Source: an optimization exercise on an open RTL-to-GDS flow (aim: small area and a short achievable clock period). Production flows keep margins and buffers that such runs may drop. RTL that was checked went through simulation tests only; none was proved equivalent to the original. Not every run is shown, and edits may drop behaviour that the tests do not exercise. The RTL of runs 2 to 8 was laid out without a check of its function. Power is estimated from default activity; no workload was simulated.

--- flow/run.sh ---
#!/bin/bash
# synth_recipe.tcl (not shown) runs the flow's synth.tcl, then flattens the netlist and writes it again
# the make line also repeats each setting of config.mk as NAME=value (left out here)
make -C /OpenROAD-flow-scripts/flow DESIGN_CONFIG=/design/flow/config.mk WORK_HOME=/design/flow/orfs CLKGATE_MAP_FILE= SYNTH_SCRIPT=/design/flow/synth_recipe.tcl finish
--- flow/config.mk ---
export PLATFORM = sky130hd
export DESIGN_NAME = FIR
export DESIGN_NICKNAME = FIR
export VERILOG_FILES = /design/flow/design.v
export SDC_FILE = /design/flow/constraint.sdc
export NUM_CORES = 4
export LEC_CHECK = 0
export CAP_MARGIN = 20
export CORE_MARGIN = 2
export CORE_UTILIZATION = 40
export SLEW_MARGIN = 20
--- flow/constraint.sdc ---
create_clock -name core_clock -period 4.2 [get_ports {clk}]
set_input_delay 0.8400 -clock core_clock [delete_from_list [all_inputs] [get_ports {clk}]]
set_output_delay 0.8400 -clock core_clock [all_outputs]
set_load 0.01 [all_outputs]
--- flow/design.v ---
`timescale 1ns / 1ps
module FIR #
(
    parameter inbit = 11,		 
    parameter outbit = 23,		
    parameter n=32
)
(
    input rst,
    input clk,
    input wire signed [inbit-1:0] infix,
    output reg signed [outbit-1:0] outfix
);
reg signed [outbit-1:0] mul [0:31];
reg signed [outbit-1:0] add [0:30];
integer  i;
wire signed [outbit-1:0] sh1,sh2,sh3,sh5;
wire signed [outbit-1:0] w0,w1,w2,w3,w4,w5,w6,w7,w8,w9,w10,w11,w12,w13,w14;  
assign sh1 = infix<<1;
assign sh2 = infix<<2;
assign sh3 = infix<<3;
assign sh5 = infix<<5;
assign w0 = infix; 
assign w1 = sh1; 
assign w2 = -infix; 
assign w3 = -sh1-infix;	 
assign w4 = sh2;  
assign w5 = sh1+infix;  
assign w6 = -sh2-infix;	 
assign w7 = -sh2-sh1;	 
assign w8 =sh2+infix;	 
assign w9 = sh3+sh2;	 
assign w10 = -sh1;		 
assign w11 = -(infix<<4) - (sh2 + sh1);	 
assign w12 = -sh3-infix;			 
assign w13 = (sh5)+(sh3+sh2)+(sh1+infix);		 
assign w14 = (infix<<6)+(sh5+sh2)+(sh1+infix);		 
always @(posedge clk) begin
    if (rst) begin
		outfix <= 0;
    end else begin 
		outfix <= mul[0] +add[0];
	end
end
always @(posedge clk) begin
    if (rst) begin
        for(i=0;i<32;i=i+1)
			mul[i] <= 0;
    end else begin 
        mul[0] <= w0;
        mul[1] <= w1;
		mul[2] <= w2;
		mul[3] <= w3;
		mul[4] <=0;
		mul[5] <= w4;
		mul[6] <= w5;
		mul[7] <= w6;
		mul[8] <= w7;
		mul[9] <= w8;
		mul[10] <= w9;
		mul[11] <= w10;
		mul[12] <= w11;
		mul[13] <= w12;
		mul[14] <= w13;
		mul[15] <= w14;
		mul[16] <= w14;
		mul[17] <= w13;
		mul[18] <= w12;
		mul[19] <= w11;
		mul[20] <= w10;
		mul[21] <= w9;
		mul[22] <= w8;
		mul[23] <= w7;
		mul[24] <= w6;
		mul[25] <= w5;
		mul[26] <= w4;
		mul[27] <= 0;
		mul[28] <= w3;
		mul[29] <= w2;
		mul[30] <= w1;
		mul[31] <= w0;
    end
end
always @(posedge clk) begin
    if (rst) begin
        for(i=0;i<31;i=i+1)
			add[i] <= 0;
    end else begin 
        add[0] <= mul[1]+add[1];
        add[1] <= mul[2]+add[2];
		add[2] <= mul[3]+add[3];
		add[3] <= add[4];
		add[4] <= mul[5]+add[5];
		add[5] <= mul[6]+add[6];
		add[6] <= mul[7]+add[7];
		add[7] <= mul[8]+add[8];
		add[8] <= mul[9]+add[9];
		add[9] <= mul[10]+add[10];
		add[10] <= mul[11]+add[11];
		add[11] <= mul[12]+add[12];
		add[12] <= mul[13]+add[13];
		add[13] <= mul[14]+add[14];
		add[14] <= mul[15]+add[15];
		add[15] <= mul[16]+add[16];
		add[16] <= mul[17]+add[17];
		add[17] <= mul[18]+add[18];
		add[18] <= mul[19]+add[19];
		add[19] <= mul[20]+add[20];
		add[20] <= mul[21]+add[21];
		add[21] <= mul[22]+add[22];
		add[22] <= mul[23]+add[23];
		add[23] <= mul[24]+add[24];
		add[24] <= mul[25]+add[25];
		add[25] <= mul[26]+add[26];
		add[26] <= add[27];
		add[27] <= mul[28]+add[28];
		add[28] <= mul[29]+add[29];
		add[29] <= mul[30]+add[30];
		add[30] <= mul[31];
    end
end
endmodule
### Routed clock nets over the placement, run 1

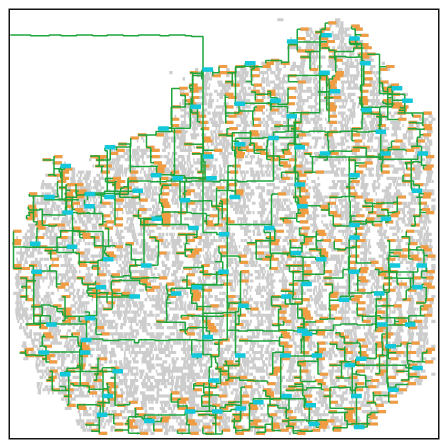
[cells driving clock nets] cyan | count: 103
[flip-flops] orange | count: 881
[clock wires] green | length: 12800 um
routed clock nets: 104
skew final: 0.0254 ns
P_clk: 9.71 mW
Clk pwr share: 28.5%

### Met3 routing, run 1

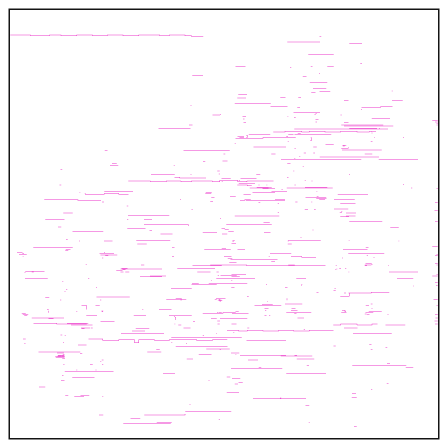
share of all routed wire: 3.2%
longest straight run: 81.6 um
main direction: horizontal
met3 usage: 2.69%
wirelength, routed: 158000 um
vias after detailed routing: 45200

==> results.txt, run 1 <==
status - complete, no violations
CTS Hold Bufs - 0
CP Data Required Time - 4.79 ns
die area - 0.140 sq mm
core area - 0.136 sq mm
io pins - 36
CP most frequent cell - fa_2
first-pass GRT wire length - 248000 um
post-synthesis mux area share - 0.189%
Syn Area/Cell - 8.75 sq um
# rows - 135
Adder-Cell Fraction of Synth Area - 19.6%
Min-Delay Startpoint - add[27][16]
Initial DRC Count - 2387
Tcrit/Tclk final - 96.8%
P_leak - 29.6 nW
crit path max-delay cell type - fa_2
post-synth top area share - 32.1%
Async SR Flop Fraction - 0%
total CTS buffers - 103
Setup CP Type - in -> reg
Detail Placement HPWL - 123000 um
CTS tree - built
Synth Area in XOR/XNOR - 9.61%
YS warnings - 3
synth top area cells - dfxtp_1, ha_1, nor2_1
top_reg_cell synth - dfxtp_1
Worst Path Max Fanout - 3
worst ir drop on vdd - 0.401 mV
Setup crit start - infix[0]
Pwr Density - 536 mW/mm^2
syn nets - 7107
crit-path cells - buf_8 -> ha_4 -> fa_2 -> a21oi_2 -> nor2_1 -> nor2_2 -> xnor2_2 -> fa_2 -> inv_2 -> ha_4 -> fa_2 -> a21o_1 -> a21oi_2 -> nor2b_2 -> o21a_1 -> o41ai_4 -> o21a_1 -> o21bai_1 -> xnor2_1 -> nor2_1
GRT Util Overall - 22.3%
Nets - 7446
largest family of logic cells by synthesized area - adder cells
die height - 374 um
CP Data Arrival Time - 4.66 ns
DRC violations left - 0
critical path startpoint category - input pin
### CTS result over the die, run 1

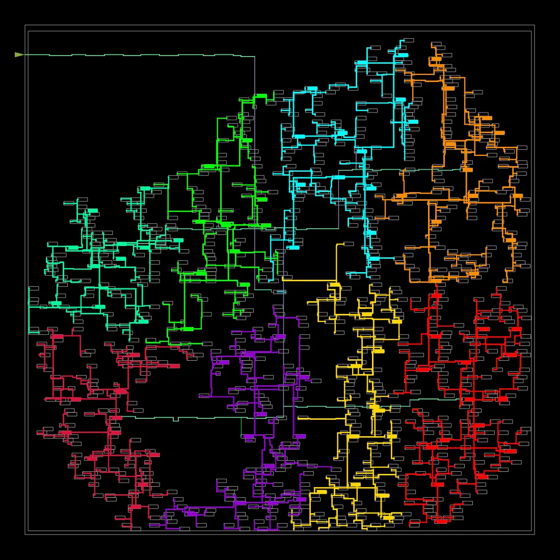
num sequential: 881
CTS H-tree lvls: 3
Sink Count: 881
Clock Tree Root: clkbuf_16

run 1: state kept, by name, indices dropped and copies added, names as in the netlist:
register,cells
outfix,23
add,691
mul,167
run 1: cells in the final DEF (no fill, tap or decap), types with 53 or more instances in the layout:
master and n:
a211oi_1 63, nand2b_1 70, a21oi_1 402, clkbuf_16 103, nor2b_1 213, fa_1 65
a21o_1 267, nor2_1 931, and2_1 53, nand2_1 237, inv_1 245, o21ai_0 298
buf_4 314, xnor2_1 331, o21bai_1 63, ha_1 741, dfxtp_1 880, xor2_1 267
o21a_1 91, nor3_1 163, a31oi_1 56, nand3_1 112
run 1: layer usage:
layer | share of wire, % | vias up | GRT usage (%)
met5 | 0 | - | 0
met4 | 4.1 | 0 | 8.78
met3 | 3.2 | 305 | 2.69
met2 | 50 | 741 | 40.9
met1 | 43 | 21400 | 26.2
li1 | - | 22800 | -
run 1: path summary, 6_finish.rpt:
| check | endpoint | slack (ns) | cells after the start |
|---|---|---|---|
| min | add[26][16] | 0.43 | 1 |
| min reg2reg | add[26][16] | 0.43 | 1 |
| max reg2reg | add[18][21] | 0.27 | 12 |
| max | mul[16][16] | 0.13 | 20 |
run 1: per-stage QoR:
stage	setup WS (ns)	instances	util [%]
2_1_floorplan	-0.330	6273	-
3_3_place_gp	-1.08	8276	43.9
3_5_place_dp	-1.09	8276	43.9
4_1_cts	0.0179	8476	46.7
5_1_grt	-0.0135	8480	46.7
6_report	0.133	8481	46.7
run 1: layout make-up:
type | instances | area (sq um) | area share, %
flip-flops and latches | 881 | 17600 | 27.8
clock inverters | 43 | 617 | 0.972
multi-input cells | 5019 | 36100 | 56.9
repair buffers | 355 | 2820 | 4.44
clock buffers | 149 | 3110 | 4.90
diodes | 1 | 2.50 | 0.00394
inverters | 252 | 953 | 1.50
well taps | 1781 | 2230 | 3.51
run 1: critical path: cells and delay by family:
family / cells / cell delay [ns]
adder cells (fa/ha/maj): 5 / 1.72
AO/OA/AOI/OAI: 7 / 1.36
AND/OR/NAND/NOR: 4 / 0.36
XOR/XNOR: 2 / 0.25
buffers and inverters: 2 / 0.14
run 1: power breakdown:
| part | leakage [nW] | switching, mW | internal (mW) |
|---|---|---|---|
| clock | 1.84 | 3.87 | 5.84 |
| combinational | 20.5 | 7.37 | 5.82 |
| sequential | 7.29 | 0.969 | 10.2 |
run 1: Yosys cell counts, drive strengths merged, types with 11 or more instances:
cell,number
o211a,17
a211o,13
nor4,15
fa,68
nand2,237
or3,49
nor2b,215
o31ai,45
buf,11
ha,753
a211oi,65
xor2,269
dfxtp,881
or2,30
o21a,91
o21ai,336
nand2b,70
o211ai,24
nand3,112
a41oi,16
a31oi,58
nand4,41
o21bai,64
clkbuf,110
a21o,267
nor3,163
o31a,23
nor3b,13
xnor2,333
inv,252
a2111oi,18
a21oi,412
a21boi,24
and3,50
o311ai,14
a31o,16
and2,53
nor2,933
run 1: timing repair:
action,CTS,global route
resized for setup,13,28
endpoints found under the setup margin,12,10
setup buffers,8,4
pin swaps,19,24
endpoints found under the hold margin,0,0
run 1: logic make-up (layout without fill, tap and decap cells):
kind of cell             Yosys count  after routing
buffers and inverters            373            799
adder cells (fa/ha/maj)          821            821
AO/OA/AOI/OAI                   1578           1578
XOR/XNOR                         602            602
AND/OR/NAND/NOR                 2008           2008
multiplexers                      10             10
other                              0              1
flip-flops                       881            881
## Run 2: large edit since run 1, in outline
flow/design.v: 122 -> 3944 lines; modules unchanged: 0
  FIR: edited, 121 -> 3943 lines
==> run 2 against run 1 <==
Clock-buffer cell count is 45 lower. Setup slack better by 0.89 ns. Clock power down 37%. Critical path type is now reg -> reg. Largest power group is now sequential cells.
==> results.txt, run 2 <==
status - complete, no violations
Detail Placement HPWL - 38700 um
area delta synth->final - 11.6%
worst reg2reg setup slack - 1.03 ns
setup ws final - 1.03 ns
Async SR Flop Fraction - 0%
critical path startpoint category - register
setup TNS - 0 ns
first-pass GRT wire length - 93900 um
antenna viol nets, final - 0
Initial DRC Count - 605
RSZ-0062 raised after global routing - false
Worst Path Max Fanout - 115
DRC violations left - 0
Setup CP Type - reg -> reg
Nets - 3438
TritonRoute pass-1 iters - 5
CTS Hold Bufs - 0
number of synthesized register bits - 670
r2r endpoint - A9_12_1
Hold Path Class - reg -> reg
Min-Delay Startpoint - U16[4]
worst ir drop on vdd - 0.267 mV
routed wire length per instance - 13.7 um
Initial Util - 40.6%
wirelength, routed - 53500 um
pre-CTS setup slack - 0.701 ns
syn nets - 3397
GRT Util Overall - 14.1%
skew final - 0.0159 ns
Syn Area/Cell - 11.6 sq um
Clock Tree Root - clkbuf_16
max reg flops - 20
io pins - 36
largest delay contributor family on the critical path - adder cells
post-synth top area share - 41.7%
die height - 288 um
YS warnings - 1
most flop-heavy register - outfix
Post-synth top cells - dfxtp_1, inv_1, fa_1
crit-path cells - buf_12 -> nor2_1 -> fa_1 -> fa_1 -> inv_1 -> fa_1
P_leak - 16.0 nW
crit path max-delay cell type - dfxtp_4
Tcrit/Tclk final - 75.5%
worst path bufs/invs - 2
Worst R2R Start - rstd
Synth cell types - 46
Gate Count Post-Synth - 2763
CP most frequent cell - fa_1
Resized cells post-CTS - 0
Hold Path Depth - 1
multi-input logic area - 0.0162 sq mm
number of diodes - 0
Hold Worst Slack - 0.373 ns
commonest non-fill, non-tap cell in the layout - dfxtp_1
Register Area - 0.0134 sq mm
CTS tree - built
initial antenna violation count - 0
R2R depth - 6
most frequent cells in the layout - dfxtp_1, inv_1, fa_1
most frequent cell after synthesis - dfxtp_1
top_reg_cell synth - dfxtp_1
die area - 0.0827 sq mm
CP Data Required Time - 4.68 ns
CP Data Arrival Time - 3.65 ns
insertion delay to the later sink of the worst-skew pair - 0.61 ns
postcts setup bufs - 0
vias after detailed routing - 16900
WHS Endpoint - U17[4]
core area - 0.0793 sq mm
# rows - 103
CTS H-tree lvls - 3
synth top area cells - dfxtp_1, fa_1, inv_1
Fmax - 315 MHz
-- run 2: changes by cell type after synthesis, moves of 291 or more --
cell,delta
a21oi_1,-393
nor2_1,-696
fa_1,+466
o21ai_0,-291
inv_1,+359
ha_1,-666
xnor2_1,-323
-- run 2: area by class of cell --
class	instances	share of cell area, %
clock inverters	18	0.439
multi-input cells	1408	45.0
flip-flops and latches	670	37.4
well taps	1050	3.66
clock buffers	104	5.83
repair buffers	45	1.26
inverters	609	6.37
-- run 2: metal layers --
| layer | routed length (um) | up-vias | GRT usage (%) |
|---|---|---|---|
| met4 | 1350 | 0 | 4.49 |
| met3 | 1450 | 102 | 2.25 |
| li1 | - | 8006 | - |
| met1 | 23200 | 8581 | 17.4 |
| met5 | 0 | - | 0 |
| met2 | 27400 | 203 | 25.2 |
-- run 2: worst register-to-register path, stage by stage, from the launching register on --
cell	delay [ns]
dfxtp_4	0.87
buf_12	0.44
nor2_1	0.24
fa_1	0.45
fa_1	0.54
inv_1	0.06
fa_1	0.46
-- run 2: report_power, final --
group          switching (mW)  internal (mW)
Clock                    2.51           3.57
Sequential              0.147           6.77
Combinational            1.54           1.20
Total                    4.19           11.5
-- run 2: cells by family (layout without fill, tap and decap cells) --
group / count (synthesis) / after routing / synth area share [%]
AND/OR/NAND/NOR: 694 / 694 / 11.5
XOR/XNOR: 16 / 16 / 0.436
multiplexers: 7 / 7 / 0.226
buffers and inverters: 685 / 776 / 8.03
adder cells (fa/ha/maj): 621 / 621 / 36.6
flip-flops: 670 / 670 / 41.7
AO/OA/AOI/OAI: 70 / 70 / 1.48
-- run 2: worst max path at each step --
stage	from	endpoint	slack [ns]	depth (start not counted)
floorplan	rst	U0[8]	0.81	11
global placement	infix[0]	U0[8]	0.72	9
detailed placement	infix[0]	U0[8]	0.70	9
CTS	rstd	A9_12_1	1.00	6
global route	rstd	A8_10_1	0.82	6
finish	rstd	A9_12_1	1.03	6
-- run 2: metrics by stage --
| step | utilization [%] | total power [mW] | cell area, sq um | instances |
|---|---|---|---|---|
| global route | 45.3 | 16.6 | 35900 | 3904 |
| global placement | 42.4 | 9.69 | 33600 | 3782 |
| floorplan | - | 9.09 | 32200 | 2763 |
| CTS | 45.3 | 15.9 | 35900 | 3904 |
| detailed placement | 42.4 | 9.80 | 33600 | 3782 |
| finish | 45.3 | 15.7 | 35900 | 3904 |
### IR drop over the die, run 2

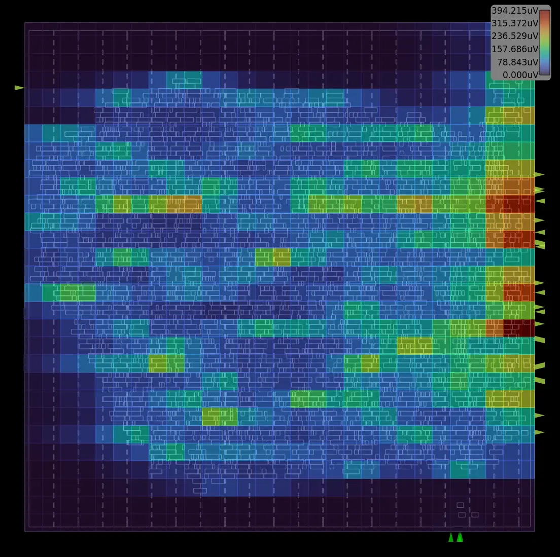
Pwr Density: 438 mW/mm^2
Internal: 11.5 mW
total power: 15.7 mW
Psw: 4.19 mW

### Selected gate families, run 2

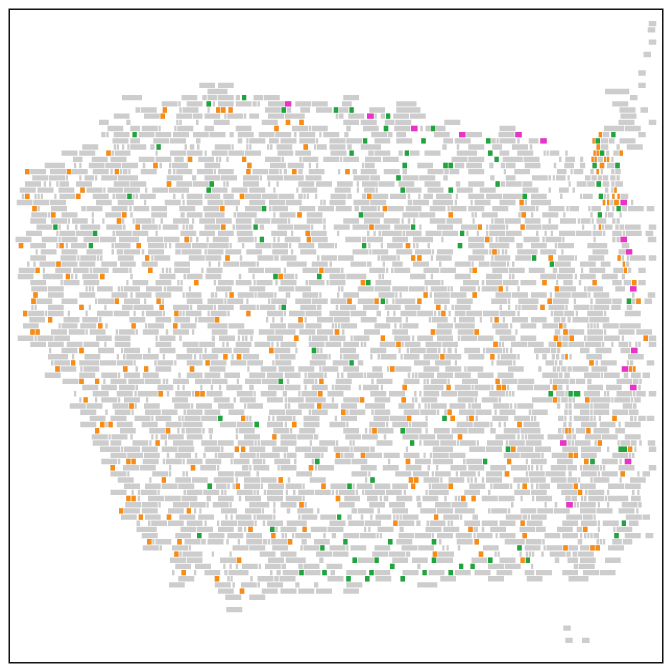
| family | color | cells | most used |
|---|---|---|---|
| XOR/XNOR gates | magenta | 16 | xnor2_1 |
| NAND gates | orange | 255 | nand2b_1 |
| AND and OR gates | green | 101 | or2_2 |
Layout Cells excl Fill: 3904
fraction of area in multi-input gates: 45.0%

### CTS result over the die, run 2

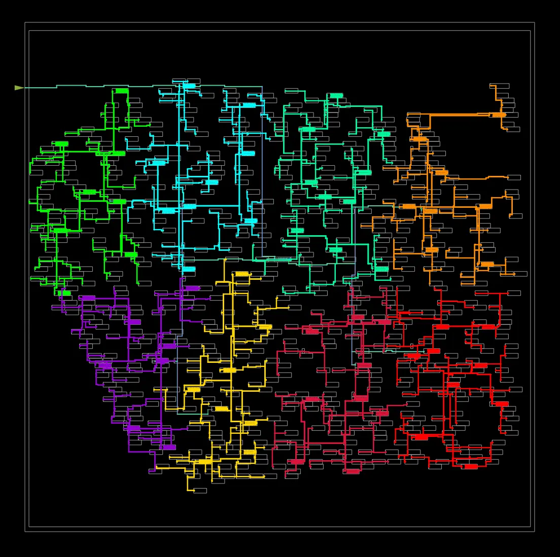
num sequential: 670
Sink Count: 670
total CTS buffers: 70

==> run 3, diff against run 2 <==
--- a/flow/config.mk
+++ b/flow/config.mk
@@ -10,2 +10,3 @@
 export CORE_UTILIZATION = 40
+export SETUP_SLACK_MARGIN = 1.8
 export SLEW_MARGIN = 20
==> run 3 against run 2 <==
Still clean. Maximum frequency increased by 19%. Setup slack gained 0.51 ns. Combinational power up 25%. Hold slack lost 0.0029 ns. Cell count is 3.0% higher. Sequential power barely moved. Cell area increased by 10%. Register-to-register slack better by 0.51 ns. Utilization is 4.7 points higher. Synthesized cell count stayed put. Clock power decreased by 0.8%.
==> results.txt, run 3 <==
met3 usage - 2.39%
most frequent cells in the layout - dfxtp_1, inv_1, fa_1
multi-input logic area - 0.0179 sq mm
combinational share of power - 20.9%
CP Data Arrival Time - 3.20 ns
most frequent cell after synthesis - dfxtp_1
Sink Count - 670
DP Area - 0.0340 sq mm
worst reg2reg setup slack - 1.54 ns
area delta synth->final - 23.1%
fin area - 0.0396 sq mm
r2r endpoint - A9_9_1
routed wire length per instance - 15.1 um
Setup crit start - rstd
core area - 0.0793 sq mm
antenna viol nets, final - 0
worst ir drop on vdd - 0.451 mV
RSZ-0062 raised after global routing - true
setup TNS - 0 ns
R2R depth - 10
Fill cells - 6722
Setup CP Type - reg -> reg
die area - 0.0827 sq mm
top_reg_cell synth - dfxtp_1
# rows - 103
GRT Util Overall - 15.7%
Post-synth top cells - dfxtp_1, inv_1, fa_1
DRC violations left - 0
WHS Endpoint - U17[4]
Async SR Flop Fraction - 0%
most flop-heavy register - outfix
initial antenna violation count - 1
GRT busiest layer - met2
CTS tree - built
max reg flops - 20
CP Data Required Time - 4.74 ns
Detail Placement HPWL - 39000 um
number of synthesized register bits - 670
switching share of power - 27.1%
Hold Path Depth - 1
number of diodes - 0
Min-Delay Startpoint - U16[4]
Reg power frac - 42.3%
Hold Path Class - reg -> reg
met2 usage - 27.8%
io pins - 36
YS warnings - 1
CTS H-tree lvls - 3
synth top area cells - dfxtp_1, fa_1, inv_1
total CTS buffers - 70
critical path startpoint category - register
commonest non-fill, non-tap cell in the layout - dfxtp_1
status - complete, no violations
Tcrit/Tclk final - 63.4%
## run 3: worst max-delay path by stage
stage	end	slack [ns]	cells after the start
2_1_floorplan	A0_3_0	1.25	8
3_5_place_dp	A0_3_0	1.01	7
3_3_place_gp	A0_3_0	0.97	7
5_1_grt	A1_5_0	1.49	9
4_1_cts	A1_5_0	1.56	9
6_report	A9_9_1	1.54	10
## run 3: final cells by class
cell class                      instances  area share (%)
Clock buffer                           99            5.08
Tap cell                             1050            3.32
Clock inverter                         13           0.433
Sequential cell                       670            34.0
Multi-Input combinational cell       1408            45.1
Inverter                              609            5.87
Timing Repair Buffer                  174            6.13
## run 3: power groups by stage
stage / clock [mW] / sequential, mW / combinational (mW)
after floorplan: 0 / 7.04 / 2.09
after global placement: 0 / 7.07 / 2.65
after detailed placement: 0 / 7.07 / 2.78
after CTS: 6.19 / 6.94 / 3.20
after global routing: 6.45 / 6.98 / 3.86
final: 6.03 / 6.94 / 3.43
## run 3: worst max-delay path: stages (launching register included)
cell	delay (ns)
dfxtp_4	0.36
buf_12	0.16
buf_12	0.14
buf_8	0.13
buf_16	0.14
buf_12	0.12
nand2b_4	0.13
fa_2	0.34
fa_2	0.54
inv_2	0.04
fa_2	0.51
## run 3: cells by family (layout without fill, tap and decap cells)
group                    count (synthesis)  after routing  share of synthesized area, %
adder cells (fa/ha/maj)                621            621                          36.6
flip-flops                             670            670                          41.7
buffers and inverters                  685            895                          8.03
multiplexers                             7              7                         0.226
XOR/XNOR                                16             16                         0.436
AO/OA/AOI/OAI                           70             70                          1.48
AND/OR/NAND/NOR                        694            694                          11.5
## run 3: what timing repair did
action | CTS | global route
buffers inserted | 83 | 19
gates resized for setup | 368 | 218
cloned | 24 | 0
endpoints found under the setup margin | 276 | 216
pin swaps | 190 | 160
## run 3: metrics by stage
stage          cells  total power, mW  worst slack (ns)  util [%]  hold WS (ns)
3_5_place_dp    3785             9.85              1.01      42.8         0.362
4_1_cts         4004             16.3              1.56      49.0         0.374
3_3_place_gp    3785             9.72             0.970      42.8         0.357
2_1_floorplan   2763             9.14              1.25         -         0.356
6_report        4023             16.4              1.54      49.9         0.371
5_1_grt         4023             17.3              1.49      49.9         0.382
## run 3: per-layer routing
metal	share of wire (%)	wire length, um
met5	0	0
met1	43	26100
met4	2.7	1620
met3	3.2	1950
met2	51	31000
### Routed clock nets over the placement, run 3

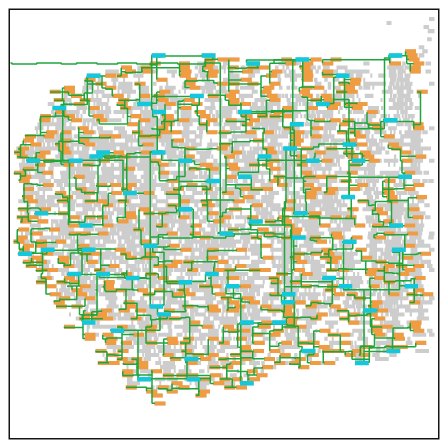
[clock wires] green | length: 8470 um
[flip-flops] orange | count: 670
[cells driving clock nets] cyan | count: 70
routed clock nets: 71
insertion delay to the later sink of the worst-skew pair: 0.60 ns
Clk pwr share: 36.7%
skew final: 0.0236 ns
P_clk: 6.03 mW

### Met3 routing, run 3

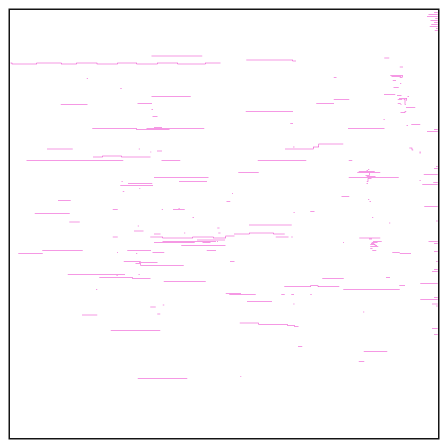
share of all routed wire: 3.2%
longest straight run: 64.6 um
vias after detailed routing: 17800
wirelength, routed: 60600 um

### IR drop over the die, run 3

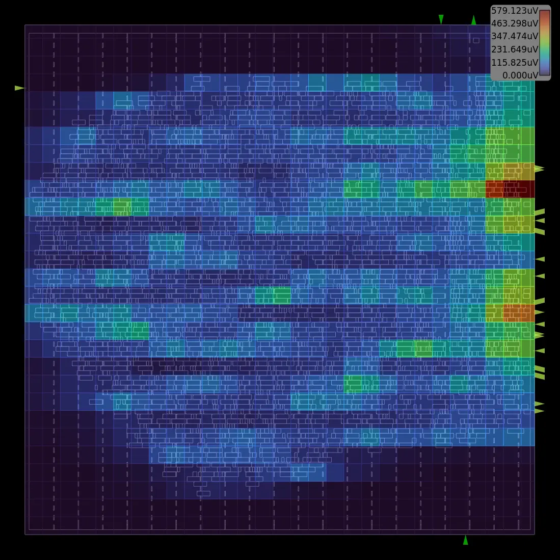
Internal: 12.0 mW
total power: 16.4 mW
Psw: 4.45 mW
Pwr Density: 414 mW/mm^2

==> run 4, diff against run 3 <==
--- a/flow/config.mk
+++ b/flow/config.mk
@@ -10,3 +10,3 @@
 export CORE_UTILIZATION = 40
-export SETUP_SLACK_MARGIN = 1.8
+export SETUP_SLACK_MARGIN = 2.1
 export SLEW_MARGIN = 20
==> run 4 against run 3 <==
Clock power increased by 13%. Global-route usage rose by 0.54 points. Total power increased by 8.1%. Still clean. Critical path type unchanged. Die area unchanged. Largest cell class unchanged. Critical path depth down 1. Clock-buffer cell count is 4 higher. Combinational power is 15% higher.
==> results.txt, run 4 <==
status - complete, no violations
P_leak - 17.6 nW
most frequent cell after synthesis - dfxtp_1
number of synthesized register bits - 670
crit-path max cell delay - 0.53 ns
fin area - 0.0410 sq mm
Hold Fails Final Rpt - 0
TritonRoute pass-1 iters - 5
io pins - 36
most flop-heavy register - outfix
core area - 0.0793 sq mm
antenna viol nets, final - 0
Worst path depth - 9
post-synth top area share - 41.7%
first-pass GRT wire length - 106000 um
crit-path cells - buf_12 -> buf_6 -> buf_6 -> buf_16 -> nand2b_4 -> fa_2 -> inv_2 -> fa_2 -> fa_2
Worst R2R Start - rstd
Fmax - 376 MHz
syn nets - 3397
crit path to - A3_7_0
Post-Synthesis Cell Area - 0.0322 sq mm
die height - 288 um
Vias/cell - 4.39
Clock Tree Root - clkbuf_16
number of diodes - 0
Tcrit/Tclk final - 63.4%
Initial Util - 40.6%
CP Data Arrival Time - 3.15 ns
routed wire length per instance - 15.5 um
RSZ-0062 raised after global routing - true
top_reg_cell synth - dfxtp_1
setup TNS - 0 ns
min Tclk post-route - 2.66 ns
DP Area - 0.0348 sq mm
GRT Util Overall - 16.3%
largest delay contributor family on the critical path - adder cells
critical path startpoint category - register
die area - 0.0827 sq mm
worst path bufs/invs - 5
R2R depth - 9
CTS H-tree lvls - 3
r2r endpoint - A3_7_0
initial antenna violation count - 0
worst reg2reg setup slack - 1.54 ns
DRC violations left - 0
max reg flops - 20
Register Area - 0.0135 sq mm
wirelength, routed - 62800 um
Clock Pin Slew Worst Setup and Hold Paths - 0.06 ns
worst ir drop on vdd - 0.324 mV
# rows - 103
CTS Hold Bufs - 0
Detail Placement HPWL - 40100 um
Pwr Density - 433 mW/mm^2
Nets - 3588
Post-synth top cells - dfxtp_1, inv_1, fa_1
Syn Area/Cell - 11.6 sq um
die span in x - 288 um
synth top area cells - dfxtp_1, fa_1, inv_1
total power - 17.7 mW
vias after detailed routing - 17800
YS warnings - 1
Overflow after GRT - 0
multi-input logic area - 0.0186 sq mm
area delta synth->final - 27.4%
Worst Path Max Fanout - 8
Initial DRC Count - 654
Sink Count - 670
Setup CP Type - reg -> reg
CTS tree - built
Synth cell types - 46
Setup crit start - rstd
Gate Count Post-Synth - 2763
crit path max-delay cell type - fa_2
Hold Path Class - reg -> reg
Hold Worst Slack - 0.363 ns
Max-Cap Viols - 0
Fill cells - 6682
CP most frequent cell - fa_2
vias in the first global route - 20600
Yosys top cell by area - dfxtp_1
PortBufs - 35
endpoints failing setup - 0
Async SR Flop Fraction - 0%
most frequent cells in the layout - dfxtp_1, inv_1, fa_1
Longest Clk Path Bufs - 3
CP Data Required Time - 4.68 ns
Max-slew headroom - 22.7%
layout cells sized above 1 - 32.6%
## run 4: cell counts after synthesis
Identical to the previous run, type by type.
## run 4: kinds of logic (layout without fill, tap and decap cells)
group | Yosys count | after routing | synth area share (%)
xor gates and xnor gates | 16 | 16 | 0.436
DFF | 670 | 670 | 41.7
AOI/OAI and AO/OA | 70 | 70 | 1.48
and+or+nand+nor | 694 | 694 | 11.5
muxes | 7 | 7 | 0.226
adders and majority gates | 621 | 621 | 36.6
buffers and inverters | 685 | 932 | 8.03
## run 4: worst min-delay path by stage
stage          startpoint  endpoint  slack [ns]  cells past startpoint
5_1_grt            U16[3]    U17[3]        0.39                      1
4_1_cts            U17[3]    U18[3]        0.37                      1
3_5_place_dp       U16[1]    U17[1]        0.36                      1
6_report           U17[3]    U18[3]        0.36                      1
3_3_place_gp       U16[0]    U17[0]        0.36                      1
2_1_floorplan      U16[0]    U17[0]        0.36                      1
## run 4: layout make-up
cell class,instances,share of cell area (%)
clock inverter,28,0.926
clock buffer,103,5.38
tap,1050,3.21
multi-input combinational,1408,45.3
timing repair buffer,192,6.59
sequential,670,32.9
inverter,609,5.65
## run 4: worst register-to-register path, stage by stage, from the launching register on
cell and delay, ns:
dfxtp_4 0.37, buf_12 0.15, buf_6 0.14, buf_6 0.11, buf_16 0.12, nand2b_4 0.13
fa_2 0.53, inv_2 0.04, fa_2 0.52, fa_2 0.42
## run 4: per-layer routing
metal  GRT usage, %  wire, um  vias up
li1               -         -     8348
met1           20.0     26600     9112
met2           29.5     32800      244
met3           2.35      1710      121
met4           4.58      1650        0
met5              0         0        -
## run 4: per-stage QoR
step / worst slack [ns] / cells / util (%)
final: 1.54 / 4060 / 51.7
after global routing: 1.47 / 4060 / 51.7
after CTS: 1.54 / 4042 / 50.9
after detailed placement: 0.955 / 3783 / 44.0
after global placement: 0.978 / 3783 / 44.0
after floorplan: 1.25 / 2763 / -
## run 4: repair_timing
action,in CTS,in global routing
cloned,26,0
pin swaps,108,85
resized for setup,371,130
endpoints found under the setup margin,340,302
buffers inserted,102,18
## run 4: where the power goes
group	internal (mW)	switching, mW	leakage, nW
Clock	4.21	2.63	1.29
Sequential	6.77	0.175	5.45
Combinational	1.91	2.03	10.9
Total	12.9	4.84	17.6
### CTS result over the die, run 4

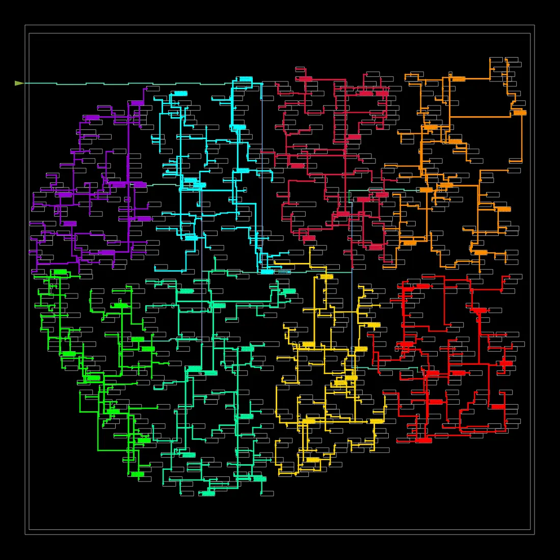
total CTS buffers: 73

### Routed clock nets over the placement, run 4

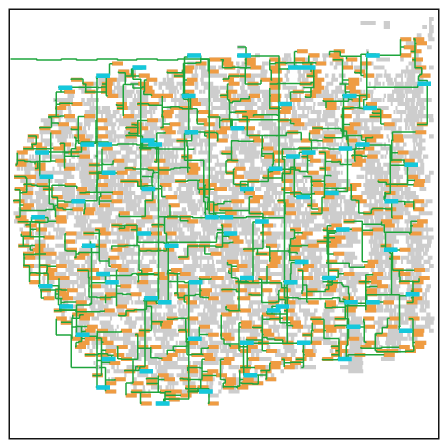
insertion delay to the later sink of the worst-skew pair: 0.61 ns
P_clk: 6.84 mW
skew final: 0.0196 ns

### Selected gate families, run 4

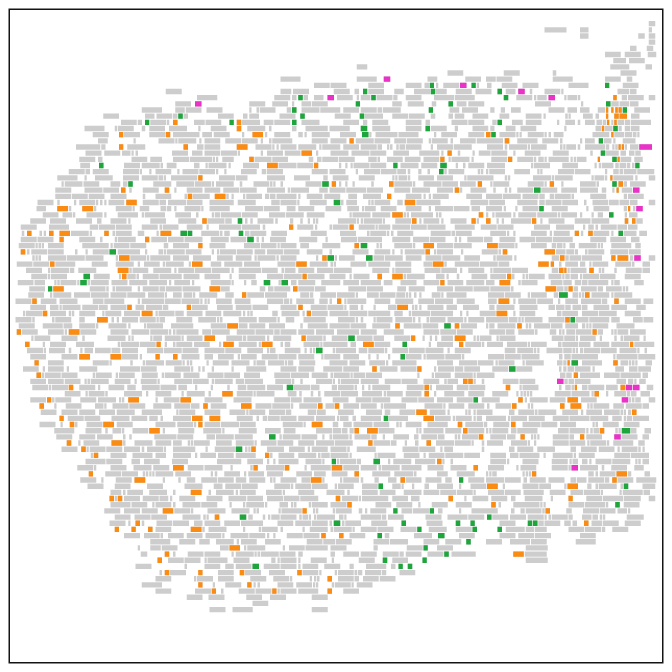
commonest non-fill, non-tap cell in the layout: dfxtp_1
Layout Cells excl Fill: 4060
fraction of area in multi-input gates: 45.3%

--- run 5: outline of the changes from run 4 ---
flow/design.v: 3944 -> 3220 lines; modules unchanged: 0
  FIR: edited, 3943 -> 3219 lines
--- a/flow/config.mk
+++ b/flow/config.mk
@@ -9,4 +9,4 @@
 export CORE_MARGIN = 2
 export CORE_UTILIZATION = 40
-export SETUP_SLACK_MARGIN = 2.1
+export SETUP_SLACK_MARGIN = 1.8
 export SLEW_MARGIN = 20
==> run 5 against run 4 <==
Hold slack improved by 0.0057 ns. Cell area shrank 6.1%. Via count is 1.3% higher. Register-to-register slack better by 0.08 ns. Critical endpoint is now A5_7_0. Die area grew 3.8%. Synthesized cell count increased by 9.5%. Total power shrank 7.0%. Sequential share of layout area rose by 2.1 points. Routed wire length down 15%. Highest routed layer unchanged. Clock power is 9.9% lower. Non-clock buffer count shrank 76. Area after synthesis up 3.8%.
==> results.txt, run 5 <==
status - complete, no violations
CTS H-tree lvls - 3
worst ir drop on vdd - 0.325 mV
Post-Synthesis Cell Area - 0.0334 sq mm
Longest Clk Path Bufs - 3
vias in the first global route - 19600
Hold Path Class - reg -> reg
core area - 0.0824 sq mm
Cells after DPL - 4055
CP Data Required Time - 4.69 ns
largest net degree at the start of global routing - 155
Async SR Flop Fraction - 0%
CTS tree - built
Setup crit start - U8[1]
Gate Count Post-Synth - 3025
number of diodes - 0
Sink Count - 664
die span in x - 293 um
Nets - 3774
endpoints failing setup - 0
Overflow after GRT - 0
most frequent cells in the layout - inv_1, dfxtp_1, fa_1
die height - 293 um
top_reg_cell synth - dfxtp_1
r2r endpoint - A5_7_0
Setup CP Type - reg -> reg
CP Data Arrival Time - 3.08 ns
die area - 0.0858 sq mm
Fmax - 387 MHz
DRC violations left - 0
layout cells sized above 1 - 18.5%
pins over their slew limit - 0
Worst Path Max Fanout - 4
setup TNS - 0 ns
RSZ-0062 raised after global routing - true
Post-synth top cells - inv_1, dfxtp_1, fa_1
min Tclk post-route - 2.58 ns
routed wire length per instance - 12.6 um
synth top area cells - dfxtp_1, fa_1, inv_1
commonest non-fill, non-tap cell in the layout - inv_1
R2R depth - 7
worst reg2reg setup slack - 1.62 ns
Max-slew headroom - 35.0%
total CTS buffers - 72
Hold Path Depth - 1
PortBufs - 35
GRT Util Overall - 13.5%
Initial Util - 40.5%
Vias/cell - 4.24
Clock Tree Root - clkbuf_16
most flop-heavy register - outfix
Hold Fails Final Rpt - 0
Worst R2R Start - U8[1]
Yosys top cell by area - dfxtp_1
CTS Hold Bufs - 0
initial antenna violation count - 0
io pins - 36
syn nets - 3665
TritonRoute pass-1 iters - 5
Tcrit/Tclk final - 61.5%
critical path startpoint category - register
WHS Endpoint - U17[4]
post-synth top area share - 39.8%
first-pass GRT wire length - 94000 um
number of synthesized register bits - 664
Min-Delay Startpoint - U16[4]
YS warnings - 1
Detail Placement HPWL - 38300 um
most frequent cell after synthesis - inv_1
Initial DRC Count - 567
Synth cell types - 53
Syn Area/Cell - 11.0 sq um
==> run 5: cell types whose count changed after synthesis, sizes merged, moves of 6 or more <==
cell,delta
dfxtp,-6
ha,+7
inv,+217
mux2,+8
nand2,-6
nand2b,-77
nor2,-52
nor2b,+105
or2,+69
==> run 5: kinds of logic (layout without fill, tap and decap cells) <==
logic type,after synthesis,after routing,synth area share [%]
AO/OA/AOI/OAI,73,73,1.51
XOR/XNOR,14,14,0.367
adder cells (fa/ha/maj),627,627,35.5
buffers and inverters,907,1066,10.2
flip-flops,664,664,39.8
multiplexers,11,11,0.367
AND/OR/NAND/NOR,729,729,12.2
==> run 5: metal layers <==
layer	global-route usage, %	vias up	part of all wire [%]
met3	2.39	83	2.8
met4	3.40	0	2.2
met1	17.2	9072	45
met5	0	-	0
met2	23.8	154	50
li1	-	8745	-
==> run 5: worst max-delay path: stages, from the launching register on <==
cell     delay, ns
dfxtp_4       0.37
fa_2          0.35
fa_1          0.50
inv_2         0.04
fa_2          0.53
inv_2         0.04
fa_2          0.42
or2_4         0.23
==> run 5: layout make-up <==
type / count / area (sq um)
tap: 1070 / 1340
clock inverter: 14 / 174
clock buffer: 110 / 2110
multi-input combinational: 1454 / 17200
inverter: 826 / 3140
sequential: 664 / 13500
timing repair buffer: 116 / 1070
fill: 7605 / 43900
==> run 5: through the flow <==
stage	hold slack (ns)	setup WS, ns	area (sq um)	utilization [%]
4_1_cts	0.373	1.57	38000	46.1
5_1_grt	0.378	1.56	38500	46.7
6_report	0.368	1.62	38500	46.7
3_5_place_dp	0.364	0.760	35100	42.6
2_1_floorplan	0.356	1.50	33600	-
3_3_place_gp	0.357	0.760	35100	42.6
==> run 5: how the worst max path moves through the flow <==
stage               endpoint  slack [ns]  cells after the start
floorplan             A0_7_0        1.50                      7
global placement      A0_7_0        0.76                      8
detailed placement    A0_7_0        0.76                      8
CTS                   A5_7_0        1.57                      7
global route          A5_7_0        1.56                      7
finish                A5_7_0        1.62                      7
==> run 5: timing repair <==
action	in CTS	in global routing
gates cloned	0	0
buffers inserted	44	31
pin swaps	29	42
endpoints found under the setup margin	91	80
resized for setup	129	121
hold endpoints to repair	0	0
==> run 5: power breakdown <==
group	total, mW	internal, mW	switching (mW)
sequential	6.79	6.65	0.147
clock	6.16	3.68	2.47
combinational	3.54	1.77	1.77
total	16.5	12.1	4.39
### Routed clock nets over the placement, run 5

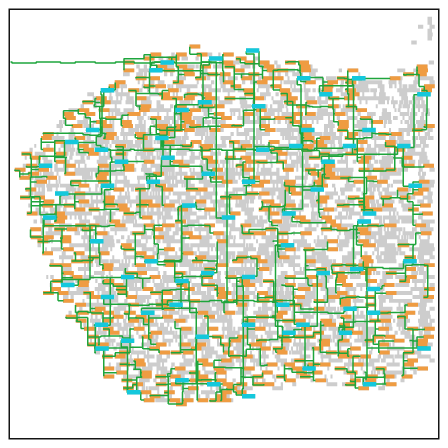
[clock wires] green | length: 8620 um
[cells driving clock nets] cyan | count: 72
[flip-flops] orange | count: 664
routed clock nets: 73
flops lie: spread over the die
insertion delay to the later sink of the worst-skew pair: 0.59 ns
skew final: 0.0181 ns
P_clk: 6.16 mW
Clk pwr share: 37.3%

### IR drop over the die, run 5

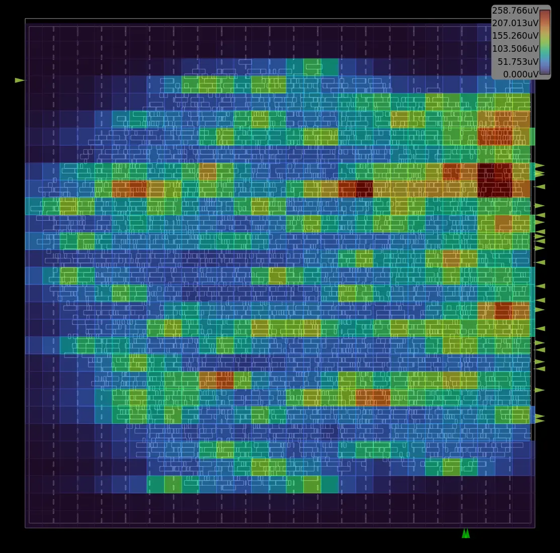
Psw: 4.39 mW
Pwr Density: 429 mW/mm^2
total power: 16.5 mW
Internal: 12.1 mW

### Met3 routing, run 5

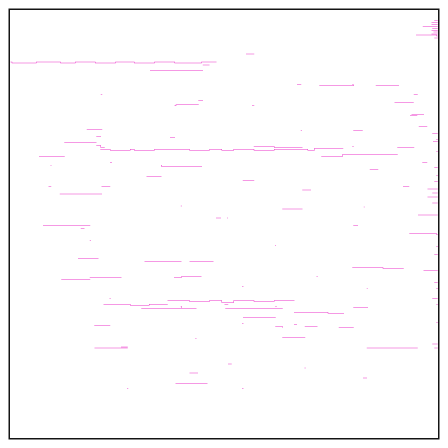
met3 usage: 2.39%
wirelength, routed: 53500 um
vias after detailed routing: 18100

==> run 6, diff against run 5 <==
--- a/flow/config.mk
+++ b/flow/config.mk
@@ -10,3 +10,3 @@
 export CORE_UTILIZATION = 40
-export SETUP_SLACK_MARGIN = 1.8
+export SETUP_SLACK_MARGIN = 2.1
 export SLEW_MARGIN = 20
==> run 6 against run 5 <==
Synthesized cell count unchanged. Cell count increased by 2.1%. First-iteration DRC count decreased by 2.5%. Flip-flop and latch count unchanged. Sequential power about the same. Utilization increased by 2.6 points. Combinational power increased by 21%. Clock skew increased by 0.0049 ns. Routed wire length increased by 3.7%. Still clean.
==> results.txt, run 6 <==
status - complete, no violations
Setup CP Type - reg -> reg
Hold Path Class - reg -> reg
Cells after DPL - 4055
Clock Pin Slew Worst Setup and Hold Paths - 0.06 ns
Post-synth top cells - inv_1, dfxtp_1, fa_1
die area - 0.0858 sq mm
Gate Count Post-Synth - 3025
total CTS buffers - 74
die span in x - 293 um
Vias/cell - 4.24
routed wire length per instance - 12.8 um
CP Data Arrival Time - 3.06 ns
DRC violations left - 0
Longest Clk Path Bufs - 3
io pins - 36
most frequent cells in the layout - inv_1, dfxtp_1, fa_1
Initial DRC Count - 553
die height - 293 um
max reg flops - 20
Sink Count - 664
core area - 0.0824 sq mm
Worst Path Max Fanout - 4
combinational share of power - 24.7%
Max-slew headroom - 31.3%
Hold Fails Final Rpt - 0
synth top area cells - dfxtp_1, fa_1, inv_1
most frequent cell after synthesis - inv_1
Psw - 4.77 mW
initial antenna violation count - 0
Min-Delay Startpoint - U13[7]
post-synth top area share - 39.8%
YS warnings - 1
Clock Tree Root - clkbuf_16
Pwr Density - 428 mW/mm^2
min Tclk post-route - 2.57 ns
Fmax - 389 MHz
Async SR Flop Fraction - 0%
TritonRoute pass-1 iters - 4
most flop-heavy register - outfix
PortBufs - 35
CTS H-tree lvls - 3
worst ir drop on vdd - 0.329 mV
Reg power frac - 38.9%
run 6: cell counts after synthesis:
Identical to the previous run, type by type.
run 6: kinds of logic (layout without fill, tap and decap cells):
logic type,after synthesis,in the layout,synth area share [%]
XOR/XNOR,14,14,0.367
buffers and inverters,907,1154,10.2
adder cells (fa/ha/maj),627,627,35.5
AND/OR/NAND/NOR,729,729,12.2
flip-flops,664,664,39.8
AO/OA/AOI/OAI,73,73,1.51
multiplexers,11,11,0.367
run 6: power groups by stage:
stage	combinational (mW)	sequential [mW]	clock, mW
after floorplan	2.60	6.93	0
after global placement	3.36	6.93	0
after detailed placement	3.43	6.93	0
after CTS	3.95	6.78	6.55
after global routing	4.84	6.81	6.82
final	4.29	6.77	6.34
run 6: cell type report:
class | count | area [sq um] | share of cell area, %
flip-flops and latches | 664 | 13700 | 33.7
clock buffers | 122 | 2320 | 5.72
well taps | 1070 | 1340 | 3.30
clock inverters | 14 | 73.8 | 0.182
multi-input cells | 1454 | 18200 | 44.8
inverters | 826 | 3220 | 7.92
repair buffers | 192 | 1770 | 4.37
run 6: layer usage:
layer,global-route usage [%],vias to the layer above,part of all wire [%],routed length [um]
met5,0,-,0,0
li1,-,8902,-,-
met3,2.55,98,2.9,1620
met1,17.4,9237,44,24300
met2,24.7,152,51,28300
met4,3.83,0,2.3,1290
run 6: stage by stage:
step / hold WS [ns] / cell area, sq um / power, mW / util [%]
floorplan: 0.356 / 34200 / 9.53 / -
global placement: 0.357 / 35700 / 10.3 / 43.3
detailed placement: 0.361 / 35700 / 10.4 / 43.3
CTS: 0.361 / 39700 / 17.3 / 48.2
global route: 0.376 / 40600 / 18.5 / 49.3
finish: 0.366 / 40600 / 17.4 / 49.3
run 6: what timing repair did:
action | 4_1_cts | 5_1_grt
endpoints found under the setup margin | 228 | 221
gates resized for setup | 383 | 274
cloned | 0 | 0
buffers inserted | 110 | 41
pin swaps | 127 | 119
endpoints found under the hold margin | 0 | 0
run 6: critical path: stages (launching register included):
cell     delay (ns)
dfxtp_4        0.37
fa_2           0.36
fa_1           0.48
inv_1          0.05
fa_2           0.52
inv_2          0.04
fa_2           0.42
or2_4          0.22
run 6: final timing paths:
kind,end,slack (ns),depth (start not counted)
worst max register to register,A5_7_0,1.63,7
worst max-delay path,A5_7_0,1.63,7
worst min-delay path,U14[7],0.37,1
worst min register to register,U14[7],0.37,1
### Routed clock nets over the placement, run 6

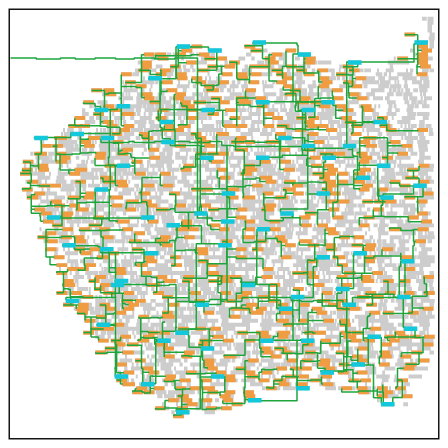
insertion delay to the later sink of the worst-skew pair: 0.61 ns
Clk pwr share: 36.4%
skew final: 0.0230 ns

### Selected gate families, run 6

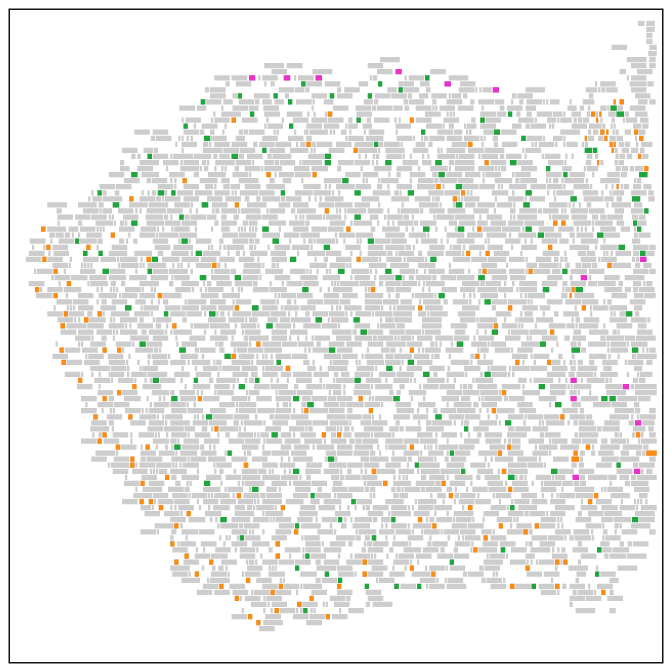
| family | color | cells | most used |
|---|---|---|---|
| AND and OR gates | green | 168 | or2_4 |
| NAND gates | orange | 168 | nand2b_1 |
| XOR/XNOR gates | magenta | 14 | xnor2_1 |
commonest non-fill, non-tap cell in the layout: inv_1
fraction of area in multi-input gates: 44.8%
Layout Cells excl Fill: 4342

### Met3 routing, run 6

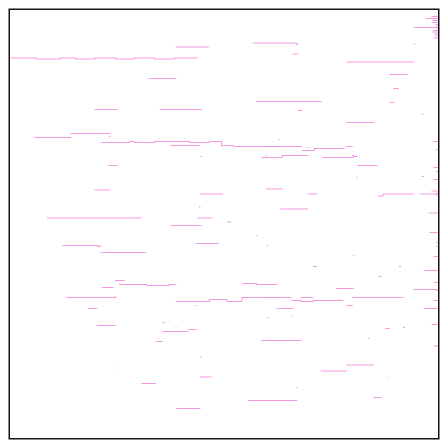
main direction: horizontal
share of all routed wire: 2.9%
vias after detailed routing: 18400
wirelength, routed: 55500 um
met3 usage: 2.55%

--- run 7: outline of the changes from run 6 ---
flow/design.v: 3220 -> 2645 lines; modules unchanged: 0
  FIR: edited, 3219 -> 2636 lines
  fa3: new, 4 lines
  ha2: new, 4 lines
==> module fa3 as of run 7 <==
module fa3 (input a, input b, input c, output s, output co);
  assign s = a ^ b ^ c;
  assign co = (a & b) | (a & c) | (b & c);
endmodule
==> module ha2 as of run 7 <==
module ha2 (input a, input b, output s, output co);
  assign s = a ^ b;
  assign co = a & b;
endmodule
--- a/flow/config.mk
+++ b/flow/config.mk
@@ -9,4 +9,4 @@
 export CORE_MARGIN = 2
 export CORE_UTILIZATION = 40
-export SETUP_SLACK_MARGIN = 2.1
 export SLEW_MARGIN = 20
+export SYNTH_HIERARCHICAL = 1
==> run 7 against run 6 <==
Still clean. First-iteration DRC count fell by 11%. Synthesized cell count down 22%. Total power is 6.4% lower. Sequential power up 0.9%. Hold slack gained 0.0080 ns. Sequential share of layout area rose by 4.3 points. Cell count fell by 19%. Global-route usage down 0.33 points.
==> results.txt, run 7 <==
status - complete, no violations
Syn Area/Cell - 13.0 sq um
EDFF count, synth - 0
Async SR Flop Fraction - 0%
total CTS buffers - 72
antenna viol nets, final - 0
Clock Pin Slew Worst Setup and Hold Paths - 0.06 ns
number of diodes - 0
# rows - 102
io pins - 36
Longest Clk Path Bufs - 3
core area - 0.0771 sq mm
Nets - 3055
max reg flops - 20
Cells after DPL - 3377
Setup CP Type - reg -> reg
P_leak - 13.9 nW
wirelength, routed - 49200 um
critical path startpoint category - register
Worst path depth - 5
TritonRoute pass-1 iters - 5
first-pass GRT wire length - 85700 um
synth top area cells - dfxtp_1, fa_1, nor2b_1
worst ir drop on vdd - 0.263 mV
crit path max-delay cell type - dfxtp_1
Post-synth top cells - dfxtp_1, fa_1, nor2b_1
worst path bufs/invs - 0
crit-path max cell delay - 0.68 ns
switching share of power - 25.8%
Reg power frac - 41.9%
Vias/cell - 4.36
min Tclk post-route - 2.89 ns
Hold Path Class - reg -> reg
postcts setup bufs - 0
Fmax - 346 MHz
RePlAce Congestion - 0.792
Clk pwr share - 40.2%
RSZ-0062 raised after global routing - false
CTS tree - built
CP Data Arrival Time - 3.38 ns
WHS Endpoint - U17[8]
YS warnings - 7
endpoints failing setup - 0
Max-Cap Viols - 0
Initial DRC Count - 490
Overflow after GRT - 0
layout cells sized above 1 - 8.93%
sequential element share of the synthesized area - 42.9%
Hold Fails Final Rpt - 0
Resized cells post-CTS - 0
Min-Delay Startpoint - U16[8]
most frequent cells in the layout - dfxtp_1, fa_1, nor2b_1
vias after detailed routing - 15300
DRC violations left - 0
commonest non-fill, non-tap cell in the layout - dfxtp_1
worst reg2reg setup slack - 1.31 ns
insertion delay to the later sink of the worst-skew pair - 0.61 ns
Tcrit/Tclk final - 68.8%
worst slew pin tran - 0.778 ns
routed wire length per instance - 14.0 um
CP most frequent cell - fa_1
syn nets - 3018
Hold Path Depth - 1
CTS H-tree lvls - 3
R2R depth - 5
Worst R2R Start - U8[2]
Post-Synthesis Cell Area - 0.0310 sq mm
post-synth top area share - 42.9%
crit-path cells - fa_1 -> fa_1 -> fa_1 -> fa_1 -> or2_2
largest delay contributor family on the critical path - adder cells
PortBufs - 35
CTS Hold Bufs - 0
number of synthesized register bits - 664
CP Data Required Time - 4.69 ns
Detail Placement HPWL - 36700 um
most frequent cell after synthesis - dfxtp_1
Clock Tree Root - clkbuf_16
die area - 0.0797 sq mm
initial antenna violation count - 0
die height - 282 um
Synth cell types - 41
vias in the first global route - 17700
GRT Util Overall - 13.6%
Worst Path Max Fanout - 7
most flop-heavy register - outfix
pins over their slew limit - 0
combinational share of power - 17.9%
setup TNS - 0 ns
largest net degree at the start of global routing - 128
die span in x - 282 um
Max-slew headroom - 48.1%
r2r endpoint - A5_7_0
Crit. End Element - register
Initial Util - 40.2%
Yosys top cell by area - dfxtp_1
Layout Cells excl Fill - 3504
top_reg_cell synth - dfxtp_1
skew final - 0.0179 ns
Gate Count Post-Synth - 2374
-- run 7: cell types whose count changed in the layout (fill, tap and decap cells not counted), moves of 90 or more --
cell     before  now
inv_1       616  197
dfxtp_1     517  664
buf_4       103    3
dfxtp_4      90    0
fa_2        205    0
fa_1        328  533
inv_2       181    1
or2_1         0  100
or2_4        93    0
-- run 7: power by group through the flow --
| stage | combinational (mW) | sequential [mW] | clock (mW) |
|---|---|---|---|
| 6_report | 2.92 | 6.83 | 6.55 |
| 5_1_grt | 3.35 | 6.87 | 7.02 |
| 4_1_cts | 2.97 | 6.84 | 6.74 |
| 3_5_place_dp | 2.94 | 6.98 | 0 |
| 3_3_place_gp | 2.86 | 6.97 | 0 |
| 2_1_floorplan | 2.19 | 6.97 | 0 |
-- run 7: worst max-delay path by stage --
stage	startpoint	end	slack, ns
floorplan	infix[5]	A0_7_0	1.50
global route	U8[3]	A4_7_0	1.15
detailed placement	infix[4]	A0_7_0	0.96
finish	U8[2]	A5_7_0	1.31
global placement	infix[0]	U0[10]	0.93
CTS	U8[2]	A5_7_0	1.26
-- run 7: area by class of cell --
type / count / area, sq um
flip-flops and latches: 664 / 13300
repair buffers: 43 / 478
clock inverters: 23 / 339
inverters: 198 / 743
fillers: 6982 / 42200
clock buffers: 104 / 2150
multi-input cells: 1432 / 16600
well taps: 1040 / 1300
-- run 7: cell families (layout without fill, tap and decap cells) --
kind of cell               Yosys count  in the layout  synth area share (%)
and+or+nand+nor                    709            709                  13.0
xor gates and xnor gates            24             24                 0.679
adders and majority gates          631            631                  38.4
AOI/OAI and AO/OA                   68             68                  1.60
DFF                                664            664                  42.9
buffers and inverters              278            368                  3.43
-- run 7: stage by stage --
step | util (%) | area [sq um] | setup WS (ns) | total power [mW] | hold slack [ns]
floorplan | - | 31000 | 1.50 | 9.16 | 0.356
global placement | 42.1 | 32400 | 0.934 | 9.84 | 0.358
detailed placement | 42.1 | 32400 | 0.957 | 9.92 | 0.365
CTS | 45.3 | 34900 | 1.26 | 16.5 | 0.377
global route | 45.3 | 34900 | 1.15 | 17.2 | 0.384
finish | 45.3 | 34900 | 1.31 | 16.3 | 0.374
-- run 7: worst register-to-register path, cell delays in order (launching register included) --
cell and delay [ns]:
dfxtp_1 0.68, fa_1 0.55, fa_1 0.43, fa_1 0.42, fa_1 0.42, or2_2 0.27
-- run 7: routing by layer --
metal	vias up	global-route usage, %	wire length [um]
met5	-	0	0
met4	0	3.72	1130
met3	84	2.69	1650
met2	179	24.4	25500
met1	7780	16.7	20900
li1	7221	-	-
-- run 7: Yosys stat by module, one instance, submodules excluded --
module  cell area (sq um)  cells inside  flip-flops and latches
fa3                  20.0             1                       0
ha2                  12.5             1                       0
FIR                 19700          1791                     664
### CTS result over the die, run 7

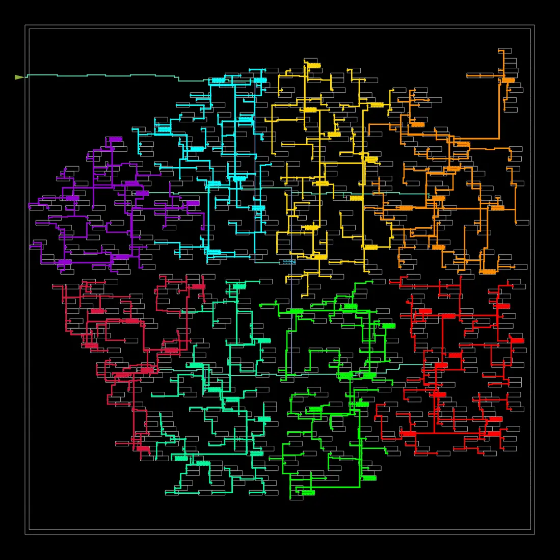
num sequential: 664
Sink Count: 664

### IR drop over the die, run 7

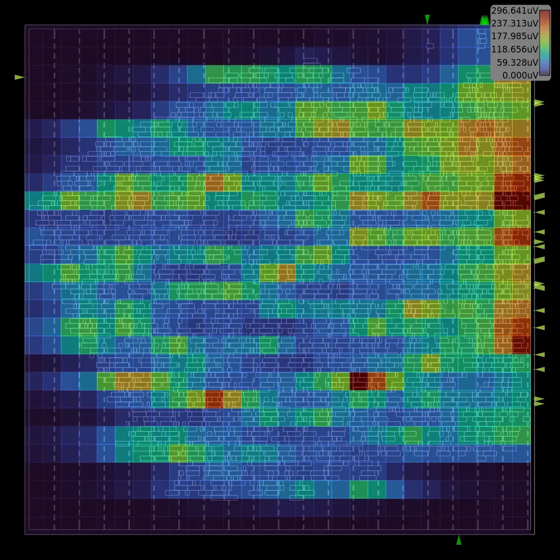
Internal: 12.1 mW
Psw: 4.20 mW
Pwr Density: 467 mW/mm^2
total power: 16.3 mW

### Cell sizes after repair, run 7

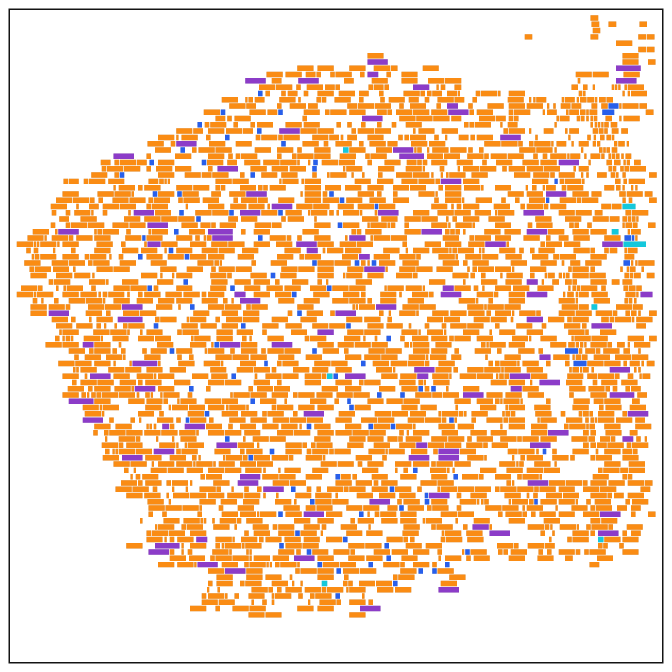
| size | color | cells | share |
|---|---|---|---|
| drive 6 and up | purple | 106 | 4.3% |
| drive 2 | blue | 106 | 4.3% |
| drive 1 or less | orange | 2244 | 91% |
| drive 3 to 4 | cyan | 8 | 0.32% |
area delta synth->final: 12.7%
fin area: 0.0349 sq mm
setup ws final: 1.31 ns
count of non-CTS buffers in the layout: 43

==> run 8, diff against run 7 <==
--- a/flow/config.mk
+++ b/flow/config.mk
@@ -10,2 +10,3 @@
 export CORE_UTILIZATION = 40
+export SETUP_SLACK_MARGIN = 1.9
 export SLEW_MARGIN = 20
==> run 8 against run 7 <==
Cell area is 3.4% higher. Hold slack hardly changed. Die area stayed put. Area after synthesis stayed put. Clock power is 3% lower. Combinational power is 13% higher. Routed wire length is 3.4% higher. Highest routed layer unchanged. Critical path depth stayed put. Critical path type unchanged. Still clean. Clock-buffer cell count is 5 higher.
==> results.txt, run 8 <==
Clock Pin Slew Worst Setup and Hold Paths - 0.06 ns
worst slew pin tran - 0.821 ns
Async SR Flop Fraction - 0%
Hold Path Class - reg -> reg
# rows - 102
area delta synth->final - 16.6%
fin area - 0.0361 sq mm
CP Data Required Time - 4.70 ns
CP Data Arrival Time - 3.04 ns
CTS Hold Bufs - 0
Max-Cap Viols - 0
Max-slew headroom - 45.3%
Post-Synthesis Cell Area - 0.0310 sq mm
Vias/cell - 4.38
status - complete, no violations
die span in x - 282 um
top_reg_cell synth - dfxtp_1
layout cells sized above 1 - 20.7%
Reg power frac - 41.3%
Yosys top cell by area - dfxtp_1
insertion delay to the later sink of the worst-skew pair - 0.61 ns
first-pass GRT wire length - 88500 um
Clock Tree Root - clkbuf_16
pre-CTS setup slack - 1.01 ns
Syn Area/Cell - 13.0 sq um
Synth cell types - 41
Longest Clk Path Bufs - 3
io pins - 36
EDFF count, synth - 0
DRC violations left - 0
RSZ-0062 raised after global routing - true
core area - 0.0771 sq mm
die area - 0.0797 sq mm
most frequent cells in the layout - dfxtp_1, fa_1, nor2b_1
Nets - 3113
GRT Util Overall - 14.0%
switching share of power - 26.7%
number of synthesized register bits - 664
Hold Fails Final Rpt - 0
worst ir drop on vdd - 0.263 mV
antenna viol nets, final - 0
DP Area - 0.0326 sq mm
largest net degree at the start of global routing - 123
skew final - 0.0262 ns
Fmax - 393 MHz
post-synth top area share - 42.9%
routed wire length per instance - 14.3 um
synth top area cells - dfxtp_1, fa_1, nor2b_1
YS warnings - 7
vias in the first global route - 17900
setup TNS - 0 ns
min Tclk post-route - 2.54 ns
combinational share of power - 20.1%
Initial DRC Count - 496
Hold Worst Slack - 0.374 ns
Detail Placement HPWL - 36900 um
Clk pwr share - 38.6%
P_leak - 14.1 nW
critical path startpoint category - register
setup ws final - 1.66 ns
max reg flops - 20
Post-synth top cells - dfxtp_1, fa_1, nor2b_1
Internal - 12.1 mW
sequential element share of the synthesized area - 42.9%
Initial Util - 40.2%
Crit. End Element - register
total power - 16.5 mW
most frequent cell after synthesis - dfxtp_1
Gate Count Post-Synth - 2374
Tcrit/Tclk final - 60.5%
number of diodes - 0
Overflow after GRT - 0
CTS H-tree lvls - 3
CTS tree - built
PortBufs - 35
pins over their slew limit - 0
Fill cells - 6868
Psw - 4.39 mW
endpoints failing setup - 0
die height - 282 um
TritonRoute pass-1 iters - 4
most flop-heavy register - outfix
Pwr Density - 456 mW/mm^2
Setup CP Type - reg -> reg
initial antenna violation count - 0
Sink Count - 664
syn nets - 3018
Worst Path Max Fanout - 2
RePlAce Congestion - 0.807
run 8: cell count changes in the layout (fill, tap and decap cells not counted), sizes merged:
cell | previous run | this run
buf | 9 | 68
bufinv | 8 | 4
clkbuf | 104 | 109
clkdlybuf4s50 | 34 | 4
clkinv | 12 | 8
clkinvlp | 2 | 7
dlygate4sd2 | 0 | 27
dlymetal6s2s | 0 | 3
inv | 199 | 194
run 8: kinds of logic after synthesis:
family          share of synthesized area (%)
xor+xnor                                0.679
fa+ha+maj                                38.4
buf+inv                                  3.43
compound gates                           1.60
flops                                    42.9
simple gates                             13.0
run 8: power groups by stage:
stage          Sequential, mW  Combinational (mW)  Clock (mW)
3_5_place_dp             6.98                2.97           0
6_report                 6.81                3.31        6.36
3_3_place_gp             6.97                2.89           0
2_1_floorplan            6.97                2.21           0
4_1_cts                  6.82                3.05        6.57
5_1_grt                  6.85                3.76        6.83
run 8: area by class of cell:
class | instances | area (sq um) | area share [%]
inverter | 198 | 782 | 2.16
multi-input combinational | 1432 | 17200 | 47.6
sequential | 664 | 13500 | 37.3
clock inverter | 15 | 186 | 0.516
tap | 1040 | 1300 | 3.60
timing repair buffer | 102 | 998 | 2.76
clock buffer | 109 | 2210 | 6.11
run 8: final timing paths:
check        slack [ns]   start  depth (start not counted)     end
max                1.66   U8[4]                          5  A4_7_0
max reg2reg        1.66   U8[4]                          5  A4_7_0
min reg2reg        0.37  U16[2]                          1  U17[2]
min                0.37  U16[2]                          1  U17[2]
run 8: Yosys stat by module (local to each module, per instance):
| module | copies in the design | cells | area, sq um |
|---|---|---|---|
| FIR | 1 | 1791 | 19700 |
| fa3 | 531 | 1 | 20.0 |
| ha2 | 52 | 1 | 12.5 |
run 8: critical path, cell delays in order (launching register included):
cell and delay, ns:
dfxtp_4 0.35, fa_2 0.40, fa_1 0.49, fa_2 0.55, fa_2 0.42, or2_4 0.22
run 8: layer usage:
metal	track usage [%]	share of wire [%]
met5	0	0
met4	3.89	2.5
met3	2.37	2.4
met2	25.5	52
met1	17.1	43
run 8: what timing repair did:
item                                    4_1_cts  5_1_grt
pin swaps                                    59       60
endpoints found under the hold margin         0        0
cloned                                        0        0
buffers inserted                             41       17
endpoints found under the setup margin      123      114
gates resized for setup                     159      128
run 8: through the flow:
stage          cells  util [%]
3_5_place_dp    3378      42.3
2_1_floorplan   2374         -
3_3_place_gp    3378      42.3
5_1_grt         3560      46.9
4_1_cts         3543      46.2
6_report        3560      46.9
### Met3 routing, run 8

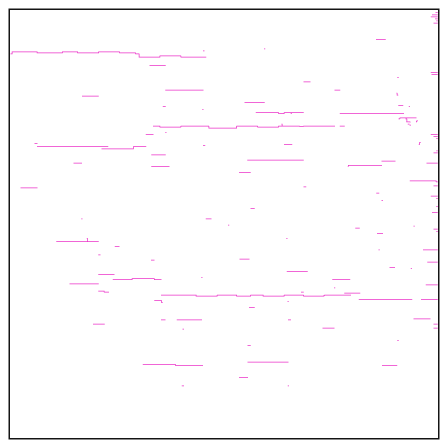
wire length on this layer: 1240 um
main direction: horizontal
met3 usage: 2.37%
vias after detailed routing: 15600
wirelength, routed: 50800 um

### CTS result over the die, run 8

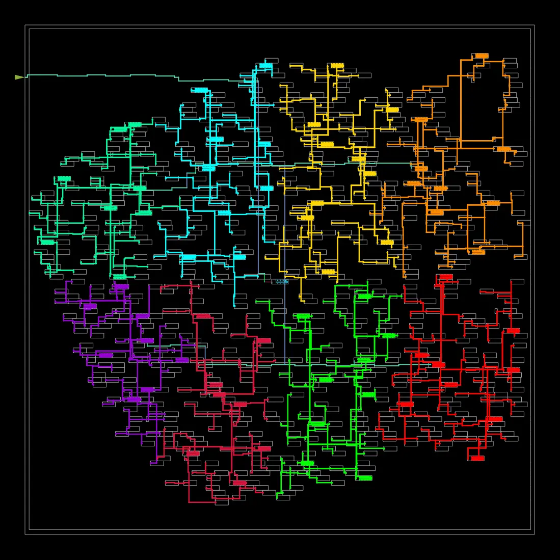
total CTS buffers: 71

### Selected gate families, run 8

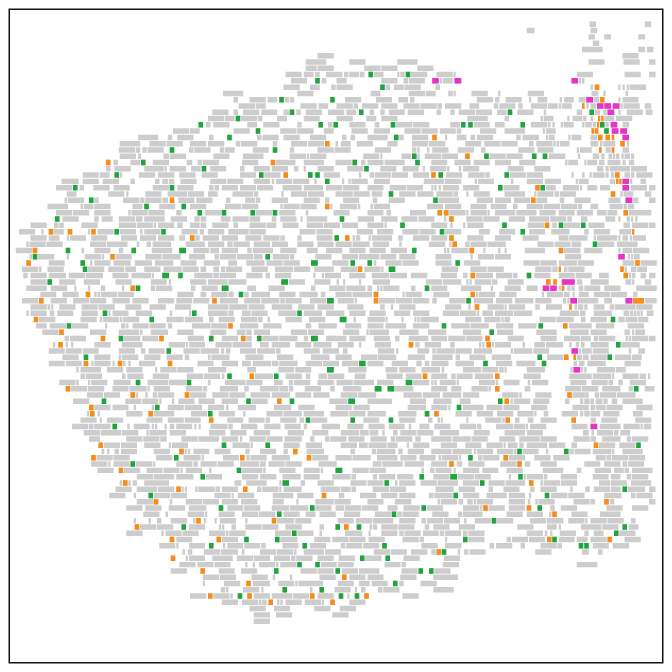
commonest non-fill, non-tap cell in the layout: dfxtp_1
Layout Cells excl Fill: 3560
fraction of area in multi-input gates: 47.6%


==> notes/layouts.md <==
Pictures saved along the way, in no particular order.

Cell sizes after repair.
Plate I
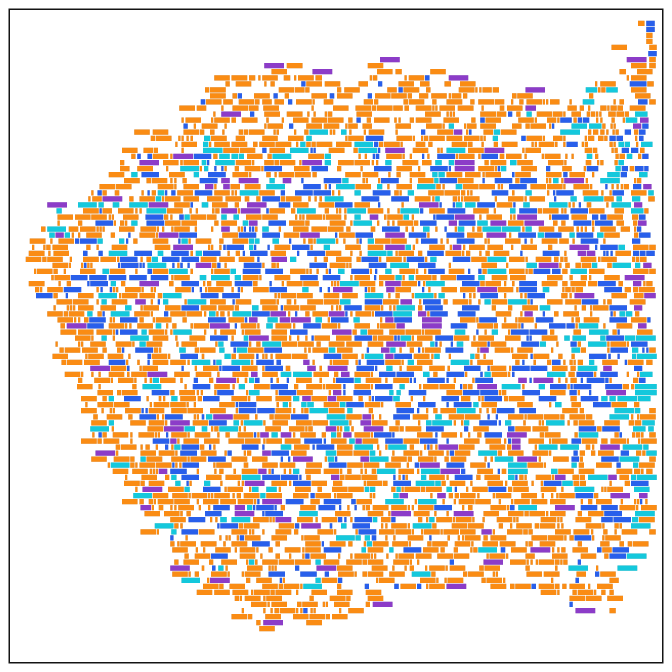
Plate II
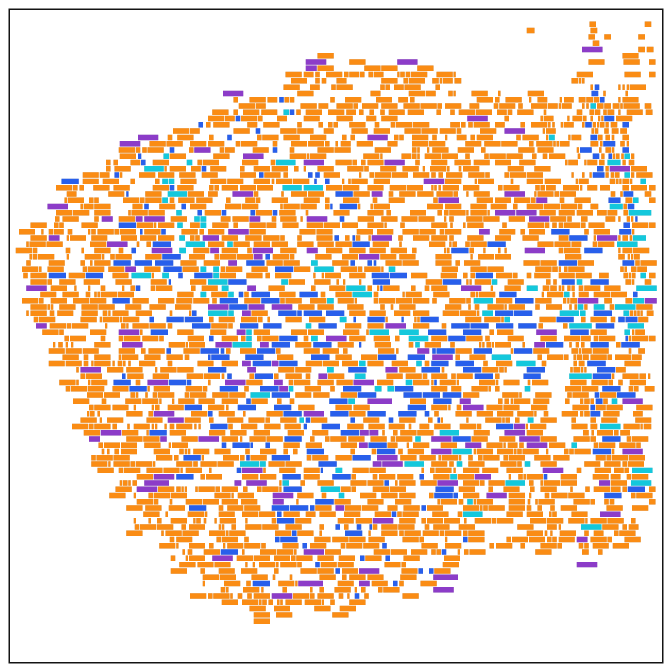
Plate III
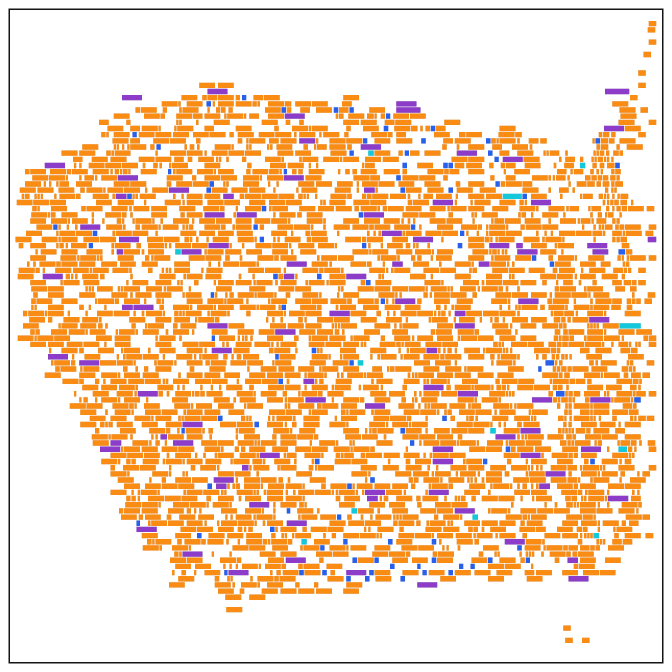
Plate IV
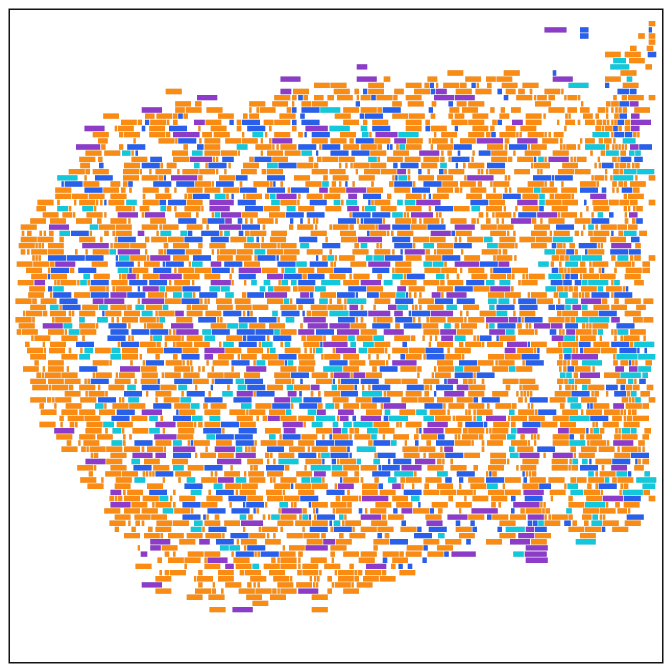
| from | picture |
|---|---|
| run 2 | Plate III |
| run 4 | Plate IV |
| run 8 | Plate II |
| run 6 | Plate I |

Key to Plate II:
| size | color | cells | share |
|---|---|---|---|
| drive 1 or less | orange | 1999 | 79% |
| drive 2 | blue | 276 | 11% |
| drive 3 to 4 | cyan | 116 | 4.6% |
| drive 6 and up | purple | 129 | 5.1% |


==> layout pictures side by side <==
IR drop over the die.
picture 1
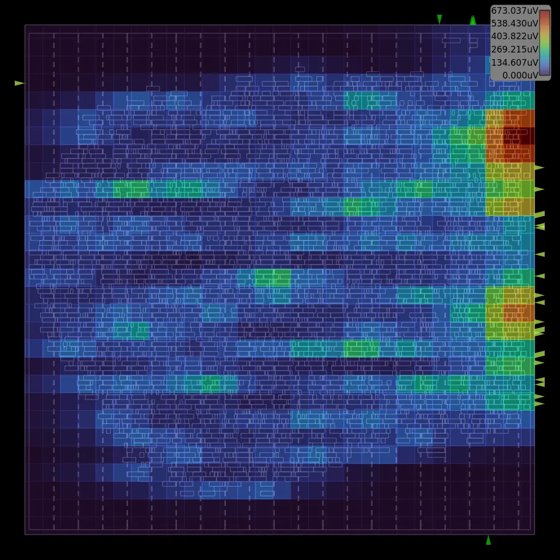
picture 2
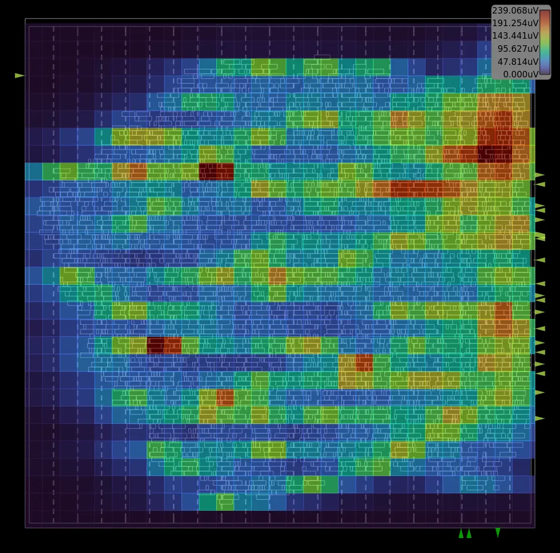
picture 3
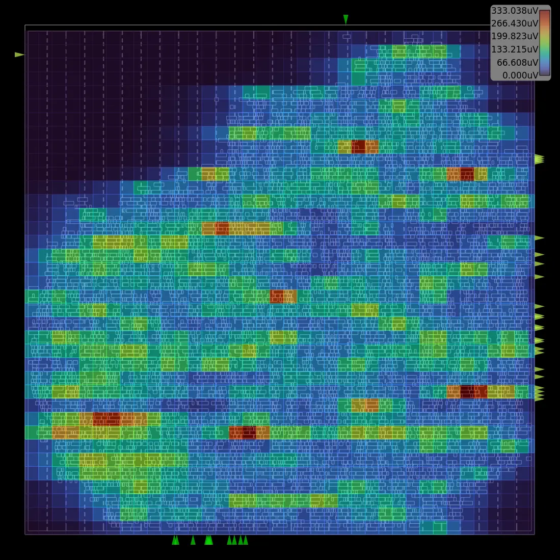
| picture | from |
|---|---|
| picture 2 | run 6 |
| picture 1 | run 4 |
| picture 3 | run 1 |

[static timing again, ports no longer ideal]
The flow's constraints put no driver on any port. The routed layouts listed below were extracted and timed again, unchanged, in two steps.
Step 1 sets driving cells, clkbuf_16 on the clock port and buf_2 on the other inputs (assumed; they add their load-dependent delay and slew).
Step 2 adds t to the input delays and takes it off the output delays; t is the mean of the earliest and latest rising clock arrival at the registers after step 1. Input paths then give back, and output paths get back, about the clock's delay inside the block.
a / b / c = ideal ports / drivers / drivers and shift; a / b = the first two.
run | t (ns) | setup slack, ns | clock arrival spread, ns | worst data-port slew with drivers (ns)
run 1 | 0.794 | 0.133 / 0.167 / -0.627 | 0.032 / 0.032 | 0.05
run 2 | 0.655 | 1.027 / 1.027 / 0.700 | 0.019 / 0.019 | 0.04
run 3 | 0.649 | 1.538 / 1.538 / 1.133 | 0.025 / 0.025 | 0.05
run 4 | 0.660 | 1.537 / 1.537 / 1.130 | 0.024 / 0.024 | 0.19
run 5 | 0.648 | 1.617 / 1.617 / 1.205 | 0.024 / 0.024 | 0.05
run 6 | 0.660 | 1.630 / 1.630 / 1.105 | 0.024 / 0.024 | 0.05
run 7 | 0.653 | 1.310 / 1.310 / 0.945 | 0.023 / 0.023 | 0.05
run 8 | 0.655 | 1.658 / 1.658 / 1.140 | 0.029 / 0.029 | 0.05
With both steps, setup timing fails in run 1, where it was met with ideal ports. The setup slack of run 1, which loses most, moves by +0.034 ns with the drivers and by -0.760 ns with both steps.
